This is an optimization exercise on Yosys and OpenROAD, whose aim is small area, not a production implementation. Function was checked by simulation only, so behaviour that the tests miss may differ from the original. Some runs may be left out. An edit can pass the tests and still lose a function that they never use.

==> flow/design.v <==
module vgalab1(
  input clk,             
  input rst_n,           
  input key_jump_n,      
  input key_restart_n,   
  input sw_gray,         
  output [0:6] HEX0, HEX1,   
  output VGA_HS,
  output VGA_VS,
  output VGA_BLANK,
  output [9:0] VGA_R,
  output [9:0] VGA_G,
  output [9:0] VGA_B
);
wire [9:0]	mVGA_R;
wire [9:0]	mVGA_G;
wire [9:0]	mVGA_B;
wire [9:0]	mCoord_X;
wire [9:0]	mCoord_Y;
wire [9:0] r, g, b;
background background(key_jump_n, clk, rst_n, key_restart_n, mCoord_X, mCoord_Y, r, g, b, HEX0, HEX1);
wire [9:0] gray = (mCoord_X<80 || mCoord_X>560? 10'h000:
	(mCoord_Y/15)<<5 | (mCoord_X-80)/15);
wire s = sw_gray;
assign mVGA_R = (s? gray: r);
assign mVGA_G = (s? gray: g);
assign mVGA_B = (s? gray: b);
vga_sync u1(
   .iCLK(clk),
   .iRST_N(rst_n),
   .iRed(mVGA_R),
   .iGreen(mVGA_G),
   .iBlue(mVGA_B),
   .px(mCoord_X),
   .py(mCoord_Y),
   .VGA_R(VGA_R),
   .VGA_G(VGA_G),
   .VGA_B(VGA_B),
   .VGA_H_SYNC(VGA_HS),
   .VGA_V_SYNC(VGA_VS),
   .VGA_BLANK(VGA_BLANK)
);
endmodule
module background #(
	parameter [25:0] TREE_DIV = 26'd200,     
	parameter [25:0] MONKEY_DIV = 26'd1200   
) (input jump, input clk, input rst_n, input reset, input [9:0] x, input [9:0] y,
	output [9:0] red, output [9:0] green, output [9:0] blue, output [0:6] HEX0, output [0:6] HEX1);
reg [2:0] idx;
reg [25:0] sclk;
reg [25:0] sclkk;
reg [25:0] sclkkk;
reg [25:0] sclkkkk;
reg tree1_clk;
reg tree2_clk;
reg tree3_clk;
reg hit;
reg disappear1;
reg disappear2;
reg disappear3;
wire [9:0] tree1_height_bin;
wire [9:0] tree2_height_bin;
wire [9:0] tree3_height_bin;
integer tree1_height;
integer tree2_height;
integer tree3_height;
integer tree1_x_left;
integer tree1_x_right;
integer tree2_x_left;
integer tree2_x_right;
integer tree3_x_left;
integer tree3_x_right;
integer banana1_left;
integer	banana1_right;
integer	banana1_top;
integer banana1_bottom;
integer banana2_left;
integer banana2_right;
integer banana2_top;
integer banana2_bottom;
integer banana3_left;
integer banana3_right;
integer banana3_top;
integer banana3_bottom;
integer monkey;
integer monkey_x;
reg [3:0] scoreFirst;
reg [3:0] scoreSecond;
wire tree1_rise = (sclk == TREE_DIV - 1) && (tree1_x_left <= 0) && !tree1_clk;
wire tree2_rise = (sclkk == TREE_DIV - 1) && (tree2_x_left <= 0) && !tree2_clk;
wire tree3_rise = (sclkkk == TREE_DIV - 1) && (tree3_x_left <= 0) && !tree3_clk;
always @(posedge clk or negedge rst_n)
	if (!rst_n) begin
		sclk <= 0;
		tree1_clk <= 1;
		tree1_x_left <= 120;
		tree1_x_right <= 200;
	end
	else if (sclk == TREE_DIV - 1)
			begin
				sclk <= 0;
				if (tree1_x_left <= 0) 
					begin 
					tree1_clk <= 1;
					tree1_x_left <= 640;
					end
				else if (tree1_x_right <= 0) 
					begin
					tree1_clk <= 0;
					tree1_x_right <= 640;
					end
				else begin
					tree1_clk <= 0;
					tree1_x_left <= tree1_x_left - 1;
					tree1_x_right <= tree1_x_right - 1; end
	end
	else sclk <= sclk + 1;
	random1 tree1 (clk, rst_n, tree1_rise, tree1_height_bin);
always @(posedge clk or negedge rst_n)
	if (!rst_n) begin
		sclkk <= 0;
		tree2_clk <= 1;
		tree2_x_left <= 330;
		tree2_x_right <= 410;
	end
	else if (sclkk == TREE_DIV - 1)
			begin
				sclkk <= 0;
				if (tree2_x_left <= 0) begin 
					tree2_x_left <= 640;
					tree2_clk <= 1; end
				else if (tree2_x_right <= 0) begin
					tree2_x_right <= 640;
					tree2_clk <= 0; end
				else begin
					tree2_x_left <= tree2_x_left - 1;
					tree2_x_right <= tree2_x_right - 1; 
					tree2_clk <= 0; end
	end
	else sclkk <= sclkk + 1;
	random2 tree2 (clk, rst_n, tree2_rise, tree2_height_bin);
always @(posedge clk or negedge rst_n)
	if (!rst_n) begin
		sclkkk <= 0;
		tree3_clk <= 1;
		tree3_x_left <= 544;
		tree3_x_right <= 628;
	end
	else if (sclkkk == TREE_DIV - 1)
			begin
				sclkkk <= 0;
				if (tree3_x_left <= 0) begin
					tree3_x_left <= 640;
					tree3_clk <= 1; end
				else if (tree3_x_right <= 0) begin
					tree3_x_right <= 640;
					tree3_clk <= 0; end
				else begin
					tree3_x_left <= tree3_x_left - 1;
					tree3_x_right <= tree3_x_right - 1; 
					tree3_clk <= 0; end
	end
	else sclkkk <= sclkkk + 1;
	random3 tree3 (clk, rst_n, tree3_rise, tree3_height_bin);
	always @* begin
		tree1_height = tree1_height_bin;
		tree2_height = tree2_height_bin;
		tree3_height = tree3_height_bin; end
	integer m, mx;
	reg h, d1, d2, d3;
	reg [3:0] sf, ss;
	always @(posedge clk or negedge rst_n)
		if (!rst_n) begin
			sclkkkk <= 0;
			monkey <= 85;
			monkey_x <= 305;
			hit <= 0;
			disappear1 <= 0;
			disappear2 <= 0;
			disappear3 <= 0;
			scoreFirst <= 0;
			scoreSecond <= 0;
		end
		else if (sclkkkk == MONKEY_DIV - 1)
				begin
				sclkkkk <= 0;
				m = monkey; mx = monkey_x; h = hit;
				d1 = disappear1; d2 = disappear2; d3 = disappear3;
				sf = scoreFirst; ss = scoreSecond;
				if (!jump && !hit)
					m = m - 10;
				else if (!reset) begin
					m = 85;
					h = 0;
					sf = 0; 
					ss = 0;
					mx = 305; end
				else if (m - 30 <= 50) begin
					m = 80;
					h = 1; end
				else if (m >= 400) begin
					m = 400;
					h = 1; end
				else if (tree1_x_left <= mx && tree1_x_right >= mx + 30 && tree1_height <= m) begin
					m = m;
					mx = tree1_x_left -30;
					h = 1; end
				else if (tree2_x_left <= mx && tree2_x_right >= mx + 30 && tree2_height <= m) begin
					m = m;
					mx = tree2_x_left -30;
					h = 1; end
				else if (tree3_x_left <= mx && tree3_x_right >= mx + 30 && tree3_height <= m) begin
					m = m;
					mx = tree3_x_left -30;
					h = 1; end
				else
					m = m + 5;
				if (tree1_x_right > 5)
					if (!hit && banana1_left <= mx && banana1_right >= mx + 30 && m >= banana1_top && !d1) begin
						d1 = 1;
						sf = scoreFirst + 1'b1;
						if (scoreFirst == 4'b1010) begin
							ss = scoreSecond + 1'b1;
							sf = 0; end end
				if (tree1_x_right < 5)
					d1 = 0;
				if (tree2_x_right > 5 )
					if ( !hit && banana2_left <= mx && banana2_right >= mx + 30 && m >= banana2_top && !d2) begin
						d2 = 1;
						sf = scoreFirst + 1'b1;
						if (scoreFirst == 4'b1010) begin
							ss = scoreSecond + 1'b1;
							sf = 0; end end
				if (tree2_x_right < 5)
					d2 = 0;
				if (tree3_x_right > 5)
					if (!hit &&  banana3_left <= mx && banana3_right >= mx + 30 && m >= banana3_top && !d3) begin
						d3 = 1;
						sf = scoreFirst + 1'b1;
						if (scoreFirst == 4'b1010) begin
							ss = scoreSecond + 1'b1;
							sf = 0; end end
				if (tree3_x_right < 5)
					d3 = 0;
				monkey <= m;
				monkey_x <= mx;
				hit <= h;
				disappear1 <= d1;
				disappear2 <= d2;
				disappear3 <= d3;
				scoreFirst <= sf;
				scoreSecond <= ss;
				end
		else sclkkkk <= sclkkkk + 1;
	BCD DisplayScoreFirst(scoreFirst, HEX0);
	BCD DisplayScoreSecond(scoreSecond, HEX1);
	always @* begin
		banana1_left = tree1_x_left + 20;
		banana1_right = tree1_x_right - 20;
		banana1_bottom = tree1_height - 30;
		banana1_top = tree1_height - 60;
		banana2_left = tree2_x_left + 20;
		banana2_right = tree2_x_right - 20;
		banana2_bottom = tree2_height - 30;
		banana2_top = tree2_height - 60;
		banana3_left = tree3_x_left + 20;
		banana3_right = tree3_x_right - 20;
		banana3_bottom = tree3_height - 30;
		banana3_top = tree3_height - 60;
	end
	always @*
	begin
		idx = 3'd6;  
		if (x >= 0 && x <= 640 && y >= 0 & y <= 480) idx = 3'd6;  
		if (x >= 0 && x <= 640 && y >= 400 && y <= 480) idx = 3'd2;  
		if (x >= 0 && x <= 640 && y >= 0 && y <= 50) idx = 3'd4;  
		else if (x >= monkey_x && x <= monkey_x + 30 && y >= monkey -30 && y <= monkey ) idx = 3'd5;  
		else if (x >= banana1_left && x <= banana1_right && y <= banana1_bottom && y >= banana1_top)
			if (disappear1) idx = 3'd6;
			else idx = 3'd3;
		else if (x >= tree1_x_left && x <= tree1_x_right && y >= tree1_height && y <= 400) idx = 3'd0;  
		else if (x >= banana2_left && x <= banana2_right && y <= banana2_bottom && y >= banana2_top)
			if (disappear2) idx = 3'd6;
			else idx = 3'd3;
	   else if (x >= tree2_x_left && x <= tree2_x_right && y >= tree2_height && y <= 400) idx = 3'd0;  
		else if (x >= banana3_left && x <= banana3_right && y <= banana3_bottom && y >= banana3_top)
			if (disappear3) idx = 3'd6;
			else idx = 3'd3;
		else if (x >= tree3_x_left && x <= tree3_x_right && y >= tree3_height && y <= 400) idx = 3'd0;  
		if (hit) begin 
			if (x >= 30 && x <= 610 && y >= 50 && y <= 450) idx = 3'd0;
			if (x >= 130 && x <=510 && y <= 400 && y >= 100) begin
				idx = 3'd7; 
				if (x >= 130 && x <= 170 && y <= 350 && y >= 100) idx = 3'd0;
				if (x >= 240 && x <= 410 && y >= 200 && y <= 250) idx = 3'd0;
				if (x >= 290 && x <= 337 && y >= 150 && y <= 350) idx = 3'd0;
				if (x >= 460 && x <= 560 && y <= 350 && y >= 100) idx = 3'd0; end
			end
	end
assign red = (idx[0]? 10'h3ff: 10'h000);
assign green = (idx[1]? 10'h3ff: 10'h000);
assign blue = (idx[2]? 10'h3ff: 10'h000);
endmodule
module random1(clk, rst_n, ccc, height);
  input clk, rst_n, ccc;
  output reg [9:0] height;
  reg [0:3] fib;
  always @ ( posedge clk or negedge rst_n )
    if (!rst_n) fib <= 4'b1111;
    else if (ccc) fib <= {fib[3]^fib[2], fib[0:2]};
  always @* begin
    case (fib)
      0 : height = 10'b0100101100;
      1 : height = 10'b0011011100;
      2 : height = 10'b0010101010;
      3 : height = 10'b0100100010;
      4 : height = 10'b0011111010;
      5 : height = 10'b0010110100;
      6 : height = 10'b0110000110;
      7 : height = 10'b0101010100;
      8 : height = 10'b0100110001;
      9 : height = 10'b0010010110;
      10 : height = 10'b0110010000;
      11 : height = 10'b0011011110;
      12 : height = 10'b0101001101;
      13 : height = 10'b0010100110;
      14 : height = 10'b0100010100;
      15 : height = 10'b0011000111;
    endcase
  end
endmodule
module random2(clk, rst_n, ccc, height);
  input clk, rst_n, ccc;
  output reg [9:0] height;
  reg [0:3] fib;
  always @ ( posedge clk or negedge rst_n )
    if (!rst_n) fib <= 4'b1111;
    else if (ccc) fib <= {fib[3]^fib[2], fib[0:2]};
  always @* begin
    case (fib)
      0 : height = 10'b0011000111;
      1 : height = 10'b0011011110;
      2 : height = 10'b0010101010;
      3 : height = 10'b0011111010;
      4 : height = 10'b0010010110;
      5 : height = 10'b0110010000;
      6 : height = 10'b0100110001;
      7 : height = 10'b0010100110;
      8 : height = 10'b0010110100;
      9 : height = 10'b0101010100;
      10 : height = 10'b0100100010;
      11 : height = 10'b0100101100;
      12 : height = 10'b0110000110;
      13 : height = 10'b0011011100;
      14 : height = 10'b0100010100;
      15 : height = 10'b0101001101;
    endcase
  end
endmodule
module random3(clk, rst_n, ccc, height);
  input clk, rst_n, ccc;
  output reg [9:0] height;
  reg [0:3] fib;
  always @ ( posedge clk or negedge rst_n )
    if (!rst_n) fib <= 4'b1111;
    else if (ccc) fib <= {fib[3]^fib[2], fib[0:2]};
  always @* begin
    case (fib)
      0 : height = 10'b0010111111;
      1 : height = 10'b0110010000;
      2 : height = 10'b0100010001;
      3 : height = 10'b0011110100;
      4 : height = 10'b0110000110;
      5 : height = 10'b0101000000;
      6 : height = 10'b0010110010;
      7 : height = 10'b0010100110;
      8 : height = 10'b0010110100;
      9 : height = 10'b0011001000;
      10 : height = 10'b0100100010;
      11 : height = 10'b0110000110;
      12 : height = 10'b0011011110;
      13 : height = 10'b0100100100;
      14 : height = 10'b0100110111;
      15 : height = 10'b0101010100;
    endcase
  end
endmodule
module BCD(m, Display0);
	input [3:0] m;
	output [0:6] Display0;
	assign Display0 [0:6] = (m[3:0] == 4'b0000) ? 7'b0000001:  
									(m[3:0] == 4'b0001) ? 7'b1001111:  
									(m[3:0] == 4'b0010) ? 7'b0010010:  
									(m[3:0] == 4'b0011) ? 7'b0000110:  
									(m[3:0] == 4'b0100) ? 7'b1001100:  
									(m[3:0] == 4'b0101) ? 7'b0100100:  
									(m[3:0] == 4'b0110) ? 7'b0100000:  
									(m[3:0] == 4'b0111) ? 7'b0001111:  
									(m[3:0] == 4'b1000) ? 7'b0000000: 7'b0000100;  
endmodule
module vga_sync(
   input iCLK,  
   input iRST_N,
   input [9:0] iRed,
   input [9:0] iGreen,
   input [9:0] iBlue,
   output [9:0] px,
   output [9:0] py,
   output  [9:0] VGA_R,
   output  [9:0] VGA_G,
   output  [9:0] VGA_B,
   output reg VGA_H_SYNC,
   output reg VGA_V_SYNC,
   output VGA_BLANK
);
assign	VGA_BLANK	=	VGA_H_SYNC & VGA_V_SYNC;
reg [9:0] h_count, v_count;
assign px = h_count;
assign py = v_count;
parameter H_SYNC_TOTAL = 800;
parameter H_PIXELS =     640;
parameter H_SYNC_START = 659;
parameter H_SYNC_WIDTH =  96;
always@(posedge iCLK or negedge iRST_N)
begin
   if(!iRST_N)
   begin
      h_count <= 10'h000;
      VGA_H_SYNC <= 1'b0;
   end
   else
   begin
      if (h_count < H_SYNC_TOTAL-1) h_count <= h_count + 1'b1;
      else h_count <= 10'h000;
      if (h_count >= H_SYNC_START && 
	h_count < H_SYNC_START+H_SYNC_WIDTH) VGA_H_SYNC <= 1'b0;
      else VGA_H_SYNC <= 1'b1;
   end
end
parameter V_SYNC_TOTAL = 525;
parameter V_PIXELS     = 480;
parameter V_SYNC_START = 493;
parameter V_SYNC_WIDTH =   2;
parameter H_START = 699;
always @(posedge iCLK or negedge iRST_N)
begin
   if (!iRST_N)
   begin
      v_count <= 10'h000;
      VGA_V_SYNC <= 1'b0;
   end
   else if (h_count == H_START)
   begin
      if (v_count < V_SYNC_TOTAL-1) v_count <= v_count + 1'b1;
      else v_count <= 10'h000;
      if (v_count >= V_SYNC_START && 
		v_count < V_SYNC_START+V_SYNC_WIDTH) VGA_V_SYNC <= 1'b0;
      else VGA_V_SYNC <= 1'b1;
   end
end
wire video_h_on = (h_count<H_PIXELS);
wire video_v_on = (v_count<V_PIXELS);
wire video_on = video_h_on & video_v_on;
assign VGA_R = (video_on? iRed: 10'h000);
assign VGA_G = (video_on? iGreen: 10'h000);
assign VGA_B = (video_on? iBlue: 10'h000);
endmodule
==> flow/run.sh <==
#!/bin/bash
# synth_recipe.tcl (not shown) runs the flow's synth.tcl, then flattens the netlist and writes it again
# the make line also repeats each setting of config.mk as NAME=value (left out here)
make -C /OpenROAD-flow-scripts/flow DESIGN_CONFIG=/design/flow/config.mk WORK_HOME=/design/flow/orfs CLKGATE_MAP_FILE= SYNTH_SCRIPT=/design/flow/synth_recipe.tcl finish
==> flow/config.mk <==
export PLATFORM = sky130hd
export DESIGN_NAME = vgalab1
export DESIGN_NICKNAME = vgalab1
export VERILOG_FILES = /design/flow/design.v
export SDC_FILE = /design/flow/constraint.sdc
export NUM_CORES = 4
export LEC_CHECK = 0
export CAP_MARGIN = 20
export CORE_MARGIN = 2
export CORE_UTILIZATION = 40
export SLEW_MARGIN = 20
==> flow/constraint.sdc <==
create_clock -name core_clock -period 12.0 [get_ports {clk}]
set_input_delay 2.4000 -clock core_clock [delete_from_list [all_inputs] [get_ports {clk}]]
set_output_delay 2.4000 -clock core_clock [all_outputs]
set_load 0.01 [all_outputs]
Figure 1. Drive-strength map (run 1).
Scale bar: 100 microns.
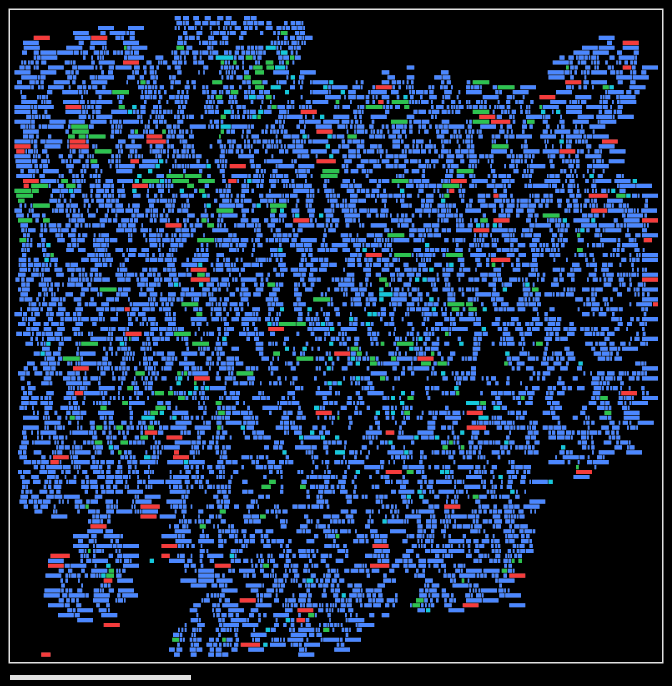
- red: drive 6 and up (cells 87)
- green: drive 2 (cells 187)
- blue: drive 1 or less (cells 5954)
- cyan: drive 3 to 4 (cells 160)
Synth-to-Final Area Change: 9.21%
Non-clk bufs: 190

Figure 2. Local utilization (run 1).
36 x 36 tiles, from dark purple (low) to yellow (high), 0 to 100% covered.
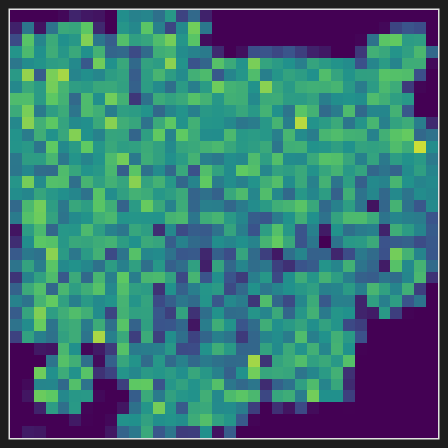
- emptiest ninth of the die: bottom right
- tiles over 75% full: 3.2%
- nearly empty tiles: 15%
- mean over tiles: 41%
- fullest tile: 92%
starting density of the core: 40.2%
Final Util: 44.0%

Figure 3. Cell placement (run 1).
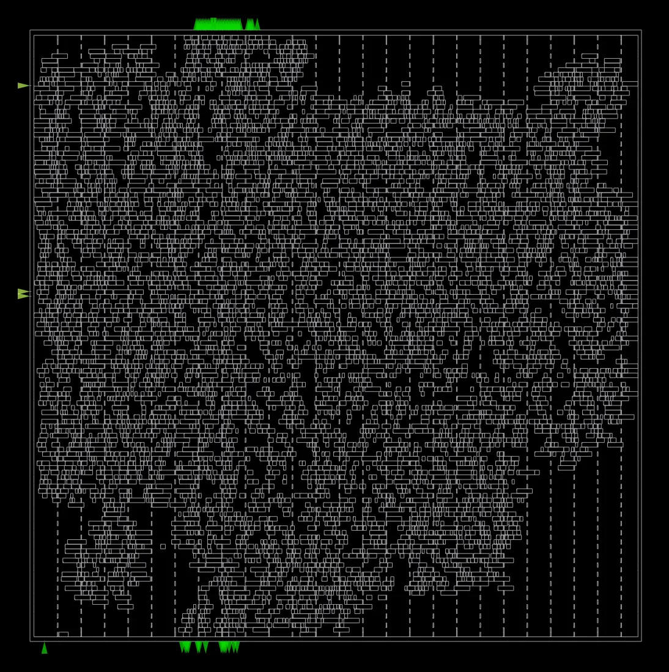
fin cells: 8043
seq_cells: 409
sequential portion of the cell area: 18.6%
# fillers: 12600

==> summary.md, run 1 <==
| Metric | Value |
|---|---|
| Status | complete, no violations |
| Commonest non-fill, non-tap cell in the layout | ha_1 |
| Async SR Flop Fraction | 100% |
| Post-synth top area share | 20.2% |
| Seq/Total Area, Yosys | 20.4% |
| CTS Buf Count | 55 |
| Setup crit end | background.scoreFirst[1] |
| H-tree depth | 2 |
| CP Class | reg -> reg |
| Vias in the first global route | 46700 |
| Nets | 7162 |
| GRT Util Overall | 30.6% |
| Placement-stage cell area | 53100 sq um |
| TritonCTS clock tree | yes |
| Cell Area, Synth | approximately 51000 sq um |
| Unrepaired setup endpoints after global routing | no |
| Clock Pin Slew Worst Setup and Hold Paths | around 0.07 ns |
| Min-Delay Path Class | reg -> reg |
| Die height | 359 microns |
| Syn Inst Count | 6379 |
| Post-route cell area | 55200 sq um |
| Die Span X | approximately 360 microns |
| Flops & latches, synth | 409 |
| Hold buffer count at CTS | 0 |
| Most frequent cells in the layout | ha_1, nor2_1, nand2_1 |
| CP startpoint | background.monkey_x[12] |
| # DRC | 0 |
| Crit. End Element | flip-flop |
| Fin crit period | 11.57 ns |
| WP buf/inv | 4 |
| Worst Reg-to-Reg Cells | 41 |
| DR vias | between 40000 and 50000 |
| CP required | 12.61 ns |
| CTS Buffer Depth | 3 |
| Die area | 129000 sq um |
| First-pass GRT wire length | 304000 microns |
| Library cells used by synthesis | between 100 and 150 |
| Tightest Pin Transition | 1.24 ns |
| Antenna violations before repair | 7 |
| GPL Wtd Cong | around 1.1 |
| Post-route clock period utilization | 96.4% |
| Congestion Overflow GR | 0 |
| Io pins | 52 |
| FP Rows | 130 |
| Top_reg_cell synth | dfrtp_1 |
| Maximum fanout along the worst path | 11 |
| IO buf count | a little over 50 |
| Leading area contributor after synthesis | ha_1 |
| Hold Violations, Final | 0 |
| CP peak stage delay | 0.58 ns |
| Syn_area_per_cell | 7.92 sq um |
| Max-slew headroom | about 16% |
| # Max-Cap Violations | 0 |
| Slew Viols, Final | 0 |
| Top cells by area, synth | ha_1, dfrtp_1, xnor2_1 |
| Via density | 6.17 |
| R2r setup slk | 0.43 ns |
| Post-synth EDFFs | 0 |
| Yosys warnings | 5 |
| FMAX | 86.5 MHz |
| CP arrival | 12.18 ns |
| Crit path top cell by count | a21o_1 |
| Startpoint Class | flip-flop |
| Iteration-0 DRC Markers | 5232 |
| Clock latency (worst-skew pair) | 0.69 ns |
| Final wirelength | 204000 microns |
| Worst r2r src | background.monkey_x[12] |
| Setup violations, final | 0 |
| Setup_tns | 0 ns |
| Delay-heaviest family, CP | compound AO/OA/AOI/OAI gates |
| Hold Startpoint | background.sclkkkk[0] |
| Layout cells sized above 1 | 6.79% |
| Worst r2r dst | background.scoreFirst[1] |
| Sink Count | just over 400 |
| Post-DP HPWL | about 160000 microns |
| Routed Antenna Nets | 0 |
| Slowest CP cell | dfrtp_1 |
| Largest net degree at the start of global routing | about 140 |
| WL/cell | roughly 25 microns |
| Crit. path cell count | roughly 40 |
| Clk root buf | clkbuf_16 |
| Core Box Area | approximately 130000 sq um |
| DR pass1 iterations | 7 |
| Worst Skew | 0.0292 ns |
-- run 1: worst reg2reg max path: cells and delay by family (launching register included) --
| family | cells | cell delay (ns) |
|---|---|---|
| compound gates | 20 | 4.51 |
| xor+xnor | 1 | 0.32 |
| fa+ha+maj | 3 | 0.86 |
| buf+inv | 4 | 1.21 |
| flops | 1 | 0.58 |
| mux | 2 | 1.09 |
| simple gates | 11 | 2.94 |
-- run 1: stage by stage --
step | hold slack (ns) | setup WS (ns) | util, % | std cells
floorplan | 0.424 | 3.11 | - | 6380
global route | 0.483 | 0.00504 | 43.9 | 8038
global placement | 0.440 | 0.588 | 42.3 | 7935
finish | 0.450 | 0.433 | 44.0 | 8043
detailed placement | 0.445 | 0.549 | 42.3 | 7935
CTS | 0.457 | 0.460 | 43.9 | 8038
-- run 1: metal layers --
metal / up-vias / GRT usage (%) / wire length, microns
met5: - / 0 / 41
met4: 6 / 16.0 / 12300
met3: 527 / 5.53 / 16600
met2: 2093 / 48.0 / 89100
met1: 23900 / 40.0 / 85900
li1: 23100 / - / -
-- run 1: layout make-up --
cell class                      instances  area [sq um]
Antenna cell                            5          12.5
Clock buffer                           71          1550
Clock inverter                         32           500
Fill cell                           12600         70400
Inverter                              294          1100
Multi-Input combinational cell       5392         38100
Sequential cell                       409         10300
Tap cell                             1650          2060
Timing Repair Buffer                  190          1570
-- run 1: worst min-delay path by stage --
stage,cells past startpoint,slack (ns),end
3_5_place_dp,1,0.44,background.sclkkkk[0]
4_1_cts,1,0.46,background.sclkkkk[0]
3_3_place_gp,1,0.44,background.sclkkkk[0]
5_1_grt,1,0.48,background.sclkkkk[0]
6_report,1,0.45,background.sclkkkk[0]
2_1_floorplan,1,0.42,background.sclkkkk[0]
-- run 1: logic make-up (layout without fill, tap and decap cells) --
logic type      after synthesis  in the layout  share of synthesized area, %
mux                          42             42                         0.904
flops                       409            409                          20.4
fa+ha+maj                   817            817                          20.2
compound gates             1439           1439                          18.6
other cells                   1              7                       0.00742
simple gates               2485           2485                          24.9
xor+xnor                    607            607                          10.5
buf+inv                     579            587                          4.45
-- run 1: flip-flops by register name, summed over array words and instances, names as in the netlist, 32 cells and up --
name                      count
background.monkey            32
background.monkey_x          32
background.tree1_x_left      32
background.tree1_x_right     32
background.tree2_x_left      32
background.tree2_x_right     32
background.tree3_x_left      32
background.tree3_x_right     32
-- run 1: synth_stat cells (all sizes together), types with 25 or more instances --
master and count:
or2 28, o21bai 26, or3 83, a2111oi 25
a211oi 57, inv 289, or4 31, xnor2 416
nand2b 75, a31oi 46, clkbuf 230, nand4 199
dfrtp 363, nand3 250, nand2 560, and2 45
o21ai 361, nor2b 91, and3 80, dfstp 46
nor3 207, a21oi 355, ha 815, o31ai 32
o211ai 39, xor2 191, o21a 83, nor2 597
a21o 165, nor4 140, buf 55
-- run 1: repair_timing --
action | in CTS | in global routing
buffers inserted | 0 | 0
setup endpoints to repair | 0 | 9
resized for setup | 0 | 2
## Run 2: files that changed since run 1, shown whole
==> flow/design.v <==
module vgalab1(
  input clk,             
  input rst_n,           
  input key_jump_n,      
  input key_restart_n,   
  input sw_gray,         
  output [0:6] HEX0, HEX1,   
  output VGA_HS,
  output VGA_VS,
  output VGA_BLANK,
  output [9:0] VGA_R,
  output [9:0] VGA_G,
  output [9:0] VGA_B
);
wire [9:0] x, y;
wire [2:0] idx;
wire [9:0] gray;
wire video_on;
vga_sync u1(.clk(clk), .rst_n(rst_n), .h(x), .v(y), .hs(VGA_HS), .vs(VGA_VS));
background background(.clk(clk), .rst_n(rst_n), .jump(key_jump_n), .restart(key_restart_n),
  .x(x), .y(y), .idx(idx), .gray(gray), .video_on(video_on), .HEX0(HEX0), .HEX1(HEX1));
assign VGA_BLANK = VGA_HS & VGA_VS;
assign VGA_R = !video_on ? 10'h000 : sw_gray ? gray : {10{idx[0]}};
assign VGA_G = !video_on ? 10'h000 : sw_gray ? gray : {10{idx[1]}};
assign VGA_B = !video_on ? 10'h000 : sw_gray ? gray : {10{idx[2]}};
endmodule
module background(
	input clk, input rst_n, input jump, input restart,
	input [9:0] x, input [9:0] y,
	output reg [2:0] idx, output [9:0] gray, output video_on,
	output [0:6] HEX0, output [0:6] HEX1);
function automatic ge(input [10:0] a, input [10:0] b);
	integer i; reg r;
	begin
		r = 1'b1;
		for (i = 0; i < 11; i = i + 1) r = (a[i] ^ b[i]) ? a[i] : r;
		ge = r;
	end
endfunction
function automatic [10:0] sub(input [10:0] a, input [10:0] b);
	integer i; reg c; reg p;
	begin
		c = 1'b1;
		for (i = 0; i < 11; i = i + 1) begin
			p = a[i] ^ ~b[i];
			sub[i] = p ^ c;
			c = (a[i] & ~b[i]) | (c & p);
		end
	end
endfunction
function automatic [10:0] add(input [10:0] a, input [10:0] b);
	integer i; reg c; reg p;
	begin
		c = 1'b0;
		for (i = 0; i < 11; i = i + 1) begin
			p = a[i] ^ b[i];
			add[i] = p ^ c;
			c = (a[i] & b[i]) | (c & p);
		end
	end
endfunction
function automatic inr(input [10:0] v, input [10:0] lo, input [10:0] hi);
	inr = !v[10] && ge(v, lo) && ge(hi, v);
endfunction
function automatic [5:0] div15(input [8:0] n);
	reg [5:0] t; reg [1:0] k;
	begin
		t = add({6'd0, n[8:4]}, {7'd0, n[3:0]});
		k = ge(t, 45) ? 2'd3 : ge(t, 30) ? 2'd2 : ge(t, 15) ? 2'd1 : 2'd0;
		div15 = add({6'd0, n[8:4]}, {9'd0, k});
	end
endfunction
wire [10:0] X = {1'b0, x};
wire [10:0] Y = {1'b0, y};
assign video_on = !ge(X, 640) && !ge(Y, 480);
wire [5:0] gy = div15(y[8:0]);
wire [5:0] xa = sub({5'd0, x[9:4]}, 11'd5);
wire [5:0] gx = div15({xa[4:0], x[3:0]});
assign gray = (!ge(X, 80) || ge(X, 561)) ? 10'd0 : ({gy[4:0], 5'd0} | {4'd0, gx});
wire tt = (x == 10'd199) || (x == 10'd399) || (x == 10'd599) || (x == 10'd799);
reg [1:0] lc;  
always @(posedge clk or negedge rst_n)
	if (!rst_n) lc <= 2'd0;
	else if (x == 10'd799) lc <= {lc[0], !lc[0] && !lc[1]};
wire mt = (lc == 2'd1 && x == 10'd399) || (lc == 2'd2 && x == 10'd799);
reg [9:0] s1, s2, s3;
reg [3:0] f1, f2, f3;  
always @(posedge clk or negedge rst_n)
	if (!rst_n) begin
		s1 <= 10'd120; s2 <= 10'd330; s3 <= 10'd544;
		f1 <= 4'hf; f2 <= 4'hf; f3 <= 4'hf;
	end else if (tt) begin
		s1 <= (s1 == 10'd0) ? 10'd641 : sub(s1, 1);
		s2 <= (s2 == 10'd0) ? 10'd641 : sub(s2, 1);
		s3 <= (s3 == 10'd0) ? 10'd641 : sub(s3, 1);
		if (s1 == 10'd0) f1 <= {f1[0] ^ f1[1], f1[3:1]};
		if (s2 == 10'd0) f2 <= {f2[0] ^ f2[1], f2[3:1]};
		if (s3 == 10'd0) f3 <= {f3[0] ^ f3[1], f3[3:1]};
	end
function [8:0] ht1(input [3:0] f);
	case (f)
	0: ht1 = 300; 1: ht1 = 220; 2: ht1 = 170; 3: ht1 = 290;
	4: ht1 = 250; 5: ht1 = 180; 6: ht1 = 390; 7: ht1 = 340;
	8: ht1 = 305; 9: ht1 = 150; 10: ht1 = 400; 11: ht1 = 222;
	12: ht1 = 333; 13: ht1 = 166; 14: ht1 = 276; default: ht1 = 199;
	endcase
endfunction
function [8:0] ht2(input [3:0] f);
	case (f)
	0: ht2 = 199; 1: ht2 = 222; 2: ht2 = 170; 3: ht2 = 250;
	4: ht2 = 150; 5: ht2 = 400; 6: ht2 = 305; 7: ht2 = 166;
	8: ht2 = 180; 9: ht2 = 340; 10: ht2 = 290; 11: ht2 = 300;
	12: ht2 = 390; 13: ht2 = 220; 14: ht2 = 276; default: ht2 = 333;
	endcase
endfunction
function [8:0] ht3(input [3:0] f);
	case (f)
	0: ht3 = 191; 1: ht3 = 400; 2: ht3 = 273; 3: ht3 = 244;
	4: ht3 = 390; 5: ht3 = 320; 6: ht3 = 178; 7: ht3 = 166;
	8: ht3 = 180; 9: ht3 = 200; 10: ht3 = 290; 11: ht3 = 390;
	12: ht3 = 222; 13: ht3 = 292; 14: ht3 = 311; default: ht3 = 340;
	endcase
endfunction
wire [10:0] H1 = {2'd0, ht1(f1)};
wire [10:0] H2 = {2'd0, ht2(f2)};
wire [10:0] H3 = {2'd0, ht3(f3)};
wire n1 = !ge({1'b0, s1}, 561);
wire n2 = !ge({1'b0, s2}, 561);
wire n3 = !ge({1'b0, s3}, 557);
reg [8:0] m;
reg [9:0] mxo;
reg hit, dis1, dis2, dis3;
reg [3:0] sf, ss;
wire [10:0] M = {2'd0, m};
wire [10:0] MX = {1'b0, mxo};
wire [10:0] d1 = sub(MX, {1'b0, s1});
wire [10:0] d2 = sub(MX, {1'b0, s2});
wire [10:0] d3 = sub(MX, {1'b0, s3});
wire col1 = n1 && inr(d1, 30, 80) && ge(M, H1);
wire col2 = n2 && inr(d2, 30, 80) && ge(M, H2);
wire col3 = n3 && inr(d3, 30, 84) && ge(M, H3);
wire mlow = !ge(M, 81);
wire mhigh = ge(M, 400);
wire brA = !jump && !hit;
wire brB = !brA && !restart;
wire brC = !brA && restart && mlow;
wire brD = !brA && restart && !mlow && mhigh;
wire brE = !brA && restart && !mlow && !mhigh && (col1 || col2 || col3);
reg [8:0] mn;
always @* begin
	if (brA) mn = !ge(M, 10) ? m : sub(M, 10);
	else if (brB) mn = 9'd85;
	else if (brC) mn = 9'd80;
	else if (brD) mn = 9'd400;
	else if (brE) mn = m;
	else mn = add(M, 5);
end
wire [10:0] MN60 = add({2'd0, mn}, 60);
wire ben = !hit && !brE;
wire b1 = ben && !dis1 && n1 && inr(d1, 50, 60) && ge(MN60, H1);
wire b2 = ben && !dis2 && n2 && inr(d2, 50, 60) && ge(MN60, H2);
wire b3 = ben && !dis3 && n3 && inr(d3, 50, 64) && ge(MN60, H3);
wire c1 = !n1 && !ge({1'b0, s1}, 566);
wire c2 = !n2 && !ge({1'b0, s2}, 566);
wire c3 = !n3 && !ge({1'b0, s3}, 562);
wire bany = b1 || b2 || b3;
wire sf10 = sf == 4'd10;
always @(posedge clk or negedge rst_n)
	if (!rst_n) begin
		m <= 9'd85;
		mxo <= 10'd335;
		hit <= 1'b0;
		dis1 <= 1'b0; dis2 <= 1'b0; dis3 <= 1'b0;
		sf <= 4'd0; ss <= 4'd0;
	end else if (mt) begin
		m <= mn;
		if (brB) mxo <= 10'd335;
		else if (brE) mxo <= col1 ? s1 : col2 ? s2 : s3;
		if (brB) hit <= 1'b0;
		else if (brC || brD || brE) hit <= 1'b1;
		dis1 <= b1 ? 1'b1 : c1 ? 1'b0 : dis1;
		dis2 <= b2 ? 1'b1 : c2 ? 1'b0 : dis2;
		dis3 <= b3 ? 1'b1 : c3 ? 1'b0 : dis3;
		if (bany) begin
			sf <= sf10 ? 4'd0 : add(sf, 1);
			if (sf10) ss <= add(ss, 1);
		end else if (brB) begin
			sf <= 4'd0; ss <= 4'd0;
		end
	end
BCD DisplayScoreFirst(sf, HEX0);
BCD DisplayScoreSecond(ss, HEX1);
wire [10:0] ex1 = sub(X, {1'b0, s1});
wire [10:0] ex2 = sub(X, {1'b0, s2});
wire [10:0] ex3 = sub(X, {1'b0, s3});
wire tx1 = n1 && inr(ex1, 0, 80);
wire tx2 = n2 && inr(ex2, 0, 80);
wire tx3 = n3 && inr(ex3, 0, 84);
wire bx1 = n1 ? inr(ex1, 20, 60) : (!ge({1'b0, s1}, 581) && inr(ex1, 19, 1023));
wire bx2 = n2 ? inr(ex2, 20, 60) : (!ge({1'b0, s2}, 581) && inr(ex2, 19, 1023));
wire bx3 = n3 ? inr(ex3, 20, 64) : (!ge({1'b0, s3}, 577) && inr(ex3, 19, 1023));
wire [10:0] ey1 = sub(Y, H1);
wire [10:0] ey2 = sub(Y, H2);
wire [10:0] ey3 = sub(Y, H3);
wire y400 = !ge(Y, 401);
wire ty1 = !ey1[10] && y400;
wire ty2 = !ey2[10] && y400;
wire ty3 = !ey3[10] && y400;
wire by1 = ey1[10] && ge(ey1, 11'h7ff - 59) && ge(11'h7ff - 29, ey1);
wire by2 = ey2[10] && ge(ey2, 11'h7ff - 59) && ge(11'h7ff - 29, ey2);
wire by3 = ey3[10] && ge(ey3, 11'h7ff - 59) && ge(11'h7ff - 29, ey3);
wire [10:0] mdx = sub(MX, X);
wire [10:0] mdy = sub(M, Y);
wire mon = ge(MX, 30) && inr(mdx, 0, 30) && ge(M, 30) && inr(mdy, 0, 30);
always @* begin
	idx = 3'd6;
	if (ge(Y, 400)) idx = 3'd2;
	if (!ge(Y, 51)) idx = 3'd4;
	else if (mon) idx = 3'd5;
	else if (bx1 && by1) idx = dis1 ? 3'd6 : 3'd3;
	else if (tx1 && ty1) idx = 3'd0;
	else if (bx2 && by2) idx = dis2 ? 3'd6 : 3'd3;
	else if (tx2 && ty2) idx = 3'd0;
	else if (bx3 && by3) idx = dis3 ? 3'd6 : 3'd3;
	else if (tx3 && ty3) idx = 3'd0;
	if (hit) begin
		if (ge(X, 30) && ge(610, X) && ge(Y, 50) && ge(450, Y)) idx = 3'd0;
		if (ge(X, 130) && ge(510, X) && ge(400, Y) && ge(Y, 100)) begin
			idx = 3'd7;
			if (ge(170, X) && ge(350, Y)) idx = 3'd0;
			if (ge(X, 240) && ge(410, X) && ge(Y, 200) && ge(250, Y)) idx = 3'd0;
			if (ge(X, 290) && ge(337, X) && ge(Y, 150) && ge(350, Y)) idx = 3'd0;
			if (ge(X, 460) && ge(350, Y)) idx = 3'd0;
		end
	end
end
endmodule
module BCD(m, Display0);
	input [3:0] m;
	output [0:6] Display0;
	assign Display0 [0:6] = (m[3:0] == 4'b0000) ? 7'b0000001:  
									(m[3:0] == 4'b0001) ? 7'b1001111:  
									(m[3:0] == 4'b0010) ? 7'b0010010:  
									(m[3:0] == 4'b0011) ? 7'b0000110:  
									(m[3:0] == 4'b0100) ? 7'b1001100:  
									(m[3:0] == 4'b0101) ? 7'b0100100:  
									(m[3:0] == 4'b0110) ? 7'b0100000:  
									(m[3:0] == 4'b0111) ? 7'b0001111:  
									(m[3:0] == 4'b1000) ? 7'b0000000: 7'b0000100;  
endmodule
module vga_sync(
   input clk,
   input rst_n,
   output reg [9:0] h,
   output reg [9:0] v,
   output reg hs,
   output reg vs
);
function automatic [9:0] inc10(input [9:0] a);
   integer i; reg c;
   begin
      c = 1'b1;
      for (i = 0; i < 10; i = i + 1) begin inc10[i] = a[i] ^ c; c = a[i] & c; end
   end
endfunction
function automatic ge10(input [9:0] a, input [9:0] b);
   integer i; reg r;
   begin
      r = 1'b1;
      for (i = 0; i < 10; i = i + 1) r = (a[i] ^ b[i]) ? a[i] : r;
      ge10 = r;
   end
endfunction
wire h_end = h == 10'd799;
wire v_end = v == 10'd524;
wire h_v = h == 10'd699;
always @(posedge clk or negedge rst_n)
   if (!rst_n) begin
      h <= 10'd0;
      hs <= 1'b0;
   end else begin
      h <= h_end ? 10'd0 : inc10(h);
      hs <= !(ge10(h, 10'd659) && ge10(10'd754, h));
   end
always @(posedge clk or negedge rst_n)
   if (!rst_n) begin
      v <= 10'd0;
      vs <= 1'b0;
   end else if (h_v) begin
      v <= v_end ? 10'd0 : inc10(v);
      vs <= !(v == 10'd493 || v == 10'd494);
   end
endmodule
Figure 4. Top view of the die (run 2).
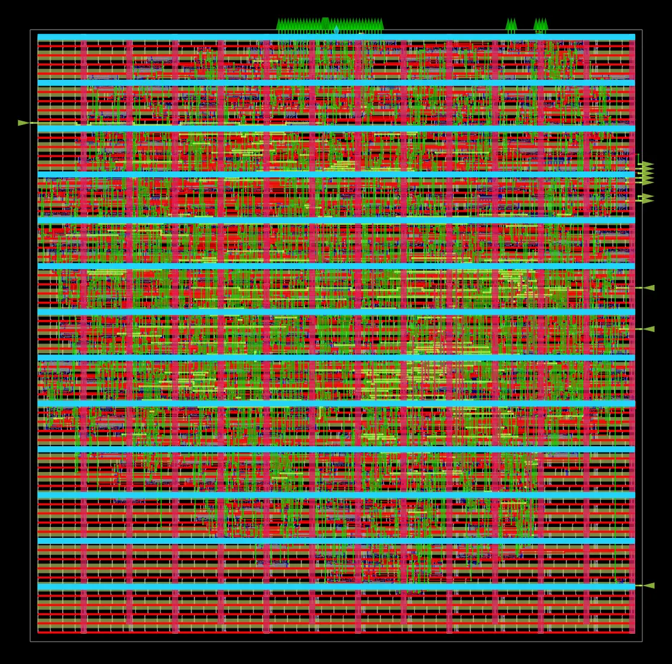
Final Util: 43.9%
Die Span X: 182 microns
die height: 182 microns
FP Rows: 65
final wirelength: 39300 microns

==> run 2 against run 1 <==
Effect of this change: critical path type is now reg -> out; sequential share of layout area fell by 0.71 points; wire length fell by 81%; maximum frequency rose by 12%; via count fell by 77%; synthesized cell count fell by 77%; die area fell by 74%; first-iteration DRC count fell by 81%; clock skew fell by 0.014 ns; critical path depth fell by 17.
==> summary.md, run 2 <==
| Metric | Value |
|---|---|
| Routed Antenna Nets | 0 (unchanged) |
| Hold Violations, Final | 0 (unchanged) |
| Post-route clock period utilization | 85.7% (was 96.4%) |
| Post-synth top area share | 16.3% (was 20.2%) |
| Fin Hold WS | 0.511 ns (was 0.450 ns) |
| Iteration-0 DRC Markers | 968 (was 5232) |
| Commonest non-fill, non-tap cell in the layout | inv_1 (was ha_1) |
| Post-route cell area | 13800 sq um (was 55200 sq um) |
| Top-count cell post-synth | inv_1 (was ha_1) |
| Die area | 33000 sq um (was 129000 sq um) |
| Clock Pin Slew Worst Setup and Hold Paths | 0.09 ns (was 0.07 ns) |
| Via density | 5.93 (was 6.17) |
| Yosys warnings | 2 (was 5) |
| CP Class | reg -> out (was reg -> reg) |
| Top cells by area, synth | fa_1, dfrtp_1, ha_1 (was ha_1, dfrtp_1, xnor2_1) |
| WL/cell | 20.6 microns (was 25.4 microns) |
| Clock latency (worst-skew pair) | 0.38 ns (was 0.69 ns) |
| Syn_area_per_cell | 8.44 sq um (was 7.92 sq um) |
| Post-synth top cells | inv_1, nor2_1, ha_1, nand2_1, o21ai_0 (was ha_1, nor2_1, nand2_1) |
| Startpoint Class | flip-flop (unchanged) |
| Tightest Pin Transition | 0.872 ns (was 1.24 ns) |
| TritonCTS clock tree | yes (unchanged) |
| CP arrival | 7.89 ns (was 12.18 ns) |
| Io pins | 52 (unchanged) |
| Crit. End Element | primary output (was flip-flop) |
| DR pass1 iterations | 5 (was 7) |
| Clk root buf | clkbuf_16 (unchanged) |
| Post-synth EDFFs | 0 (unchanged) |
| Fin crit period | 10.29 ns (was 11.57 ns) |
| Unrepaired setup endpoints after global routing | no (unchanged) |
| Post-CTS Setup Bufs | 0 (unchanged) |
| Placement-stage cell area | 13400 sq um (was 53100 sq um) |
| Synth-to-Final Area Change | 8.93% (was 9.21%) |
| Async SR Flop Fraction | 100% (unchanged) |
| Hold buffer count at CTS | 0 (unchanged) |
| Slew Viols, Final | 0 (unchanged) |
| Antenna violations before repair | 0 (was 7) |
| Cells resized by post-CTS repair | 0 (unchanged) |
| # Max-Cap Violations | 0 (unchanged) |
| CP required | 9.60 ns (was 12.61 ns) |
| Top_reg_cell synth | dfrtp_1 (unchanged) |
| IO buf count | 51 (unchanged) |
| FMAX | 97.2 MHz (was 86.5 MHz) |
| Placed insts | 1893 (was 7935) |
| Most frequent cells in the layout | inv_1, nor2_1, nand2_1, ha_1, o21ai_0 (was ha_1, nor2_1, nand2_1) |
| Syn Inst Count | 1496 (was 6379) |
| Max-slew headroom | 41.5% (was 16.3%) |
| Min-Delay Path Class | reg -> reg (unchanged) |
| CTS Buf Count | 9 (was 55) |
| Leading area contributor after synthesis | fa_1 (was ha_1) |
| Worst Skew | 0.0152 ns (was 0.0292 ns) |
| CTS Buffer Depth | 2 (was 3) |
| Fin cells | 1909 (was 8043) |
| Seq/Total Area, Yosys | 19.5% (was 20.4%) |
| GRT Util Overall | 24.3% (was 30.6%) |
| Status | complete, no violations (unchanged) |
| Layout cells sized above 1 | 7.50% (was 6.79%) |
| Diode count | 0 (was 5) |
| Post-DP HPWL | 30100 microns (was 161000 microns) |
| Vias in the first global route | 10900 (was 46700) |
| Largest net degree at the start of global routing | 61 (was 144) |
| # fillers | 3099 (was 12600) |
| First-pass GRT wire length | 62900 microns (was 304000 microns) |
Figure 5. Local utilization (run 2).
18 x 18 tiles, from dark purple (low) to yellow (high), 0 to 100% covered.
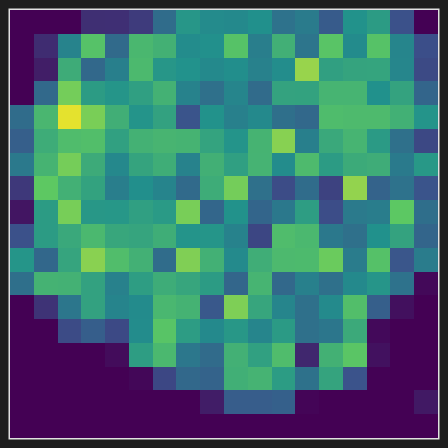
- fullest tile: 96%
- nearly empty tiles: 18%
- mean over tiles: 40%
starting density of the core: 40.3%
Core Box Area: 31300 sq um

run 2: cell types whose count changed after synthesis, sizes merged, moves of 157 or more:
| cell | before | now |
|---|---|---|
| o21ai | 361 | 114 |
| ha | 815 | 129 |
| nand4 | 199 | 31 |
| clkbuf | 230 | 50 |
| dfrtp | 363 | 65 |
| nor2 | 597 | 145 |
| nand3 | 250 | 26 |
| nor3 | 207 | 42 |
| a21oi | 355 | 62 |
| xnor2 | 416 | 6 |
| a21o | 165 | 8 |
| nand2 | 560 | 129 |
| xor2 | 191 | 2 |
run 2: kinds of logic (layout without fill, tap and decap cells):
kind of cell	after synthesis	in the layout	synth area share, %
AND/OR/NAND/NOR	522	522	20.6
AO/OA/AOI/OAI	373	373	20.1
adder cells (fa/ha/maj)	235	235	29.4
buffers and inverters	234	245	7.43
flip-flops	97	97	19.5
multiplexers	27	27	2.51
XOR/XNOR	8	8	0.555
run 2: final cells by class:
type | count | area [sq um] | share of cell area (%)
clock inverter | 7 | 109 | 0.791
timing repair buffer | 63 | 598 | 4.35
clock buffer | 9 | 225 | 1.64
multi-input combinational | 1165 | 9230 | 67.1
tap | 402 | 503 | 3.66
inverter | 166 | 623 | 4.53
sequential | 97 | 2470 | 17.9
run 2: per-layer routing:
metal	share of wire [%]	up-vias	GRT usage, %
li1	-	5315	-
met2	47	366	40.7
met1	45	5580	33.5
met3	5.4	63	3.27
met5	0	-	0
met4	2.1	0	5.79
run 2: metrics by stage:
step | worst slack [ns]
after floorplan | 3.13
after global placement | 2.03
after detailed placement | 1.94
after CTS | 1.70
after global routing | 1.24
final | 1.71
run 2: worst paths after layout:
| path | slack, ns | cells after the start | endpoint | start |
|---|---|---|---|---|
| min in group asynchronous | 2.03 | 1 | background.m[7] | rst_n |
| worst min register to register | 0.51 | 1 | u1.vs | u1.vs |
| max in group asynchronous | 8.75 | 2 | background.s1[8] | rst_n |
| worst max-delay path | 1.71 | 24 | VGA_B[6] | background.f1[0] |
| worst max register to register | 1.75 | 37 | background.sf[2] | background.mxo[0] |
| worst min-delay path | 0.51 | 1 | u1.vs | u1.vs |
run 2: critical path, cell delays in order (launching register included):
cell and delay (ns):
dfstp_2 0.62, inv_2 0.07, ha_1 0.38, nor2b_1 0.10, o21a_1 0.25, ha_1 0.24, fa_1 0.41, inv_1 0.08
fa_1 0.16, inv_1 0.05, fa_1 0.45, fa_1 0.46, fa_1 0.46, fa_1 0.46, fa_1 0.46, fa_1 0.43
ha_1 0.30, nor4_1 0.25, nand3b_1 0.11, a211o_1 0.30, mux2i_1 0.17, a31oi_1 0.11, nor2b_1 0.53, nor2_1 0.11
clkdlybuf4s50_1 0.53
==> run 3: a larger rewrite; changed files in full <==
==> flow/design.v <==
module vgalab1(
  input clk,             
  input rst_n,           
  input key_jump_n,      
  input key_restart_n,   
  input sw_gray,         
  output [0:6] HEX0, HEX1,   
  output VGA_HS,
  output VGA_VS,
  output VGA_BLANK,
  output [9:0] VGA_R,
  output [9:0] VGA_G,
  output [9:0] VGA_B
);
wire [9:0] x;
wire [5:0] yq;
wire [3:0] yr;
wire [2:0] idx;
wire [9:0] gray;
wire video_on;
vga_sync u1(.clk(clk), .rst_n(rst_n), .h(x), .yq(yq), .yr(yr), .hs(VGA_HS), .vs(VGA_VS));
background background(.clk(clk), .rst_n(rst_n), .jump(key_jump_n), .restart(key_restart_n),
  .x(x), .yq(yq), .yr(yr), .idx(idx), .gray(gray), .video_on(video_on), .HEX0(HEX0), .HEX1(HEX1));
assign VGA_BLANK = VGA_HS & VGA_VS;
assign VGA_R = !video_on ? 10'h000 : sw_gray ? gray : {10{idx[0]}};
assign VGA_G = !video_on ? 10'h000 : sw_gray ? gray : {10{idx[1]}};
assign VGA_B = !video_on ? 10'h000 : sw_gray ? gray : {10{idx[2]}};
endmodule
module background(
	input clk, input rst_n, input jump, input restart,
	input [9:0] x, input [5:0] yq, input [3:0] yr,
	output reg [2:0] idx, output [9:0] gray, output video_on,
	output [0:6] HEX0, output [0:6] HEX1);
function automatic ge(input [10:0] a, input [10:0] b);
	integer i; reg r;
	begin
		r = 1'b1;
		for (i = 0; i < 11; i = i + 1) r = (a[i] ^ b[i]) ? a[i] : r;
		ge = r;
	end
endfunction
function automatic sge(input [10:0] a, input [10:0] b);
	sge = ge({~a[10], a[9:0]}, {~b[10], b[9:0]});
endfunction
function automatic sin(input [10:0] v, input [10:0] lo, input [10:0] hi);
	sin = sge(v, lo) && sge(hi, v);
endfunction
function automatic [10:0] sub(input [10:0] a, input [10:0] b);
	integer i; reg c; reg p;
	begin
		c = 1'b1;
		for (i = 0; i < 11; i = i + 1) begin
			p = a[i] ^ ~b[i];
			sub[i] = p ^ c;
			c = (a[i] & ~b[i]) | (c & p);
		end
	end
endfunction
function automatic [10:0] add(input [10:0] a, input [10:0] b);
	integer i; reg c; reg p;
	begin
		c = 1'b0;
		for (i = 0; i < 11; i = i + 1) begin
			p = a[i] ^ b[i];
			add[i] = p ^ c;
			c = (a[i] & b[i]) | (c & p);
		end
	end
endfunction
function automatic [10:0] pk(input integer v);
	pk = ((v / 15) << 4) | (v % 15);
endfunction
wire [10:0] X = {1'b0, x};
wire [10:0] Y = {1'b0, yq, yr};
assign video_on = !ge(X, 640) && !yq[5];
reg [5:0] gx;
reg [3:0] gr;
always @(posedge clk or negedge rst_n)
	if (!rst_n) begin
		gx <= 6'd0; gr <= 4'd0;
	end else if (x == 10'd79) begin
		gx <= 6'd0; gr <= 4'd0;
	end else if (gr == 4'd14) begin
		gx <= add(gx, 1); gr <= 4'd0;
	end else
		gr <= add(gr, 1);
assign gray = (!ge(X, 80) || ge(X, 561)) ? 10'd0 : ({yq[4:0], 5'd0} | {4'd0, gx});
wire tt = (x == 10'd199) || (x == 10'd399) || (x == 10'd599) || (x == 10'd799);
reg [1:0] lc;  
always @(posedge clk or negedge rst_n)
	if (!rst_n) lc <= 2'd0;
	else if (x == 10'd799) lc <= {lc[0], !lc[0] && !lc[1]};
wire mt = (lc == 2'd1 && x == 10'd399) || (lc == 2'd2 && x == 10'd799);
reg [9:0] s;
reg [4:0] lf;  
always @(posedge clk or negedge rst_n)
	if (!rst_n) begin
		s <= 10'd120;
		lf <= 5'b11110;
	end else if (tt) begin
		s <= (s == 10'd0) ? 10'd641 : sub(s, 1);
		if (s == 10'd0) lf <= {lf[1] ^ lf[2], lf[4:1]};
	end
wire [10:0] S = {1'b0, s};
wire n1 = !ge(S, 561);    
wire a2 = !ge(S, 432);    
wire n2a = !ge(S, 351);   
wire a3 = !ge(S, 218);    
wire n3a = !ge(S, 133);   
reg [4:0] mq;
reg [1:0] mc;
reg [9:0] mxo;
reg hit, dis1, dis2, dis3;
reg [3:0] sf, ss;
wire [10:0] M = {2'd0, mq, mc[1], mc[0], mc[1], mc[0]};
wire [10:0] MX = {1'b0, mxo};
reg ty1, ty2, ty3, by1, by2, by3, my;
reg g01, g02, g03, gA1, gA2, gA3, gH1, gH2, gH3;
wire [1:0] t = x[1:0];
wire usep = (t == 2'd1 && !a2) || (t == 2'd2 && !a3);
wire [3:0] fs = usep ? lf[3:0] : lf[4:1];
reg [8:0] htab;
always @*
	case ({t, fs})
	6'd0: htab = {5'd20, 4'd0};  
	6'd1: htab = {5'd14, 4'd10};  
	6'd2: htab = {5'd11, 4'd5};  
	6'd3: htab = {5'd19, 4'd5};  
	6'd4: htab = {5'd16, 4'd10};  
	6'd5: htab = {5'd12, 4'd0};  
	6'd6: htab = {5'd26, 4'd0};  
	6'd7: htab = {5'd22, 4'd10};  
	6'd8: htab = {5'd20, 4'd5};  
	6'd9: htab = {5'd10, 4'd0};  
	6'd10: htab = {5'd26, 4'd10};  
	6'd11: htab = {5'd14, 4'd12};  
	6'd12: htab = {5'd22, 4'd3};  
	6'd13: htab = {5'd11, 4'd1};  
	6'd14: htab = {5'd18, 4'd6};  
	6'd15: htab = {5'd13, 4'd4};  
	6'd16: htab = {5'd13, 4'd4};  
	6'd17: htab = {5'd14, 4'd12};  
	6'd18: htab = {5'd11, 4'd5};  
	6'd19: htab = {5'd16, 4'd10};  
	6'd20: htab = {5'd10, 4'd0};  
	6'd21: htab = {5'd26, 4'd10};  
	6'd22: htab = {5'd20, 4'd5};  
	6'd23: htab = {5'd11, 4'd1};  
	6'd24: htab = {5'd12, 4'd0};  
	6'd25: htab = {5'd22, 4'd10};  
	6'd26: htab = {5'd19, 4'd5};  
	6'd27: htab = {5'd20, 4'd0};  
	6'd28: htab = {5'd26, 4'd0};  
	6'd29: htab = {5'd14, 4'd10};  
	6'd30: htab = {5'd18, 4'd6};  
	6'd31: htab = {5'd22, 4'd3};  
	6'd32: htab = {5'd12, 4'd11};  
	6'd33: htab = {5'd26, 4'd10};  
	6'd34: htab = {5'd18, 4'd3};  
	6'd35: htab = {5'd16, 4'd4};  
	6'd36: htab = {5'd26, 4'd0};  
	6'd37: htab = {5'd21, 4'd5};  
	6'd38: htab = {5'd11, 4'd13};  
	6'd39: htab = {5'd11, 4'd1};  
	6'd40: htab = {5'd12, 4'd0};  
	6'd41: htab = {5'd13, 4'd5};  
	6'd42: htab = {5'd19, 4'd5};  
	6'd43: htab = {5'd26, 4'd0};  
	6'd44: htab = {5'd14, 4'd12};  
	6'd45: htab = {5'd19, 4'd7};  
	6'd46: htab = {5'd20, 4'd11};  
	6'd47: htab = {5'd22, 4'd10};  
	default: htab = 9'd0;
	endcase
reg [4:0] mqd;
reg [1:0] mcd;
wire [10:0] MD = {2'd0, mqd, mcd[1], mcd[0], mcd[1], mcd[0]};
wire [10:0] ua = (x[2] && t != 2'd3) ? M : Y;
wire [10:0] ub = (t == 2'd3) ? MD : {2'd0, htab};
wire [4:0] ur = sub({7'd0, ua[3:0]}, {7'd0, ub[3:0]});
wire [3:0] urc = ur[4] ? sub({7'd0, ur[3:0]}, 1) : ur[3:0];
wire [6:0] uq = sub({4'd0, ua[9:4]}, {4'd0, ub[9:4]} + ur[4]);
wire [10:0] ud = {uq, urc};
wire ud_ge0 = !uq[6];
wire ud_by = sin(ud, -64, -32);       
wire ud_my = sin(ud, -32, 0) && ge(MD, pk(30));
wire ud_gA = sge(ud, -54);            
wire ud_gH = sge(ud, -70);            
always @(posedge clk or negedge rst_n)
	if (!rst_n) begin
		{ty1, ty2, ty3, by1, by2, by3, my} <= 7'd0;
		{g01, g02, g03, gA1, gA2, gA3, gH1, gH2, gH3} <= 9'd0;
	end else
		case (x[2:0])
		3'd0: begin ty1 <= ud_ge0; by1 <= ud_by; end
		3'd1: begin ty2 <= ud_ge0; by2 <= ud_by; end
		3'd2: begin ty3 <= ud_ge0; by3 <= ud_by; end
		3'd4: begin g01 <= ud_ge0; gA1 <= ud_gA; gH1 <= ud_gH; end
		3'd5: begin g02 <= ud_ge0; gA2 <= ud_gA; gH2 <= ud_gH; end
		3'd6: begin g03 <= ud_ge0; gA3 <= ud_gA; gH3 <= ud_gH; end
		default: my <= ud_my;
		endcase
wire [10:0] d1 = sub(MX, S);
wire col1 = n1 && sin(d1, 30, 80) && g01;
wire col2 = (a2 ? (n2a && sin(d1, 240, 290)) : sin(d1, -402, -352)) && g02;
wire col3 = (a3 ? (n3a && sin(d1, 454, 508)) : sin(d1, -188, -134)) && g03;
wire bd1 = n1 && sin(d1, 50, 60);
wire bd2 = a2 ? (n2a && sin(d1, 260, 270)) : sin(d1, -382, -372);
wire bd3 = a3 ? (n3a && sin(d1, 474, 488)) : sin(d1, -168, -154);
wire colany = col1 || col2 || col3;
wire mlow = !ge(M, pk(81));
wire mhigh = ge(M, pk(400));
wire brA = !jump && !hit;
wire brB = !brA && !restart;
wire brC = !brA && restart && mlow;
wire brD = !brA && restart && !mlow && mhigh;
wire brE = !brA && restart && !mlow && !mhigh && colany;
wire brH = !brA && restart && !mlow && !mhigh && !colany;
reg [4:0] mqn;
reg [1:0] mcn;
always @* begin
	mqn = mq; mcn = mc;
	if (brA) begin
		if (mc == 2'd2) mcn = 2'd0;
		else if (mq != 5'd0) begin mqn = sub(mq, 1); mcn = {mc[0], !mc[0]}; end
	end else if (brB) begin mqn = 5'd5; mcn = 2'd2; end
	else if (brC) begin mqn = 5'd5; mcn = 2'd1; end
	else if (brD) begin mqn = 5'd26; mcn = 2'd2; end
	else if (brH) begin
		if (mc == 2'd2) begin mqn = add(mq, 1); mcn = 2'd0; end
		else mcn = {mc[0], !mc[0]};
	end
	mqd = mt ? mqn : mq;
	mcd = mt ? mcn : mc;
end
wire bok = !hit && (brA || brD || brH);
wire b1 = bok && !dis1 && bd1 && (brA ? gA1 : (brD || gH1));
wire b2 = bok && !dis2 && bd2 && (brA ? gA2 : (brD || gH2));
wire b3 = bok && !dis3 && bd3 && (brA ? gA3 : (brD || gH3));
wire c1 = ge(S, 561) && !ge(S, 566);
wire c2 = ge(S, 351) && !ge(S, 356);
wire c3 = ge(S, 133) && !ge(S, 138);
wire bany = b1 || b2 || b3;
wire sf10 = sf == 4'd10;
wire [9:0] kx = col1 ? 10'd0 : col2 ? (a2 ? 10'd210 : 10'd592) : (a3 ? 10'd424 : 10'd806);
always @(posedge clk or negedge rst_n)
	if (!rst_n) begin
		mxo <= 10'd335;
		hit <= 1'b0;
		dis1 <= 1'b0; dis2 <= 1'b0; dis3 <= 1'b0;
		sf <= 4'd0; ss <= 4'd0;
	end else if (mt) begin
		if (brB) mxo <= 10'd335;
		else if (brE) mxo <= add(S, {1'b0, kx});
		if (brB) hit <= 1'b0;
		else if (brC || brD || brE) hit <= 1'b1;
		dis1 <= b1 ? 1'b1 : c1 ? 1'b0 : dis1;
		dis2 <= b2 ? 1'b1 : c2 ? 1'b0 : dis2;
		dis3 <= b3 ? 1'b1 : c3 ? 1'b0 : dis3;
		if (bany) begin
			sf <= sf10 ? 4'd0 : add(sf, 1);
			if (sf10) ss <= add(ss, 1);
		end else if (brB) begin
			sf <= 4'd0; ss <= 4'd0;
		end
	end
always @(posedge clk or negedge rst_n)
	if (!rst_n) begin
		mq <= 5'd5; mc <= 2'd2;    
	end else begin
		mq <= mqd; mc <= mcd;
	end
BCD DisplayScoreFirst(sf, HEX0);
BCD DisplayScoreSecond(ss, HEX1);
wire [10:0] ex = sub(X, S);
wire tx1 = n1 && sin(ex, 0, 80);
wire tx2 = a2 ? (n2a && sin(ex, 210, 290)) : sin(ex, -432, -352);
wire tx3 = a3 ? (n3a && sin(ex, 424, 508)) : sin(ex, -218, -134);
wire bx1 = n1 ? sin(ex, 20, 60) : (!ge(S, 581) && sge(ex, 19));
wire bx2 = a2 ? (n2a ? sin(ex, 230, 270) : (!ge(S, 371) && sge(ex, 229))) : sin(ex, -412, -372);
wire bx3 = a3 ? (n3a ? sin(ex, 444, 488) : (!ge(S, 153) && sge(ex, 443))) : sin(ex, -198, -154);
wire y400 = !ge(Y, pk(401));
wire [10:0] mdx = sub(MX, X);
wire mon = ge(MX, 30) && sin(mdx, 0, 30) && my;
always @* begin
	idx = 3'd6;
	if (ge(Y, pk(400))) idx = 3'd2;
	if (!ge(Y, pk(51))) idx = 3'd4;
	else if (mon) idx = 3'd5;
	else if (bx1 && by1) idx = dis1 ? 3'd6 : 3'd3;
	else if (tx1 && ty1 && y400) idx = 3'd0;
	else if (bx2 && by2) idx = dis2 ? 3'd6 : 3'd3;
	else if (tx2 && ty2 && y400) idx = 3'd0;
	else if (bx3 && by3) idx = dis3 ? 3'd6 : 3'd3;
	else if (tx3 && ty3 && y400) idx = 3'd0;
	if (hit) begin
		if (ge(X, 30) && ge(610, X) && ge(Y, pk(50)) && ge(pk(450), Y)) idx = 3'd0;
		if (ge(X, 130) && ge(510, X) && ge(pk(400), Y) && ge(Y, pk(100))) begin
			idx = 3'd7;
			if (ge(170, X) && ge(pk(350), Y)) idx = 3'd0;
			if (ge(X, 240) && ge(410, X) && ge(Y, pk(200)) && ge(pk(250), Y)) idx = 3'd0;
			if (ge(X, 290) && ge(337, X) && ge(Y, pk(150)) && ge(pk(350), Y)) idx = 3'd0;
			if (ge(X, 460) && ge(pk(350), Y)) idx = 3'd0;
		end
	end
end
endmodule
module BCD(m, Display0);
	input [3:0] m;
	output [0:6] Display0;
	assign Display0 [0:6] = (m[3:0] == 4'b0000) ? 7'b0000001:  
									(m[3:0] == 4'b0001) ? 7'b1001111:  
									(m[3:0] == 4'b0010) ? 7'b0010010:  
									(m[3:0] == 4'b0011) ? 7'b0000110:  
									(m[3:0] == 4'b0100) ? 7'b1001100:  
									(m[3:0] == 4'b0101) ? 7'b0100100:  
									(m[3:0] == 4'b0110) ? 7'b0100000:  
									(m[3:0] == 4'b0111) ? 7'b0001111:  
									(m[3:0] == 4'b1000) ? 7'b0000000: 7'b0000100;  
endmodule
module vga_sync(
   input clk,
   input rst_n,
   output reg [9:0] h,
   output reg [5:0] yq,
   output reg [3:0] yr,
   output reg hs,
   output reg vs
);
function automatic [9:0] inc(input [9:0] a);
   integer i; reg c;
   begin
      c = 1'b1;
      for (i = 0; i < 10; i = i + 1) begin inc[i] = a[i] ^ c; c = a[i] & c; end
   end
endfunction
function automatic ge(input [9:0] a, input [9:0] b);
   integer i; reg r;
   begin
      r = 1'b1;
      for (i = 0; i < 10; i = i + 1) r = (a[i] ^ b[i]) ? a[i] : r;
      ge = r;
   end
endfunction
wire [9:0] yinc = inc({6'd0, yr});
wire [9:0] yqinc = inc({yq, 4'hf});
always @(posedge clk or negedge rst_n)
   if (!rst_n) begin
      h <= 10'd0;
      hs <= 1'b0;
   end else begin
      h <= (h == 10'd799) ? 10'd0 : inc(h);
      hs <= !(ge(h, 10'd659) && ge(10'd754, h));
   end
always @(posedge clk or negedge rst_n)
   if (!rst_n) begin
      yq <= 6'd0;
      yr <= 4'd0;
      vs <= 1'b0;
   end else if (h == 10'd699) begin
      if (yr == 4'd14) begin
         yr <= 4'd0;
         yq <= (yq == 6'd34) ? 6'd0 : yqinc[9:4];
      end else
         yr <= yinc[3:0];
      vs <= !(yq == 6'd32 && (yr == 4'd13 || yr == 4'd14));
   end
endmodule
Figure 6. Flops by top-level scope (run 3).
Other cells in gray.
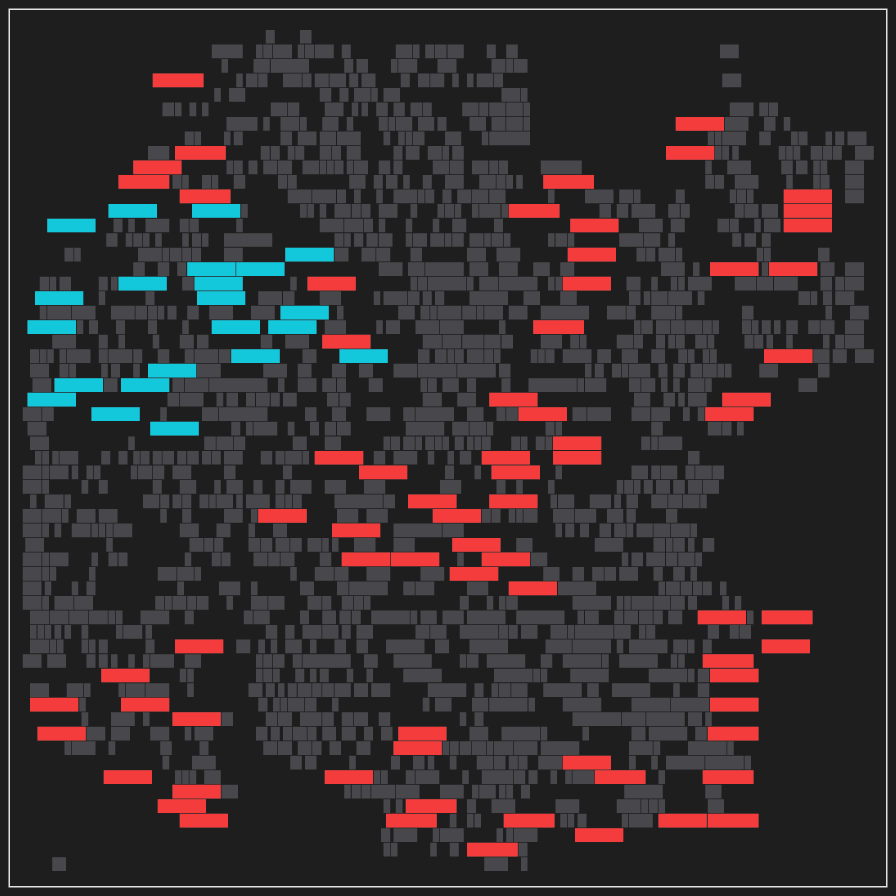
- red: `background` (sequential cells 72; where widely spread)
- cyan: `u1` (sequential cells 22)
Final Util: 44.5%
fin cells: 1609
die area: 26900 sq um

==> run 3 against run 2 <==
Effect of this change: count of clock-buffer cells in the layout up 1; utilization increased by 0.59 points; hold slack got worse by 0.025 ns; maximum frequency is 2.7% lower; sequential cell count fell by 3; die area is 18% lower; critical path type is now reg -> reg; global-route usage decreased by 0.45 points; first-iteration DRC count increased by 2.9%; synthesized cell count decreased by 14%.
==> summary.md, run 3 <==
| Metric | Value |
|---|---|
| Status | complete, no violations (unchanged) |
| FP Rows | 58 (was 65) |
| Slowest CP cell | nor4b_1 (was dfstp_2) |
| Worst r2r src | background.s[1] (was background.mxo[0]) |
| WL/cell | 19.5 microns (was 20.6 microns) |
| Hold Violations, Final | 0 (unchanged) |
| Cells resized by post-CTS repair | 0 (unchanged) |
| Layout cells sized above 1 | 7.90% (was 7.50%) |
| Clk root buf | clkbuf_16 (unchanged) |
| Final wirelength | 31300 microns (was 39300 microns) |
| Maximum fanout along the worst path | 7 (was 10) |
| Vias in the first global route | 9318 (was 10900) |
| Routed Antenna Nets | 0 (unchanged) |
| # DRC | 0 (unchanged) |
| Via density | 6.06 (was 5.93) |
| GPL Wtd Cong | 0.943 (was 0.957) |
| Top_reg_cell synth | dfrtp_1 (unchanged) |
| FMAX | 94.6 MHz (was 97.2 MHz) |
| Crit path top cell by count | fa_1 (unchanged) |
| CTS Buffer Depth | 2 (unchanged) |
| Cell Area, Synth | 10300 sq um (was 12600 sq um) |
| Yosys warnings | 2 (unchanged) |
| Top cells by area, synth | dfrtp_1, fa_1, ha_1 (was fa_1, dfrtp_1, ha_1) |
| Min-Delay Path Class | reg -> reg (unchanged) |
| Post-synth EDFFs | 0 (unchanged) |
| CTS Buf Count | 9 (unchanged) |
| Setup_tns | 0 ns (unchanged) |
| Io pins | 52 (unchanged) |
| Place WS | 1.49 ns (was 1.94 ns) |
| Crit. End Element | flip-flop (was primary output) |
| Fin crit period | 10.57 ns (was 10.29 ns) |
| Post-DP HPWL | 23800 microns (was 30100 microns) |
| Flops & latches, synth | 94 (was 97) |
| CP arrival | 10.86 ns (was 7.89 ns) |
| CP peak stage delay | 0.56 ns (was 0.62 ns) |
| Setup violations, final | 0 (unchanged) |
| WHS Endpoint | background.gA3 (was u1.vs) |
| Worst Skew | 0.00995 ns (was 0.0152 ns) |
| Nets | 1388 (was 1739) |
| R2r setup slk | 1.43 ns (was 1.75 ns) |
| First-pass GRT wire length | 50900 microns (was 62900 microns) |
| GRT Util Overall | 23.9% (was 24.3%) |
| Hold buffer count at CTS | 0 (unchanged) |
| Syn_area_per_cell | 7.99 sq um (was 8.44 sq um) |
| H-tree depth | 3 (unchanged) |
| Clock Pin Slew Worst Setup and Hold Paths | 0.08 ns (was 0.09 ns) |
| Startpoint Class | flip-flop (unchanged) |
| Post-synth top cells | nand2_1, nor2_1, o21ai_0 (was inv_1, nor2_1, ha_1, nand2_1, o21ai_0) |
| Antenna violations before repair | 0 (unchanged) |
| CP Class | reg -> reg (was reg -> out) |
| DR pass1 iterations | 6 (was 5) |
| Clock latency (worst-skew pair) | 0.36 ns (was 0.38 ns) |
| # Max-Cap Violations | 0 (unchanged) |
| Largest regs | background.mxo: 10 flops, background.s: 10 flops, u1.h: 10 flops |
| Die Span X | 164 microns (was 182 microns) |
| Slew Viols, Final | 0 (unchanged) |
| Most frequent cells in the layout | nand2_1, nor2_1, o21ai_0 (was inv_1, nor2_1, nand2_1, ha_1, o21ai_0) |
| Library cells used by synthesis | 103 (was 94) |
| Leading area contributor after synthesis | dfrtp_1 (was fa_1) |
| Worst r2r dst | background.my (was background.sf[2]) |
| Congestion Overflow GR | 0 (unchanged) |
| DR vias | 9758 (was 11300) |
| Die height | 164 microns (was 182 microns) |
| Syn Inst Count | 1283 (was 1496) |
| IO buf count | 51 (unchanged) |
| Fin Hold WS | 0.486 ns (was 0.511 ns) |
| Hold Path Cell Cnt | 2 (was 1) |
| Top-count cell post-synth | nand2_1 (was inv_1) |
| Sink Count | 94 (was 97) |
| Worst Reg-to-Reg Cells | 42 (was 37) |
| Max-slew headroom | 39.0% (was 41.5%) |
| CP startpoint | background.s[1] (was background.f1[0]) |
| Tightest Pin Transition | 0.913 ns (was 0.872 ns) |
| Placement-stage cell area | 10900 sq um (was 13400 sq um) |
| Diode count | 0 (unchanged) |
| Async SR Flop Fraction | 100% (unchanged) |
| Seq/Total Area, Yosys | 23.1% (was 19.5%) |
| Synth-to-Final Area Change | 9.33% (was 8.93%) |
| PnR worst setup slack | 1.43 ns (was 1.71 ns) |
| Iteration-0 DRC Markers | 996 (was 968) |
| Hold Startpoint | background.gA3 (was u1.vs) |
| CP required | 12.29 ns (was 9.60 ns) |
| TritonCTS clock tree | yes (unchanged) |
| Post-CTS Setup Bufs | 0 (unchanged) |
| Largest net degree at the start of global routing | 54 (was 61) |
| Post-synth top area share | 18.8% (was 16.3%) |
| Unrepaired setup endpoints after global routing | no (unchanged) |
| # fillers | 2473 (was 3099) |
| Post-route clock period utilization | 88.1% (was 85.7%) |
| Commonest non-fill, non-tap cell in the layout | nand2_1 (was inv_1) |
| Post-route cell area | 11200 sq um (was 13800 sq um) |
Figure 7. Local utilization (run 3).
16 x 16 tiles, from dark purple (low) to yellow (high), 0 to 100% covered.
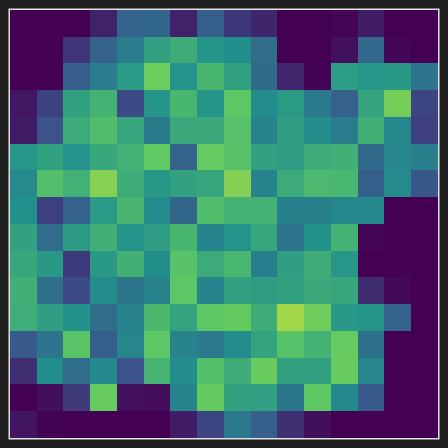
- mean over tiles: 40%
- fullest tile: 86%
- tiles over 75% full: 5.5%
- nearly empty tiles: 17%
- densest ninth of the die: middle
starting density of the core: 40.7%
Core Box Area: 25200 sq um

-- run 3: changes by cell type in the layout (fill, tap and decap cells not counted), sizes merged, moves of 16 or more --
cell / delta
fa: -61
ha: -62
inv: -81
nand2: +16
nand3: +18
or3: -18
-- run 3: cell families (layout without fill, tap and decap cells) --
family | after synthesis | count (layout) | synth area share (%)
AOI/OAI and AO/OA | 350 | 350 | 23.6
xor gates and xnor gates | 13 | 13 | 1.11
adders and majority gates | 110 | 110 | 16.5
buffers and inverters | 165 | 161 | 6.51
DFF | 94 | 94 | 23.1
muxes | 34 | 34 | 3.56
and+or+nand+nor | 517 | 517 | 25.6
-- run 3: routing by layer --
metal | global-route usage (%) | routed length, microns | vias to the layer above
met3 | 4.22 | 2500 | 55
met4 | 8.13 | 788 | 0
met1 | 34.0 | 14400 | 4638
li1 | - | - | 4639
met2 | 36.4 | 13700 | 426
met5 | 0 | 0 | -
-- run 3: metrics by stage --
| stage | instances | utilization, % |
|---|---|---|
| detailed placement | 1593 | 43.3 |
| floorplan | 1283 | - |
| global route | 1609 | 44.5 |
| finish | 1609 | 44.5 |
| CTS | 1609 | 44.5 |
| global placement | 1593 | 43.3 |
-- run 3: critical path, delay by kind of cell, from the launching register on --
kind | cells | cell delay [ns]
adders and majority gates | 20 | 6.58
DFF | 1 | 0.52
AOI/OAI and AO/OA | 6 | 0.87
buffers and inverters | 7 | 0.58
muxes | 1 | 0.35
and+or+nand+nor | 8 | 1.62
-- run 3: cell type report --
| type | instances | area, sq um | share of cell area, % |
|---|---|---|---|
| Inverter | 86 | 323 | 2.88 |
| Clock inverter | 6 | 77.6 | 0.692 |
| Clock buffer | 10 | 239 | 2.13 |
| Timing Repair Buffer | 59 | 568 | 5.07 |
| Multi-Input combinational cell | 1024 | 7220 | 64.4 |
| Tap cell | 330 | 413 | 3.68 |
| Sequential cell | 94 | 2370 | 21.2 |
-- run 3: worst max path at each step --
stage / endpoint / slack [ns] / cells past startpoint
floorplan: background.my / 2.22 / 44
global placement: background.my / 1.69 / 40
detailed placement: background.my / 1.49 / 42
CTS: background.my / 1.44 / 40
global route: background.my / 0.61 / 42
finish: background.my / 1.43 / 42
--- run 4 (changed files replaced; the others as in run 3) ---
removed: flow/run.sh
==> flow/design.v <==
module vgalab1(
  input clk,             
  input rst_n,           
  input key_jump_n,      
  input key_restart_n,   
  input sw_gray,         
  output [0:6] HEX0, HEX1,   
  output VGA_HS,
  output VGA_VS,
  output VGA_BLANK,
  output [9:0] VGA_R,
  output [9:0] VGA_G,
  output [9:0] VGA_B
);
wire [5:0] xq;
wire [3:0] xr;
wire [5:0] yq;
wire [3:0] yr;
wire [2:0] idx;
wire [9:0] gray;
wire video_on;
vga_sync u1(.clk(clk), .rst_n(rst_n), .xq(xq), .xr(xr), .yq(yq), .yr(yr), .hs(VGA_HS), .vs(VGA_VS));
background background(.clk(clk), .rst_n(rst_n), .jump(key_jump_n), .restart(key_restart_n),
  .xq(xq), .xr(xr), .yq(yq), .yr(yr), .idx(idx), .gray(gray), .video_on(video_on), .HEX0(HEX0), .HEX1(HEX1));
assign VGA_BLANK = VGA_HS & VGA_VS;
assign VGA_R = !video_on ? 10'h000 : sw_gray ? gray : {10{idx[0]}};
assign VGA_G = !video_on ? 10'h000 : sw_gray ? gray : {10{idx[1]}};
assign VGA_B = !video_on ? 10'h000 : sw_gray ? gray : {10{idx[2]}};
endmodule
module background(
	input clk, input rst_n, input jump, input restart,
	input [5:0] xq, input [3:0] xr, input [5:0] yq, input [3:0] yr,
	output reg [2:0] idx, output [9:0] gray, output video_on,
	output [0:6] HEX0, output [0:6] HEX1);
function automatic ge(input [10:0] a, input [10:0] b);
	integer i; reg r;
	begin
		r = 1'b1;
		for (i = 0; i < 11; i = i + 1) r = (a[i] ^ b[i]) ? a[i] : r;
		ge = r;
	end
endfunction
function automatic sge(input [10:0] a, input [10:0] b);
	sge = ge({~a[10], a[9:0]}, {~b[10], b[9:0]});
endfunction
function automatic sin(input [10:0] v, input [10:0] lo, input [10:0] hi);
	sin = sge(v, lo) && sge(hi, v);
endfunction
function automatic [10:0] sub(input [10:0] a, input [10:0] b);
	integer i; reg c; reg p;
	begin
		c = 1'b1;
		for (i = 0; i < 11; i = i + 1) begin
			p = a[i] ^ ~b[i];
			sub[i] = p ^ c;
			c = (a[i] & ~b[i]) | (c & p);
		end
	end
endfunction
function automatic [10:0] add(input [10:0] a, input [10:0] b);
	integer i; reg c; reg p;
	begin
		c = 1'b0;
		for (i = 0; i < 11; i = i + 1) begin
			p = a[i] ^ b[i];
			add[i] = p ^ c;
			c = (a[i] & b[i]) | (c & p);
		end
	end
endfunction
function automatic [10:0] pk(input integer v);
	pk = ((v / 15) << 4) | (v % 15);
endfunction
function automatic [10:0] px(input integer v);
	px = (((v + 160) / 15) << 4) | ((v + 160) % 15);
endfunction
function automatic [10:0] pd(input integer v);
	integer q, r;
	begin
		q = v / 15;
		r = v - q * 15;
		if (r < 0) begin r = r + 15; q = q - 1; end
		pd = q * 16 + r;
	end
endfunction
function automatic [6:0] subc(input [6:0] a, input [6:0] b, input bin);
	integer i; reg c; reg p;
	begin
		c = !bin;
		for (i = 0; i < 7; i = i + 1) begin
			p = a[i] ^ ~b[i];
			subc[i] = p ^ c;
			c = (a[i] & ~b[i]) | (c & p);
		end
	end
endfunction
function automatic [10:0] dsub(input [9:0] a, input [9:0] b);
	reg [6:0] rd, rc, qd;
	begin
		rd = subc({3'd0, a[3:0]}, {3'd0, b[3:0]}, 1'b0);
		rc = subc(rd, 7'd0, rd[4]);
		qd = subc({1'b0, a[9:4]}, {1'b0, b[9:4]}, rd[4]);
		dsub = {qd, rc[3:0]};
	end
endfunction
wire [10:0] X = {1'b0, xq, xr};
wire [10:0] Y = {1'b0, yq, yr};
assign video_on = !ge(X, px(640)) && !yq[5];
wire [5:0] gx = {xq[5:4] - 2'd1, xq[3:0]};
assign gray = (!ge(X, px(80)) || ge(X, px(561))) ? 10'd0 : ({yq[4:0], 5'd0} | {4'd0, gx});
wire tt = (X == px(199)) || (X == px(399)) || (X == px(599)) || (X == px(799));
reg [1:0] lc;  
always @(posedge clk or negedge rst_n)
	if (!rst_n) lc <= 2'd0;
	else if (X == px(799)) lc <= {lc[0], !lc[0] && !lc[1]};
wire mt = (lc == 2'd1 && X == px(399)) || (lc == 2'd2 && X == px(799));
reg [9:0] s;
reg [4:0] lf;  
wire [10:0] ssq = sub({5'd0, s[9:4]}, 1);
wire [10:0] ssr = sub({7'd0, s[3:0]}, 1);
always @(posedge clk or negedge rst_n)
	if (!rst_n) begin
		s <= px(120);
		lf <= 5'b11110;
	end else if (tt) begin
		if (s == px(0)) s <= px(641);
		else if (s[3:0] == 4'd0) s <= {ssq[5:0], 4'd14};
		else s <= {s[9:4], ssr[3:0]};
		if (s == px(0)) lf <= {lf[1] ^ lf[2], lf[4:1]};
	end
wire [10:0] S = {1'b0, s};
wire n1 = !ge(S, px(561));    
wire a2 = !ge(S, px(432));    
wire n2a = !ge(S, px(351));   
wire a3 = !ge(S, px(218));    
wire n3a = !ge(S, px(133));   
reg [4:0] mq;
reg [1:0] mc;
reg [9:0] mxo;
reg hit, dis1, dis2, dis3;
reg [3:0] sf, ss;
wire [10:0] M = {2'd0, mq, mc[1], mc[0], mc[1], mc[0]};
wire [10:0] MX = {1'b0, mxo};
reg ty1, ty2, ty3, by1, by2, by3, my;
reg g01, g02, g03, gA1, gA2, gA3, gH1, gH2, gH3;
wire [1:0] t = xr[1:0];
wire usep = (t == 2'd1 && !a2) || (t == 2'd2 && !a3);
wire [3:0] fs = usep ? lf[3:0] : lf[4:1];
reg [8:0] htab;
always @*
	case ({t, fs})
	6'd0: htab = {5'd20, 4'd0};  
	6'd1: htab = {5'd14, 4'd10};  
	6'd2: htab = {5'd11, 4'd5};  
	6'd3: htab = {5'd19, 4'd5};  
	6'd4: htab = {5'd16, 4'd10};  
	6'd5: htab = {5'd12, 4'd0};  
	6'd6: htab = {5'd26, 4'd0};  
	6'd7: htab = {5'd22, 4'd10};  
	6'd8: htab = {5'd20, 4'd5};  
	6'd9: htab = {5'd10, 4'd0};  
	6'd10: htab = {5'd26, 4'd10};  
	6'd11: htab = {5'd14, 4'd12};  
	6'd12: htab = {5'd22, 4'd3};  
	6'd13: htab = {5'd11, 4'd1};  
	6'd14: htab = {5'd18, 4'd6};  
	6'd15: htab = {5'd13, 4'd4};  
	6'd16: htab = {5'd13, 4'd4};  
	6'd17: htab = {5'd14, 4'd12};  
	6'd18: htab = {5'd11, 4'd5};  
	6'd19: htab = {5'd16, 4'd10};  
	6'd20: htab = {5'd10, 4'd0};  
	6'd21: htab = {5'd26, 4'd10};  
	6'd22: htab = {5'd20, 4'd5};  
	6'd23: htab = {5'd11, 4'd1};  
	6'd24: htab = {5'd12, 4'd0};  
	6'd25: htab = {5'd22, 4'd10};  
	6'd26: htab = {5'd19, 4'd5};  
	6'd27: htab = {5'd20, 4'd0};  
	6'd28: htab = {5'd26, 4'd0};  
	6'd29: htab = {5'd14, 4'd10};  
	6'd30: htab = {5'd18, 4'd6};  
	6'd31: htab = {5'd22, 4'd3};  
	6'd32: htab = {5'd12, 4'd11};  
	6'd33: htab = {5'd26, 4'd10};  
	6'd34: htab = {5'd18, 4'd3};  
	6'd35: htab = {5'd16, 4'd4};  
	6'd36: htab = {5'd26, 4'd0};  
	6'd37: htab = {5'd21, 4'd5};  
	6'd38: htab = {5'd11, 4'd13};  
	6'd39: htab = {5'd11, 4'd1};  
	6'd40: htab = {5'd12, 4'd0};  
	6'd41: htab = {5'd13, 4'd5};  
	6'd42: htab = {5'd19, 4'd5};  
	6'd43: htab = {5'd26, 4'd0};  
	6'd44: htab = {5'd14, 4'd12};  
	6'd45: htab = {5'd19, 4'd7};  
	6'd46: htab = {5'd20, 4'd11};  
	6'd47: htab = {5'd22, 4'd10};  
	default: htab = 9'd0;
	endcase
reg [4:0] mqd;
reg [1:0] mcd;
wire mt1 = (lc == 2'd1 && X == px(400)) || (lc == 2'd0 && X == px(0));
wire slot_my = mt1 || t == 2'd3;
wire [10:0] ua = (xr[2] && !slot_my) ? M : Y;
wire [10:0] ub = slot_my ? M : {2'd0, htab};
wire [10:0] ud = dsub(ua[9:0], ub[9:0]);
wire uneg = ud[10];
wire ud_ge0 = !uneg;
wire ud_by = sin(ud, -64, -32);       
wire ud_my = sin(ud, -32, 0) && ge(M, pk(30));
wire ud_gA = sge(ud, -54);            
wire ud_gH = sge(ud, -70);            
always @(posedge clk or negedge rst_n)
	if (!rst_n) begin
		{ty1, ty2, ty3, by1, by2, by3, my} <= 7'd0;
		{g01, g02, g03, gA1, gA2, gA3, gH1, gH2, gH3} <= 9'd0;
	end else if (slot_my)
		my <= ud_my;
	else if (!xr[3])
		case (xr[2:0])
		3'd0: begin ty1 <= ud_ge0; by1 <= ud_by; end
		3'd1: begin ty2 <= ud_ge0; by2 <= ud_by; end
		3'd2: begin ty3 <= ud_ge0; by3 <= ud_by; end
		3'd4: begin g01 <= ud_ge0; gA1 <= ud_gA; gH1 <= ud_gH; end
		3'd5: begin g02 <= ud_ge0; gA2 <= ud_gA; gH2 <= ud_gH; end
		3'd6: begin g03 <= ud_ge0; gA3 <= ud_gA; gH3 <= ud_gH; end
		default: ;
		endcase
wire [10:0] d1 = dsub(mxo, s);
wire col1 = n1 && sin(d1, pd(30), pd(80)) && g01;
wire col2 = (a2 ? (n2a && sin(d1, pd(240), pd(290))) : sin(d1, pd(-402), pd(-352))) && g02;
wire col3 = (a3 ? (n3a && sin(d1, pd(454), pd(508))) : sin(d1, pd(-188), pd(-134))) && g03;
wire bd1 = n1 && sin(d1, pd(50), pd(60));
wire bd2 = a2 ? (n2a && sin(d1, pd(260), pd(270))) : sin(d1, pd(-382), pd(-372));
wire bd3 = a3 ? (n3a && sin(d1, pd(474), pd(488))) : sin(d1, pd(-168), pd(-154));
wire colany = col1 || col2 || col3;
wire mlow = !ge(M, pk(81));
wire mhigh = ge(M, pk(400));
wire brA = !jump && !hit;
wire brB = !brA && !restart;
wire brC = !brA && restart && mlow;
wire brD = !brA && restart && !mlow && mhigh;
wire brE = !brA && restart && !mlow && !mhigh && colany;
wire brH = !brA && restart && !mlow && !mhigh && !colany;
reg [4:0] mqn;
reg [1:0] mcn;
always @* begin
	mqn = mq; mcn = mc;
	if (brA) begin
		if (mc == 2'd2) mcn = 2'd0;
		else if (mq != 5'd0) begin mqn = sub(mq, 1); mcn = {mc[0], !mc[0]}; end
	end else if (brB) begin mqn = 5'd5; mcn = 2'd2; end
	else if (brC) begin mqn = 5'd5; mcn = 2'd1; end
	else if (brD) begin mqn = 5'd26; mcn = 2'd2; end
	else if (brH) begin
		if (mc == 2'd2) begin mqn = add(mq, 1); mcn = 2'd0; end
		else mcn = {mc[0], !mc[0]};
	end
	mqd = mt ? mqn : mq;
	mcd = mt ? mcn : mc;
end
wire bok = !hit && (brA || brD || brH);
wire b1 = bok && !dis1 && bd1 && (brA ? gA1 : (brD || gH1));
wire b2 = bok && !dis2 && bd2 && (brA ? gA2 : (brD || gH2));
wire b3 = bok && !dis3 && bd3 && (brA ? gA3 : (brD || gH3));
wire c1 = ge(S, px(561)) && !ge(S, px(566));
wire c2 = ge(S, px(351)) && !ge(S, px(356));
wire c3 = ge(S, px(133)) && !ge(S, px(138));
wire bany = b1 || b2 || b3;
wire sf10 = sf == 4'd10;
wire [9:0] kx = col1 ? 10'd0 : col2 ? (a2 ? {6'd14, 4'd0} : {6'd35, 4'd3}) : (a3 ? {6'd28, 4'd4} : {6'd49, 4'd7});
wire [10:0] kr = add({7'd0, s[3:0]}, {7'd0, kx[3:0]});
wire kc = ge(kr, 15);
wire [10:0] krc = kc ? sub(kr, 15) : kr;
wire [10:0] kq = add(add({5'd0, s[9:4]}, {5'd0, kx[9:4]}), {10'd0, kc});
always @(posedge clk or negedge rst_n)
	if (!rst_n) begin
		mxo <= px(335);
		hit <= 1'b0;
		dis1 <= 1'b0; dis2 <= 1'b0; dis3 <= 1'b0;
		sf <= 4'd0; ss <= 4'd0;
	end else if (mt) begin
		if (brB) mxo <= px(335);
		else if (brE) mxo <= {kq[5:0], krc[3:0]};
		if (brB) hit <= 1'b0;
		else if (brC || brD || brE) hit <= 1'b1;
		dis1 <= b1 ? 1'b1 : c1 ? 1'b0 : dis1;
		dis2 <= b2 ? 1'b1 : c2 ? 1'b0 : dis2;
		dis3 <= b3 ? 1'b1 : c3 ? 1'b0 : dis3;
		if (bany) begin
			sf <= sf10 ? 4'd0 : add(sf, 1);
			if (sf10) ss <= add(ss, 1);
		end else if (brB) begin
			sf <= 4'd0; ss <= 4'd0;
		end
	end
always @(posedge clk or negedge rst_n)
	if (!rst_n) begin
		mq <= 5'd5; mc <= 2'd2;    
	end else begin
		mq <= mqd; mc <= mcd;
	end
BCD DisplayScoreFirst(sf, HEX0);
BCD DisplayScoreSecond(ss, HEX1);
wire [10:0] ex = dsub(X[9:0], s);
wire tx1 = n1 && sin(ex, pd(0), pd(80));
wire tx2 = a2 ? (n2a && sin(ex, pd(210), pd(290))) : sin(ex, pd(-432), pd(-352));
wire tx3 = a3 ? (n3a && sin(ex, pd(424), pd(508))) : sin(ex, pd(-218), pd(-134));
wire bx1 = n1 ? sin(ex, pd(20), pd(60)) : (!ge(S, px(581)) && sge(ex, pd(19)));
wire bx2 = a2 ? (n2a ? sin(ex, pd(230), pd(270)) : (!ge(S, px(371)) && sge(ex, pd(229)))) : sin(ex, pd(-412), pd(-372));
wire bx3 = a3 ? (n3a ? sin(ex, pd(444), pd(488)) : (!ge(S, px(153)) && sge(ex, pd(443)))) : sin(ex, pd(-198), pd(-154));
wire y400 = !ge(Y, pk(401));
wire [10:0] mdx = dsub(mxo, X[9:0]);
wire mon = ge(MX, px(30)) && sin(mdx, pd(0), pd(30)) && (mt1 ? ud_my : my);
always @* begin
	idx = 3'd6;
	if (ge(Y, pk(400))) idx = 3'd2;
	if (!ge(Y, pk(51))) idx = 3'd4;
	else if (mon) idx = 3'd5;
	else if (bx1 && by1) idx = dis1 ? 3'd6 : 3'd3;
	else if (tx1 && ty1 && y400) idx = 3'd0;
	else if (bx2 && by2) idx = dis2 ? 3'd6 : 3'd3;
	else if (tx2 && ty2 && y400) idx = 3'd0;
	else if (bx3 && by3) idx = dis3 ? 3'd6 : 3'd3;
	else if (tx3 && ty3 && y400) idx = 3'd0;
	if (hit) begin
		if (ge(X, px(30)) && ge(px(610), X) && ge(Y, pk(50)) && ge(pk(450), Y)) idx = 3'd0;
		if (ge(X, px(130)) && ge(px(510), X) && ge(pk(400), Y) && ge(Y, pk(100))) begin
			idx = 3'd7;
			if (ge(px(170), X) && ge(pk(350), Y)) idx = 3'd0;
			if (ge(X, px(240)) && ge(px(410), X) && ge(Y, pk(200)) && ge(pk(250), Y)) idx = 3'd0;
			if (ge(X, px(290)) && ge(px(337), X) && ge(Y, pk(150)) && ge(pk(350), Y)) idx = 3'd0;
			if (ge(X, px(460)) && ge(pk(350), Y)) idx = 3'd0;
		end
	end
end
endmodule
module BCD(m, Display0);
	input [3:0] m;
	output [0:6] Display0;
	assign Display0 [0:6] = (m[3:0] == 4'b0000) ? 7'b0000001:  
									(m[3:0] == 4'b0001) ? 7'b1001111:  
									(m[3:0] == 4'b0010) ? 7'b0010010:  
									(m[3:0] == 4'b0011) ? 7'b0000110:  
									(m[3:0] == 4'b0100) ? 7'b1001100:  
									(m[3:0] == 4'b0101) ? 7'b0100100:  
									(m[3:0] == 4'b0110) ? 7'b0100000:  
									(m[3:0] == 4'b0111) ? 7'b0001111:  
									(m[3:0] == 4'b1000) ? 7'b0000000: 7'b0000100;  
endmodule
module vga_sync(
   input clk,
   input rst_n,
   output reg [5:0] xq,
   output reg [3:0] xr,
   output reg [5:0] yq,
   output reg [3:0] yr,
   output reg hs,
   output reg vs
);
function automatic [5:0] inc(input [5:0] a);
   integer i; reg c;
   begin
      c = 1'b1;
      for (i = 0; i < 6; i = i + 1) begin inc[i] = a[i] ^ c; c = a[i] & c; end
   end
endfunction
function automatic ge(input [9:0] a, input [9:0] b);
   integer i; reg r;
   begin
      r = 1'b1;
      for (i = 0; i < 10; i = i + 1) r = (a[i] ^ b[i]) ? a[i] : r;
      ge = r;
   end
endfunction
function automatic [9:0] px(input integer v);
   px = (((v + 160) / 15) << 4) | ((v + 160) % 15);
endfunction
wire [9:0] X = {xq, xr};
wire [5:0] xqi = inc(xq);
wire [5:0] xri = inc({2'd0, xr});
wire [5:0] yqi = inc(yq);
wire [5:0] yri = inc({2'd0, yr});
always @(posedge clk or negedge rst_n)
   if (!rst_n) begin
      xq <= 6'd10;
      xr <= 4'd10;
      hs <= 1'b0;
   end else begin
      if (xr == 4'd14) begin
         xr <= (xq == 6'd63) ? 4'd10 : 4'd0;
         xq <= (xq == 6'd63) ? 6'd10 : xqi;
      end else
         xr <= xri[3:0];
      hs <= !(ge(X, px(659)) && ge(px(754), X));
   end
always @(posedge clk or negedge rst_n)
   if (!rst_n) begin
      yq <= 6'd0;
      yr <= 4'd0;
      vs <= 1'b0;
   end else if (X == px(699)) begin
      if (yr == 4'd14) begin
         yr <= 4'd0;
         yq <= (yq == 6'd34) ? 6'd0 : yqi;
      end else
         yr <= yri[3:0];
      vs <= !(yq == 6'd32 && (yr == 4'd13 || yr == 4'd14));
   end
endmodule
==> flow/flow/run.sh <==
#!/bin/bash
# Own layout flow: the standard synthesis, then the combinational logic
# between the registers is mapped again by ABC for area (the registers are
# kept as they are, with their names and cells), then the standard
# layout with single-strength port buffers.
set -euo pipefail
W=$(pwd)
R=$W/orfs/results/$FLOW_PLATFORM/vgalab1/base
LIB=$FLOW_HOME/platforms/$FLOW_PLATFORM/lib/sky130_fd_sc_hd__tt_025C_1v80.lib

# 1. standard synthesis, up to the netlist
bash standard.sh $R/1_2_yosys.v > $W/std_synth.log 2>&1
cp $R/1_2_yosys.v $W/std_1_2_yosys.v

# 2. map the logic between registers again
DONT=""
for c in $(grep -o "\-dont_use [a-z0-9_]*" $W/orfs/logs/$FLOW_PLATFORM/vgalab1/base/1_2_yosys.log | awk '{print $2}' | sort -u); do
  DONT="$DONT -dont_use $c"
done
cat > $W/reabc.ys <<E2
read_liberty -ignore_miss_func -overwrite $LIB
read_verilog $W/std_1_2_yosys.v
hierarchy -top $FLOW_TOP
setattr -mod -set keep_hierarchy 1 sky130_fd_sc_hd__df* sky130_fd_sc_hd__conb_*
flatten
opt_clean -purge
tee -o $W/reabc_before.txt stat -liberty $LIB
abc -liberty $LIB $DONT -script $W/flow/area.abc
opt_clean -purge
splitnets
opt_clean -purge
hilomap -singleton -hicell sky130_fd_sc_hd__conb_1 HI -locell sky130_fd_sc_hd__conb_1 LO
insbuf -buf sky130_fd_sc_hd__buf_4 A X
opt_clean -purge
tee -o $W/reabc_after.txt stat -liberty $LIB
read_liberty -lib -ignore_miss_func -overwrite $LIB
check -assert
write_verilog -noattr -nohex -nodec $W/reabc_1_2_yosys.v
E2
yosys -l $W/reabc.log -q -s $W/reabc.ys > /dev/null 2>&1
cp $W/reabc_1_2_yosys.v $R/1_2_yosys.v

# 3. standard layout from the new netlist
bash standard.sh "BUFFER_PORTS_ARGS=-buffer_cell sky130_fd_sc_hd__buf_1" finish > $W/std_layout.log 2>&1
==> flow/flow/area.abc <==
strash; &get -n; &deepsyn -T 60; &put; dch -f; amap
==> flow/standard.sh <==
#!/bin/bash
# synth_recipe.tcl (not shown) runs the flow's synth.tcl, then flattens the netlist and writes it again
# the make line also repeats each setting of config.mk as NAME=value (left out here)
make -C /OpenROAD-flow-scripts/flow DESIGN_CONFIG=/design/flow/config.mk WORK_HOME=/design/flow/orfs CLKGATE_MAP_FILE= SYNTH_SCRIPT=/design/flow/synth_recipe.tcl "${@:-finish}"
==> flow/config.mk <==
export PLATFORM = sky130hd
export DESIGN_NAME = vgalab1
export DESIGN_NICKNAME = vgalab1
export VERILOG_FILES = /design/flow/design.v
export SDC_FILE = /design/flow/constraint.sdc
export NUM_CORES = 4
export LEC_CHECK = 0
export ABC_AREA = 1
export CAP_MARGIN = 20
export CORE_MARGIN = 2
export CORE_UTILIZATION = 40
export CTS_BUF_LIST = sky130_fd_sc_hd__clkbuf_8
export SLEW_MARGIN = 20
Figure 8. Flops by top-level scope (run 4).
Other cells in gray.
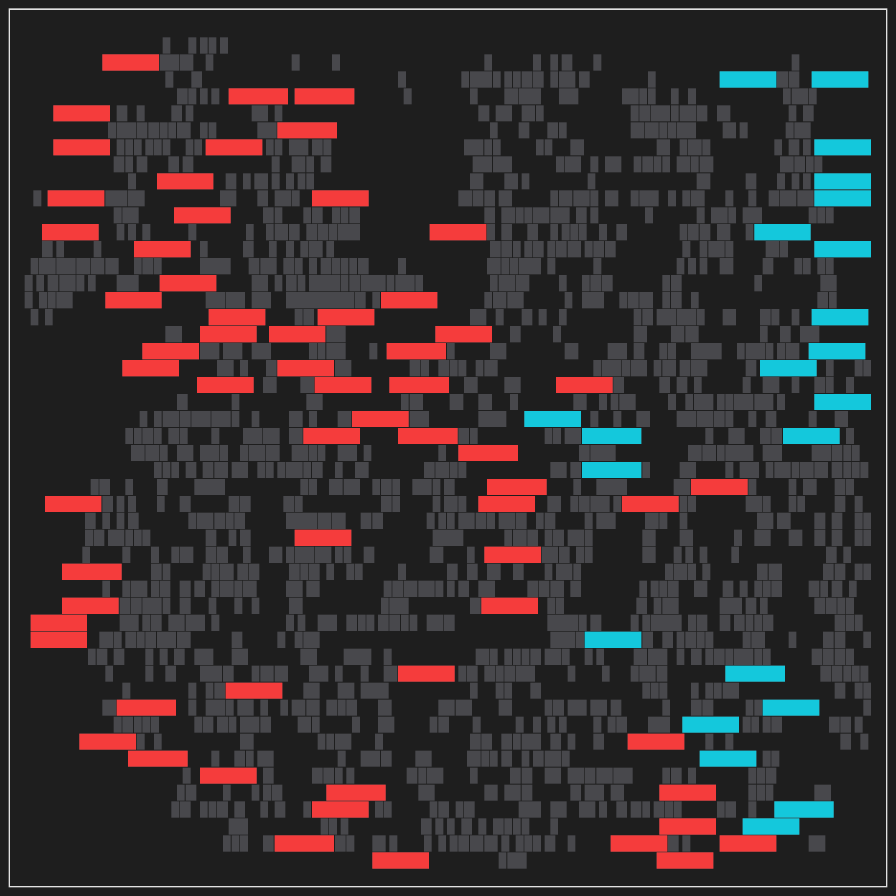
- cyan: `u1` (sequential cells 22)
- red: `background` (sequential cells 62; where widely spread)
fin cells: 1454
Final Util: 45.7%

==> run 4 against run 3 <==
Effect of this change: still clean on timing, DRC and antenna; register-to-register slack improved by 2.8 ns; wire length down 11%; clock skew rose by 0.0073 ns; hold slack better by 0.014 ns; count of clock-buffer cells in the layout decreased by 1; first-iteration DRC count is 21% lower; utilization up 1.1 points; sequential share of layout area rose by 4.6 points; die area is 27% lower.
==> summary.md, run 4 <==
| Metric | Value |
|---|---|
| Status | complete, no violations (unchanged) |
| CP arrival | 8.53 ns (was 10.86 ns) |
| Synth-to-Final Area Change | 11.1% (was 9.33%) |
| GPL Wtd Cong | 1.00 (was 0.943) |
| Via density | 6.11 (was 6.06) |
| Post-DP HPWL | 22000 microns (was 23800 microns) |
| Cell Area, Synth | 7430 sq um (was 10300 sq um) |
| TritonCTS clock tree | yes (unchanged) |
| Die height | 140 microns (was 164 microns) |
| Cells resized by post-CTS repair | 0 (unchanged) |
| Io pins | 52 (unchanged) |
| Nets | 1225 (was 1388) |
| CP Class | reg -> out (was reg -> reg) |
| Layout cells sized above 1 | 4.49% (was 7.90%) |
| DR pass1 iterations | 6 (unchanged) |
| Sink Count | 84 (was 94) |
| Worst r2r src | background.s[2] (was background.s[1]) |
| Largest net degree at the start of global routing | 60 (was 54) |
| Worst r2r dst | background.mxo[9] (was background.my) |
| CTS Buffer Depth | 2 (unchanged) |
| First-pass GRT wire length | 44200 microns (was 50900 microns) |
| CP peak stage delay | 0.49 ns (was 0.56 ns) |
| Clock Pin Slew Worst Setup and Hold Paths | 0.10 ns (was 0.08 ns) |
| Unrepaired setup endpoints after global routing | no (unchanged) |
| Yosys warnings | 2 (unchanged) |
| Die Span X | 140 microns (was 164 microns) |
| Most frequent cells in the layout | nor2_1, clkinv_1, o21ai_0 (was nand2_1, nor2_1, o21ai_0) |
| Antenna violations before repair | 1 (was 0) |
| # Max-Cap Violations | 0 (unchanged) |
| Clk root buf | clkbuf_8 (was clkbuf_16) |
| Tightest Pin Transition | 1.15 ns (was 0.913 ns) |
| CP required | 9.60 ns (was 12.29 ns) |
| H-tree depth | 3 (unchanged) |
| Place WS | 1.16 ns (was 1.49 ns) |
| Clock latency (worst-skew pair) | 0.40 ns (was 0.36 ns) |
| Commonest non-fill, non-tap cell in the layout | nor2_1 (was nand2_1) |
| Vias in the first global route | 8203 (was 9318) |
| Worst Reg-to-Reg Cells | 37 (was 42) |
| Post-CTS Setup Bufs | 0 (unchanged) |
| Post-route clock period utilization | 91.1% (was 88.1%) |
| Hold buffer count at CTS | 0 (unchanged) |
| Setup crit end | VGA_B[1] (was background.my) |
| Syn Inst Count | 1145 (was 1283) |
| Fin Hold WS | 0.500 ns (was 0.486 ns) |
| Hold Violations, Final | 0 (unchanged) |
| CP startpoint | background.s[0] (was background.s[1]) |
| Fin crit period | 10.93 ns (was 10.57 ns) |
| Crit. End Element | primary output (was flip-flop) |
| Setup_tns | 0 ns (unchanged) |
| Placed insts | 1438 (was 1593) |
| Final wirelength | 28000 microns (was 31300 microns) |
| Core Box Area | 18100 sq um (was 25200 sq um) |
| CTS Buf Count | 9 (unchanged) |
| Setup violations, final | 0 (unchanged) |
| GRT Util Overall | 28.5% (was 23.9%) |
| Starting density of the core | 41.1% (was 40.7%) |
| # DRC | 0 (unchanged) |
| Slowest CP cell | dfrtp_1 (was nor4b_1) |
| Maximum fanout along the worst path | 9 (was 7) |
| IO buf count | 51 (unchanged) |
| WL/cell | 19.3 microns (was 19.5 microns) |
| Crit path top cell by count | nor2_1 (was fa_1) |
| Iteration-0 DRC Markers | 786 (was 996) |
| R2r setup slk | 4.26 ns (was 1.43 ns) |
| Slew Viols, Final | 0 (unchanged) |
| Worst Skew | 0.0173 ns (was 0.00995 ns) |
| FP Rows | 49 (was 58) |
| Diode count | 0 (unchanged) |
| Largest regs | background.mxo: 10 flops, background.s: 10 flops (was background.mxo: 10 flops, background.s: 10 flops, u1.h: 10 flops) |
| Min-Delay Path Class | reg -> reg (unchanged) |
| Syn_area_per_cell | 6.49 sq um (was 7.99 sq um) |
| Die area | 19700 sq um (was 26900 sq um) |
| Routed Antenna Nets | 0 (unchanged) |
| FMAX | 91.5 MHz (was 94.6 MHz) |
| Startpoint Class | flip-flop (unchanged) |
| Max-slew headroom | 22.5% (was 39.0%) |
| Congestion Overflow GR | 0 (unchanged) |
Figure 9. Drive-strength map (run 4).
Scale bar: 50 microns.
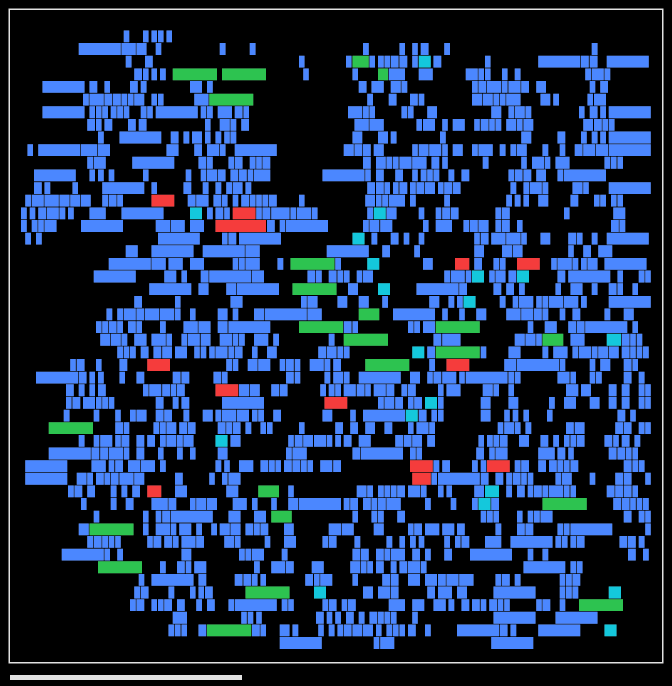
- blue: drive 1 or less (cells 1170)
- red: drive 6 and up (cells 13)
- cyan: drive 3 to 4 (cells 19)
- green: drive 2 (cells 23)
post-route cell area: 8260 sq um
PnR worst setup slack: 1.07 ns

run 4: critical path: cells and delay by family, from the launching register on:
kind	cells	cell delay, ns
AO/OA/AOI/OAI	20	4.14
AND/OR/NAND/NOR	18	2.51
buffers and inverters	5	1.01
flip-flops	1	0.49
run 4: per-stage QoR:
step	instance area (sq um)
finish	8260
global route	8260
CTS	8220
detailed placement	8010
global placement	8010
floorplan	7430
run 4: worst min-delay path by stage:
stage / from / to / slack (ns) / cells past startpoint
3_5_place_dp: background.lf[0] / background.lf[0] / 0.48 / 2
5_1_grt: background.lf[4] / background.lf[4] / 0.52 / 2
6_report: background.lf[4] / background.lf[4] / 0.50 / 2
3_3_place_gp: background.g03 / background.g03 / 0.48 / 1
2_1_floorplan: background.ty2 / background.ty2 / 0.44 / 2
4_1_cts: background.lf[0] / background.lf[0] / 0.50 / 2
run 4: cell type report:
type / instances / area (sq um)
repair buffers: 64 / 293
fillers: 1940 / 9830
clock inverters: 7 / 82.6
inverters: 159 / 601
flip-flops and latches: 84 / 2120
well taps: 229 / 287
multi-input cells: 902 / 4750
clock buffers: 9 / 124
run 4: layer usage:
metal | vias up | GRT usage, % | part of all wire, %
li1 | 4296 | - | -
met3 | 82 | 5.44 | 8.7
met2 | 434 | 45.0 | 44
met4 | 0 | 12.1 | 4.1
met1 | 4072 | 38.1 | 43
met5 | - | 0 | 0
==> run 5, diff against run 4 <==
--- a/flow/design.v
+++ b/flow/design.v
@@ -111,7 +111,5 @@
 wire tt = (X == px(199)) || (X == px(399)) || (X == px(599)) || (X == px(799));
-reg [1:0] lc;  
-always @(posedge clk or negedge rst_n)
-	if (!rst_n) lc <= 2'd0;
-	else if (X == px(799)) lc <= {lc[0], !lc[0] && !lc[1]};
-wire mt = (lc == 2'd1 && X == px(399)) || (lc == 2'd2 && X == px(799));
+wire y1 = yr == 4'd1 || yr == 4'd4 || yr == 4'd7 || yr == 4'd10 || yr == 4'd13;
+wire y0 = yr == 4'd0 || yr == 4'd3 || yr == 4'd6 || yr == 4'd9 || yr == 4'd12;
+wire mt = (y1 && X == px(399)) || (y0 && X == px(799));
 reg [9:0] s;
@@ -203,3 +201,3 @@
 reg [1:0] mcd;
-wire mt1 = (lc == 2'd1 && X == px(400)) || (lc == 2'd0 && X == px(0));
+wire mt1 = (y1 && X == px(400)) || (y0 && X == px(0));
 wire slot_my = mt1 || t == 2'd3;
@@ -214,7 +212,4 @@
 wire ud_gH = sge(ud, -70);            
-always @(posedge clk or negedge rst_n)
-	if (!rst_n) begin
-		{ty1, ty2, ty3, by1, by2, by3, my} <= 7'd0;
-		{g01, g02, g03, gA1, gA2, gA3, gH1, gH2, gH3} <= 9'd0;
-	end else if (slot_my)
+always @(posedge clk)
+	if (slot_my)
 		my <= ud_my;
@@ -359,4 +354,4 @@
    output reg [3:0] yr,
-   output reg hs,
-   output reg vs
+   output hs,
+   output vs
 );
@@ -389,3 +384,2 @@
       xr <= 4'd10;
-      hs <= 1'b0;
    end else begin
@@ -396,4 +390,9 @@
          xr <= xri[3:0];
-      hs <= !(ge(X, px(659)) && ge(px(754), X));
    end
+reg first;
+always @(posedge clk or negedge rst_n)
+   if (!rst_n) first <= 1'b1;
+   else if (X == px(699)) first <= 1'b0;
+assign hs = !(ge(X, px(660)) && ge(px(755), X)) && !(first && X == px(0));
+assign vs = !first && !(yq == 6'd32 && yr == 4'd14) && !(yq == 6'd33 && yr == 4'd0);
 always @(posedge clk or negedge rst_n)
@@ -402,3 +401,2 @@
       yr <= 4'd0;
-      vs <= 1'b0;
    end else if (X == px(699)) begin
@@ -409,3 +407,2 @@
          yr <= yri[3:0];
-      vs <= !(yq == 6'd32 && (yr == 4'd13 || yr == 4'd14));
    end
==> run 5 against run 4 <==
Effect of this change: the flow now stops in netlist read-in after synthesis.
==> summary.md, run 5 <==
| Metric | Value |
|---|---|
| Status | aborted with a tool error (was complete, no violations) |
| Yosys warnings | 2 (unchanged) |
| Failed at | netlist read-in after synthesis |
| Error message | [ERROR STA-0171] /design/flow/orfs/results/sky130hd/vgalab1/base/1_2_yosys.v line 1060, syntax error |
==> run 6, diff against run 5 <==
--- a/flow/flow/run.sh
+++ b/flow/flow/run.sh
@@ -23,3 +23,3 @@
 hierarchy -top $FLOW_TOP
-setattr -mod -set keep_hierarchy 1 sky130_fd_sc_hd__df* sky130_fd_sc_hd__conb_*
+setattr -mod -set keep_hierarchy 1 sky130_fd_sc_hd__df* sky130_fd_sc_hd__edf* sky130_fd_sc_hd__sdf* sky130_fd_sc_hd__dl* sky130_fd_sc_hd__conb_*
 flatten
--- a/flow/config.mk
+++ b/flow/config.mk
@@ -8,3 +8,3 @@
 export ABC_AREA = 1
-export CAP_MARGIN = 20
+export CAP_MARGIN = 0
 export CORE_MARGIN = 2
@@ -12,2 +12,3 @@
 export CTS_BUF_LIST = sky130_fd_sc_hd__clkbuf_8
-export SLEW_MARGIN = 20
+export GPL_TIMING_DRIVEN = 0
+export SLEW_MARGIN = 0
Figure 10. Metal 2 (run 6).
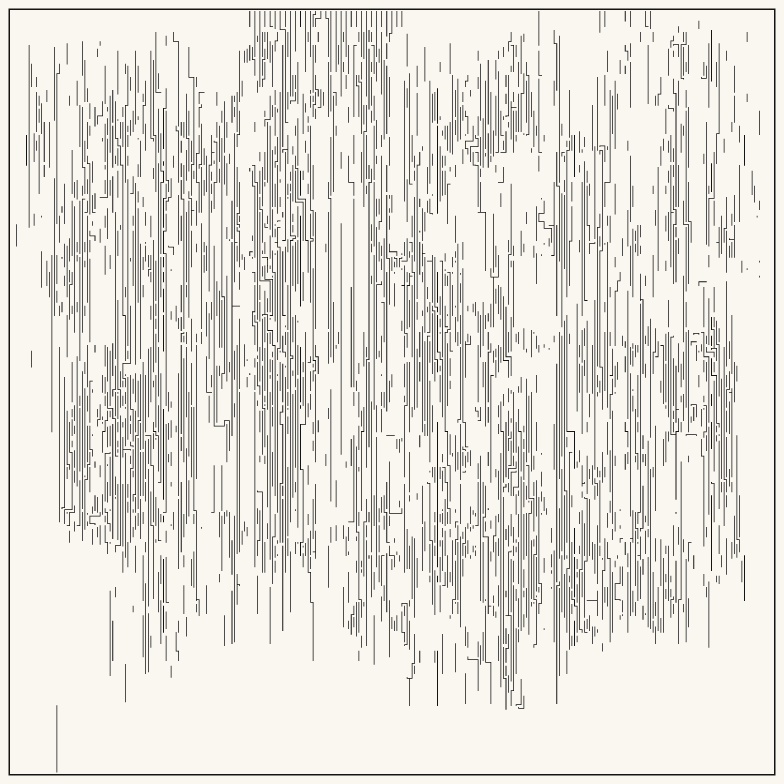
- longest straight run: 42.3 microns
- main direction: vertical
- wire length on this layer: 12000 microns
DR vias: 8768
routing usage on met2: 44.7%

==> run 6 against run 5 <==
Effect of this change: the run now finishes clean.
==> summary.md, run 6 <==
| Metric | Value |
|---|---|
| Status | complete, no violations (was aborted with a tool error) |
| CP required | about 9.6 ns |
| GRT Util Overall | 27.3% |
| Nets | 1206 |
| Sink Count | ~80 |
| Iteration-0 DRC Markers | between 900 and 1000 |
| WP buf/inv | 5 |
| CP arrival | 8.79 ns |
| FP Rows | 49 |
| Final wirelength | 26100 microns |
| Delay-heaviest family, CP | compound AO/OA/AOI/OAI gates |
| Min-Delay Path Class | reg -> reg |
| Diode count | 0 |
| Yosys warnings | 2 (unchanged) |
| Syn_area_per_cell | 6.38 sq um |
| Via density | 6.11 |
| Setup_tns | 0 ns |
| Antenna violations before repair | 0 |
| DR pass1 iterations | 6 |
| Die area | 19200 sq um |
| H-tree depth | 3 |
| Fin Hold WS | 0.483 ns |
| Crit. End Element | primary output |
| CTS Buffer Depth | 2 |
| Setup violations, final | 0 |
| Die height | ~140 microns |
| Starting density of the core | between 40% and 50% |
| Vias in the first global route | 7980 |
| Hold Violations, Final | 0 |
| Synth-to-Final Area Change | 11.7% |
| Post-route clock period utilization | 93.2% |
| Unrepaired setup endpoints after global routing | no |
| Io pins | 52 |
| Post-DP HPWL | ~20000 microns |
| Startpoint Class | flip-flop |
| Clock Pin Slew Worst Setup and Hold Paths | 0.09 ns |
| Placed insts | ~1400 |
| Layout cells sized above 1 | 4.73% |
| Syn Inst Count | 1135 |
| First-pass GRT wire length | 42400 microns |
| TritonCTS clock tree | yes |
| CTS Buf Count | 9 |
| Clk root buf | clkbuf_8 |
| Cell Area, Synth | 7240 sq um |
| WL/cell | 18.2 microns |
| Crit path top cell by count | nor2_1 |
| Tightest Pin Transition | 1.32 ns |
| Max-slew headroom | 10.8% |
Figure 11. Cell placement (run 6).
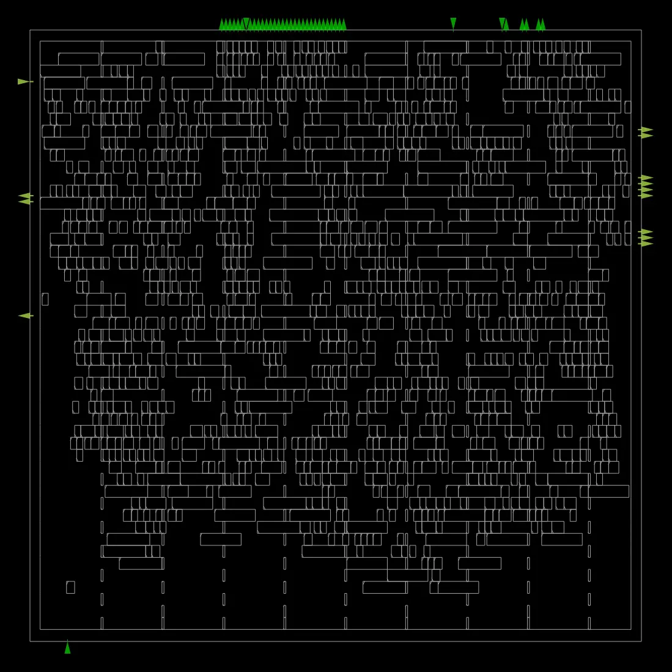
Core Box Area: 17800 sq um
sequential portion of the cell area: 26.3%
Tap Count: 229
# fillers: 1916

[run 6: routing by layer]
| metal | wire length (microns) | global-route usage [%] | share of wire [%] | up-vias |
|---|---|---|---|---|
| li1 | - | - | - | 4236 |
| met1 | 11400 | 36.8 | 44 | 4057 |
| met2 | 12000 | 44.7 | 46 | 393 |
| met3 | 1900 | 4.88 | 7.3 | 82 |
| met4 | 860 | 8.65 | 3.3 | 0 |
| met5 | 0 | 0 | 0 | - |
[run 6: path summary, 6_finish.rpt]
path / start / endpoint / slack [ns] / cells past startpoint
worst max-delay path: background.s[2] / VGA_B[8] / 0.81 / 39
worst min-delay path: u1.first / u1.first / 0.48 / 2
worst max register to register: background.s[2] / background.gH3 / 4.30 / 28
worst min register to register: u1.first / u1.first / 0.48 / 2
max in group asynchronous: rst_n / background.mxo[9] / 9.17 / 2
min in group asynchronous: rst_n / background.lf[0] / 2.10 / 1
[run 6: layout make-up]
| class | instances | area [sq um] | area share [%] |
|---|---|---|---|
| tap | 229 | 287 | 3.54 |
| sequential | 81 | 2130 | 26.3 |
| clock buffer | 9 | 124 | 1.53 |
| clock inverter | 7 | 61.3 | 0.758 |
| multi-input combinational | 908 | 4680 | 57.9 |
| timing repair buffer | 55 | 245 | 3.03 |
| inverter | 146 | 556 | 6.87 |
[run 6: through the flow]
| stage | utilization, % | setup slack (ns) |
|---|---|---|
| floorplan | - | 2.42 |
| global placement | 43.2 | -0.526 |
| detailed placement | 43.4 | -0.559 |
| CTS | 44.6 | 0.104 |
| global route | 45.3 | 0.0398 |
| finish | 45.3 | 0.813 |
[run 6: what timing repair did]
item                                    in CTS  in global routing
setup buffers                                0                  2
hold buffers                                 0                  0
pin swaps                                    0                  2
resized for setup                            7                 19
endpoints found under the hold margin        0                  0
cloned                                       0                  0
endpoints found under the setup margin      30                 30
[run 6: worst reg2reg max path, delay by kind of cell, from the launching register on]
| family | cells | cell delay [ns] |
|---|---|---|
| compound gates | 13 | 3.96 |
| buf+inv | 3 | 0.92 |
| flops | 1 | 0.61 |
| simple gates | 12 | 1.88 |

## Gallery

Flops by top-level scope.
Other cells in gray.
panel A
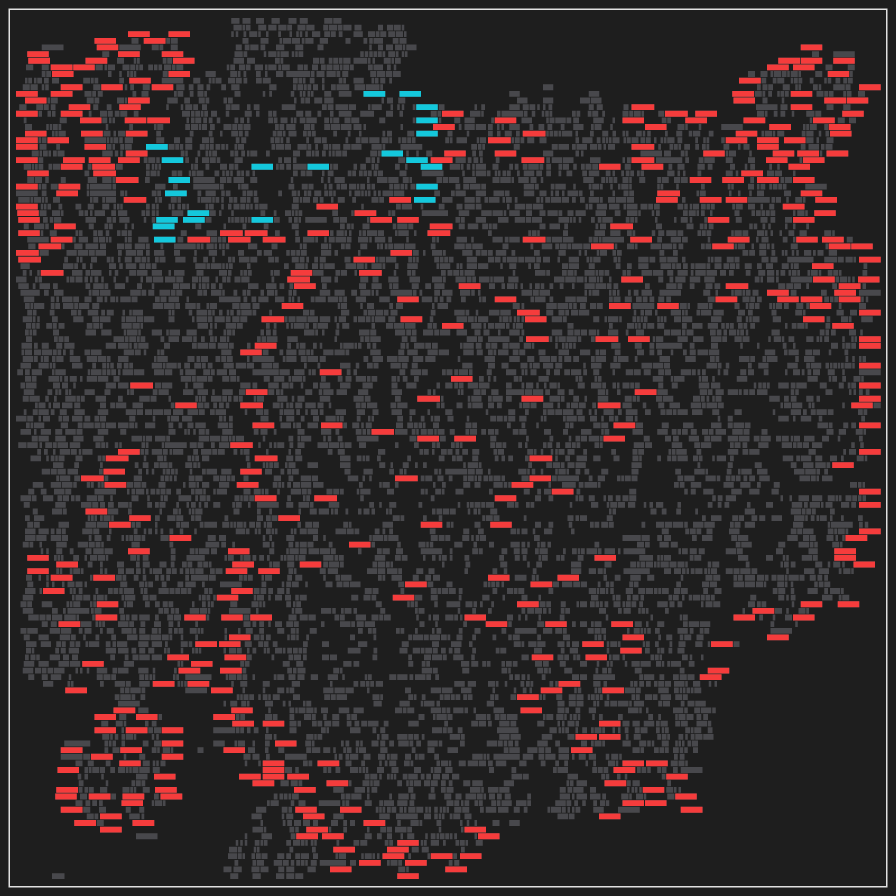
panel B
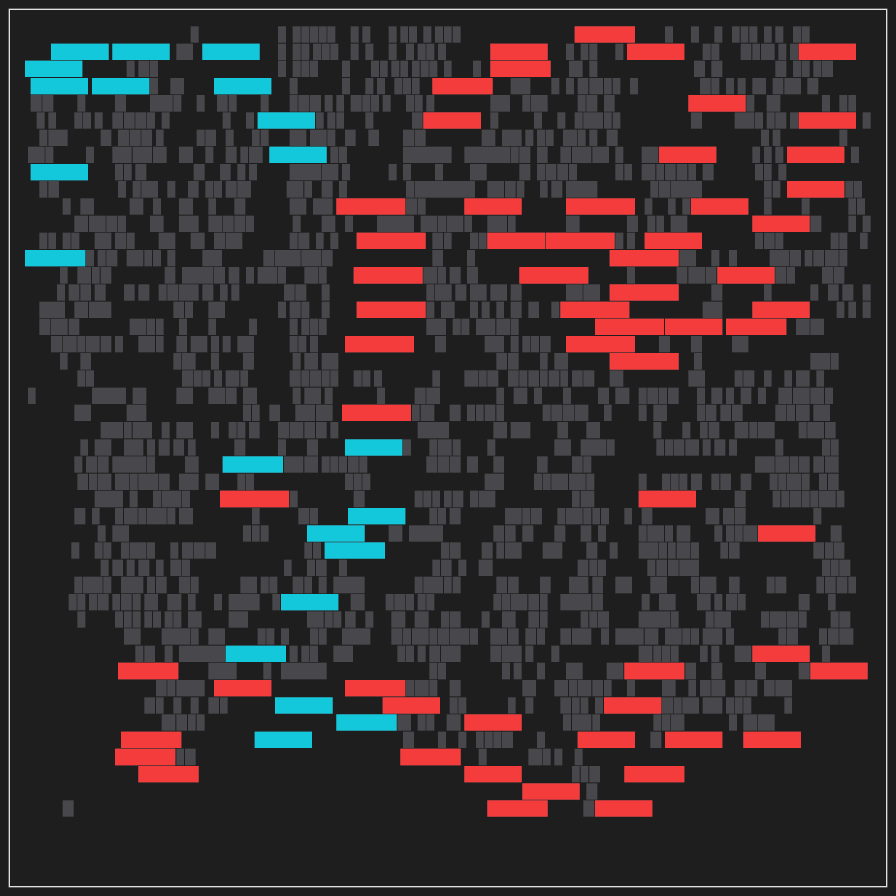
panel C
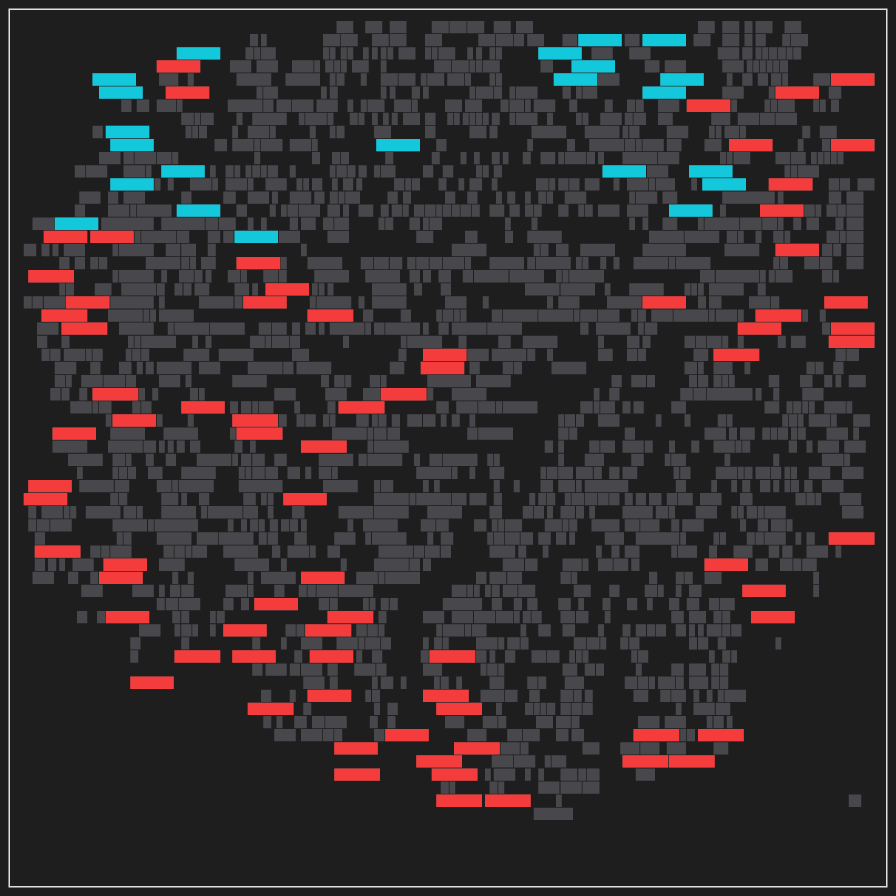
panel A -> run 1
panel C -> run 2
panel B -> run 6


==> screenshots <==
Cell placement.
image #1
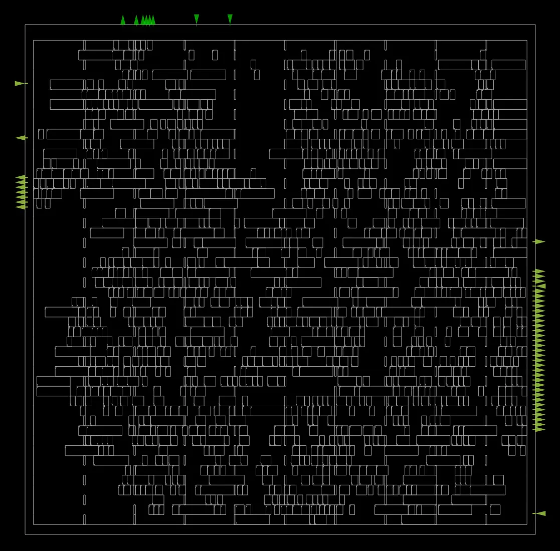
image #2
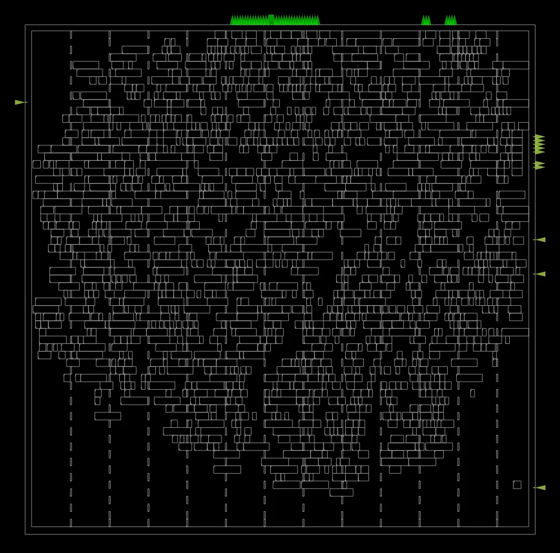
image #3
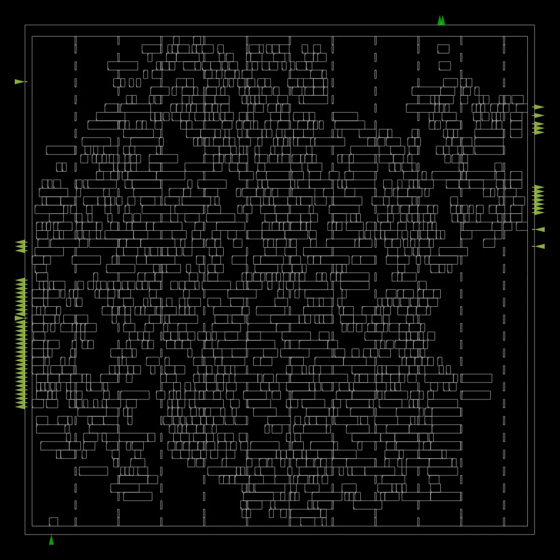
- run 4 = image #1
- run 2 = image #2
- run 3 = image #3
- most cells: image #2

-- static timing again, ports no longer ideal --
Ports are ideal in the flow. The routed layouts listed here were re-timed in OpenROAD. Step 1 sets driving cells, clkbuf_16 on the clock port and buf_2 on the other inputs (assumed; they add their load-dependent delay and slew). Step 2 moves the port delays by t, midway between the first and last clock arrival at a register: inputs arrive t later, outputs are due t later. That takes back most of the time a late clock gives input paths. Slacks: ideal ports / drivers / drivers and shift; pairs: ideal ports / drivers.
run | t, ns | slack for setup (ns) | worst register clock-pin slew, ns | worst data-port slew with drivers (ns)
run 1 | 0.752 | 0.433 / 0.433 / 0.433 | 0.07 / 0.07 | 0.05
run 2 | 0.417 | 1.712 / 1.666 / 1.754 | 0.09 / 0.09 | 0.03
run 3 | 0.404 | 1.425 / 1.425 / 1.425 | 0.08 / 0.08 | 0.04
run 4 | 0.431 | 1.068 / 1.026 / 1.457 | 0.11 / 0.11 | 0.03
run 6 | 0.429 | 0.813 / 0.774 / 1.203 | 0.11 / 0.11 | 0.04
After both steps every run listed still meets setup and hold.
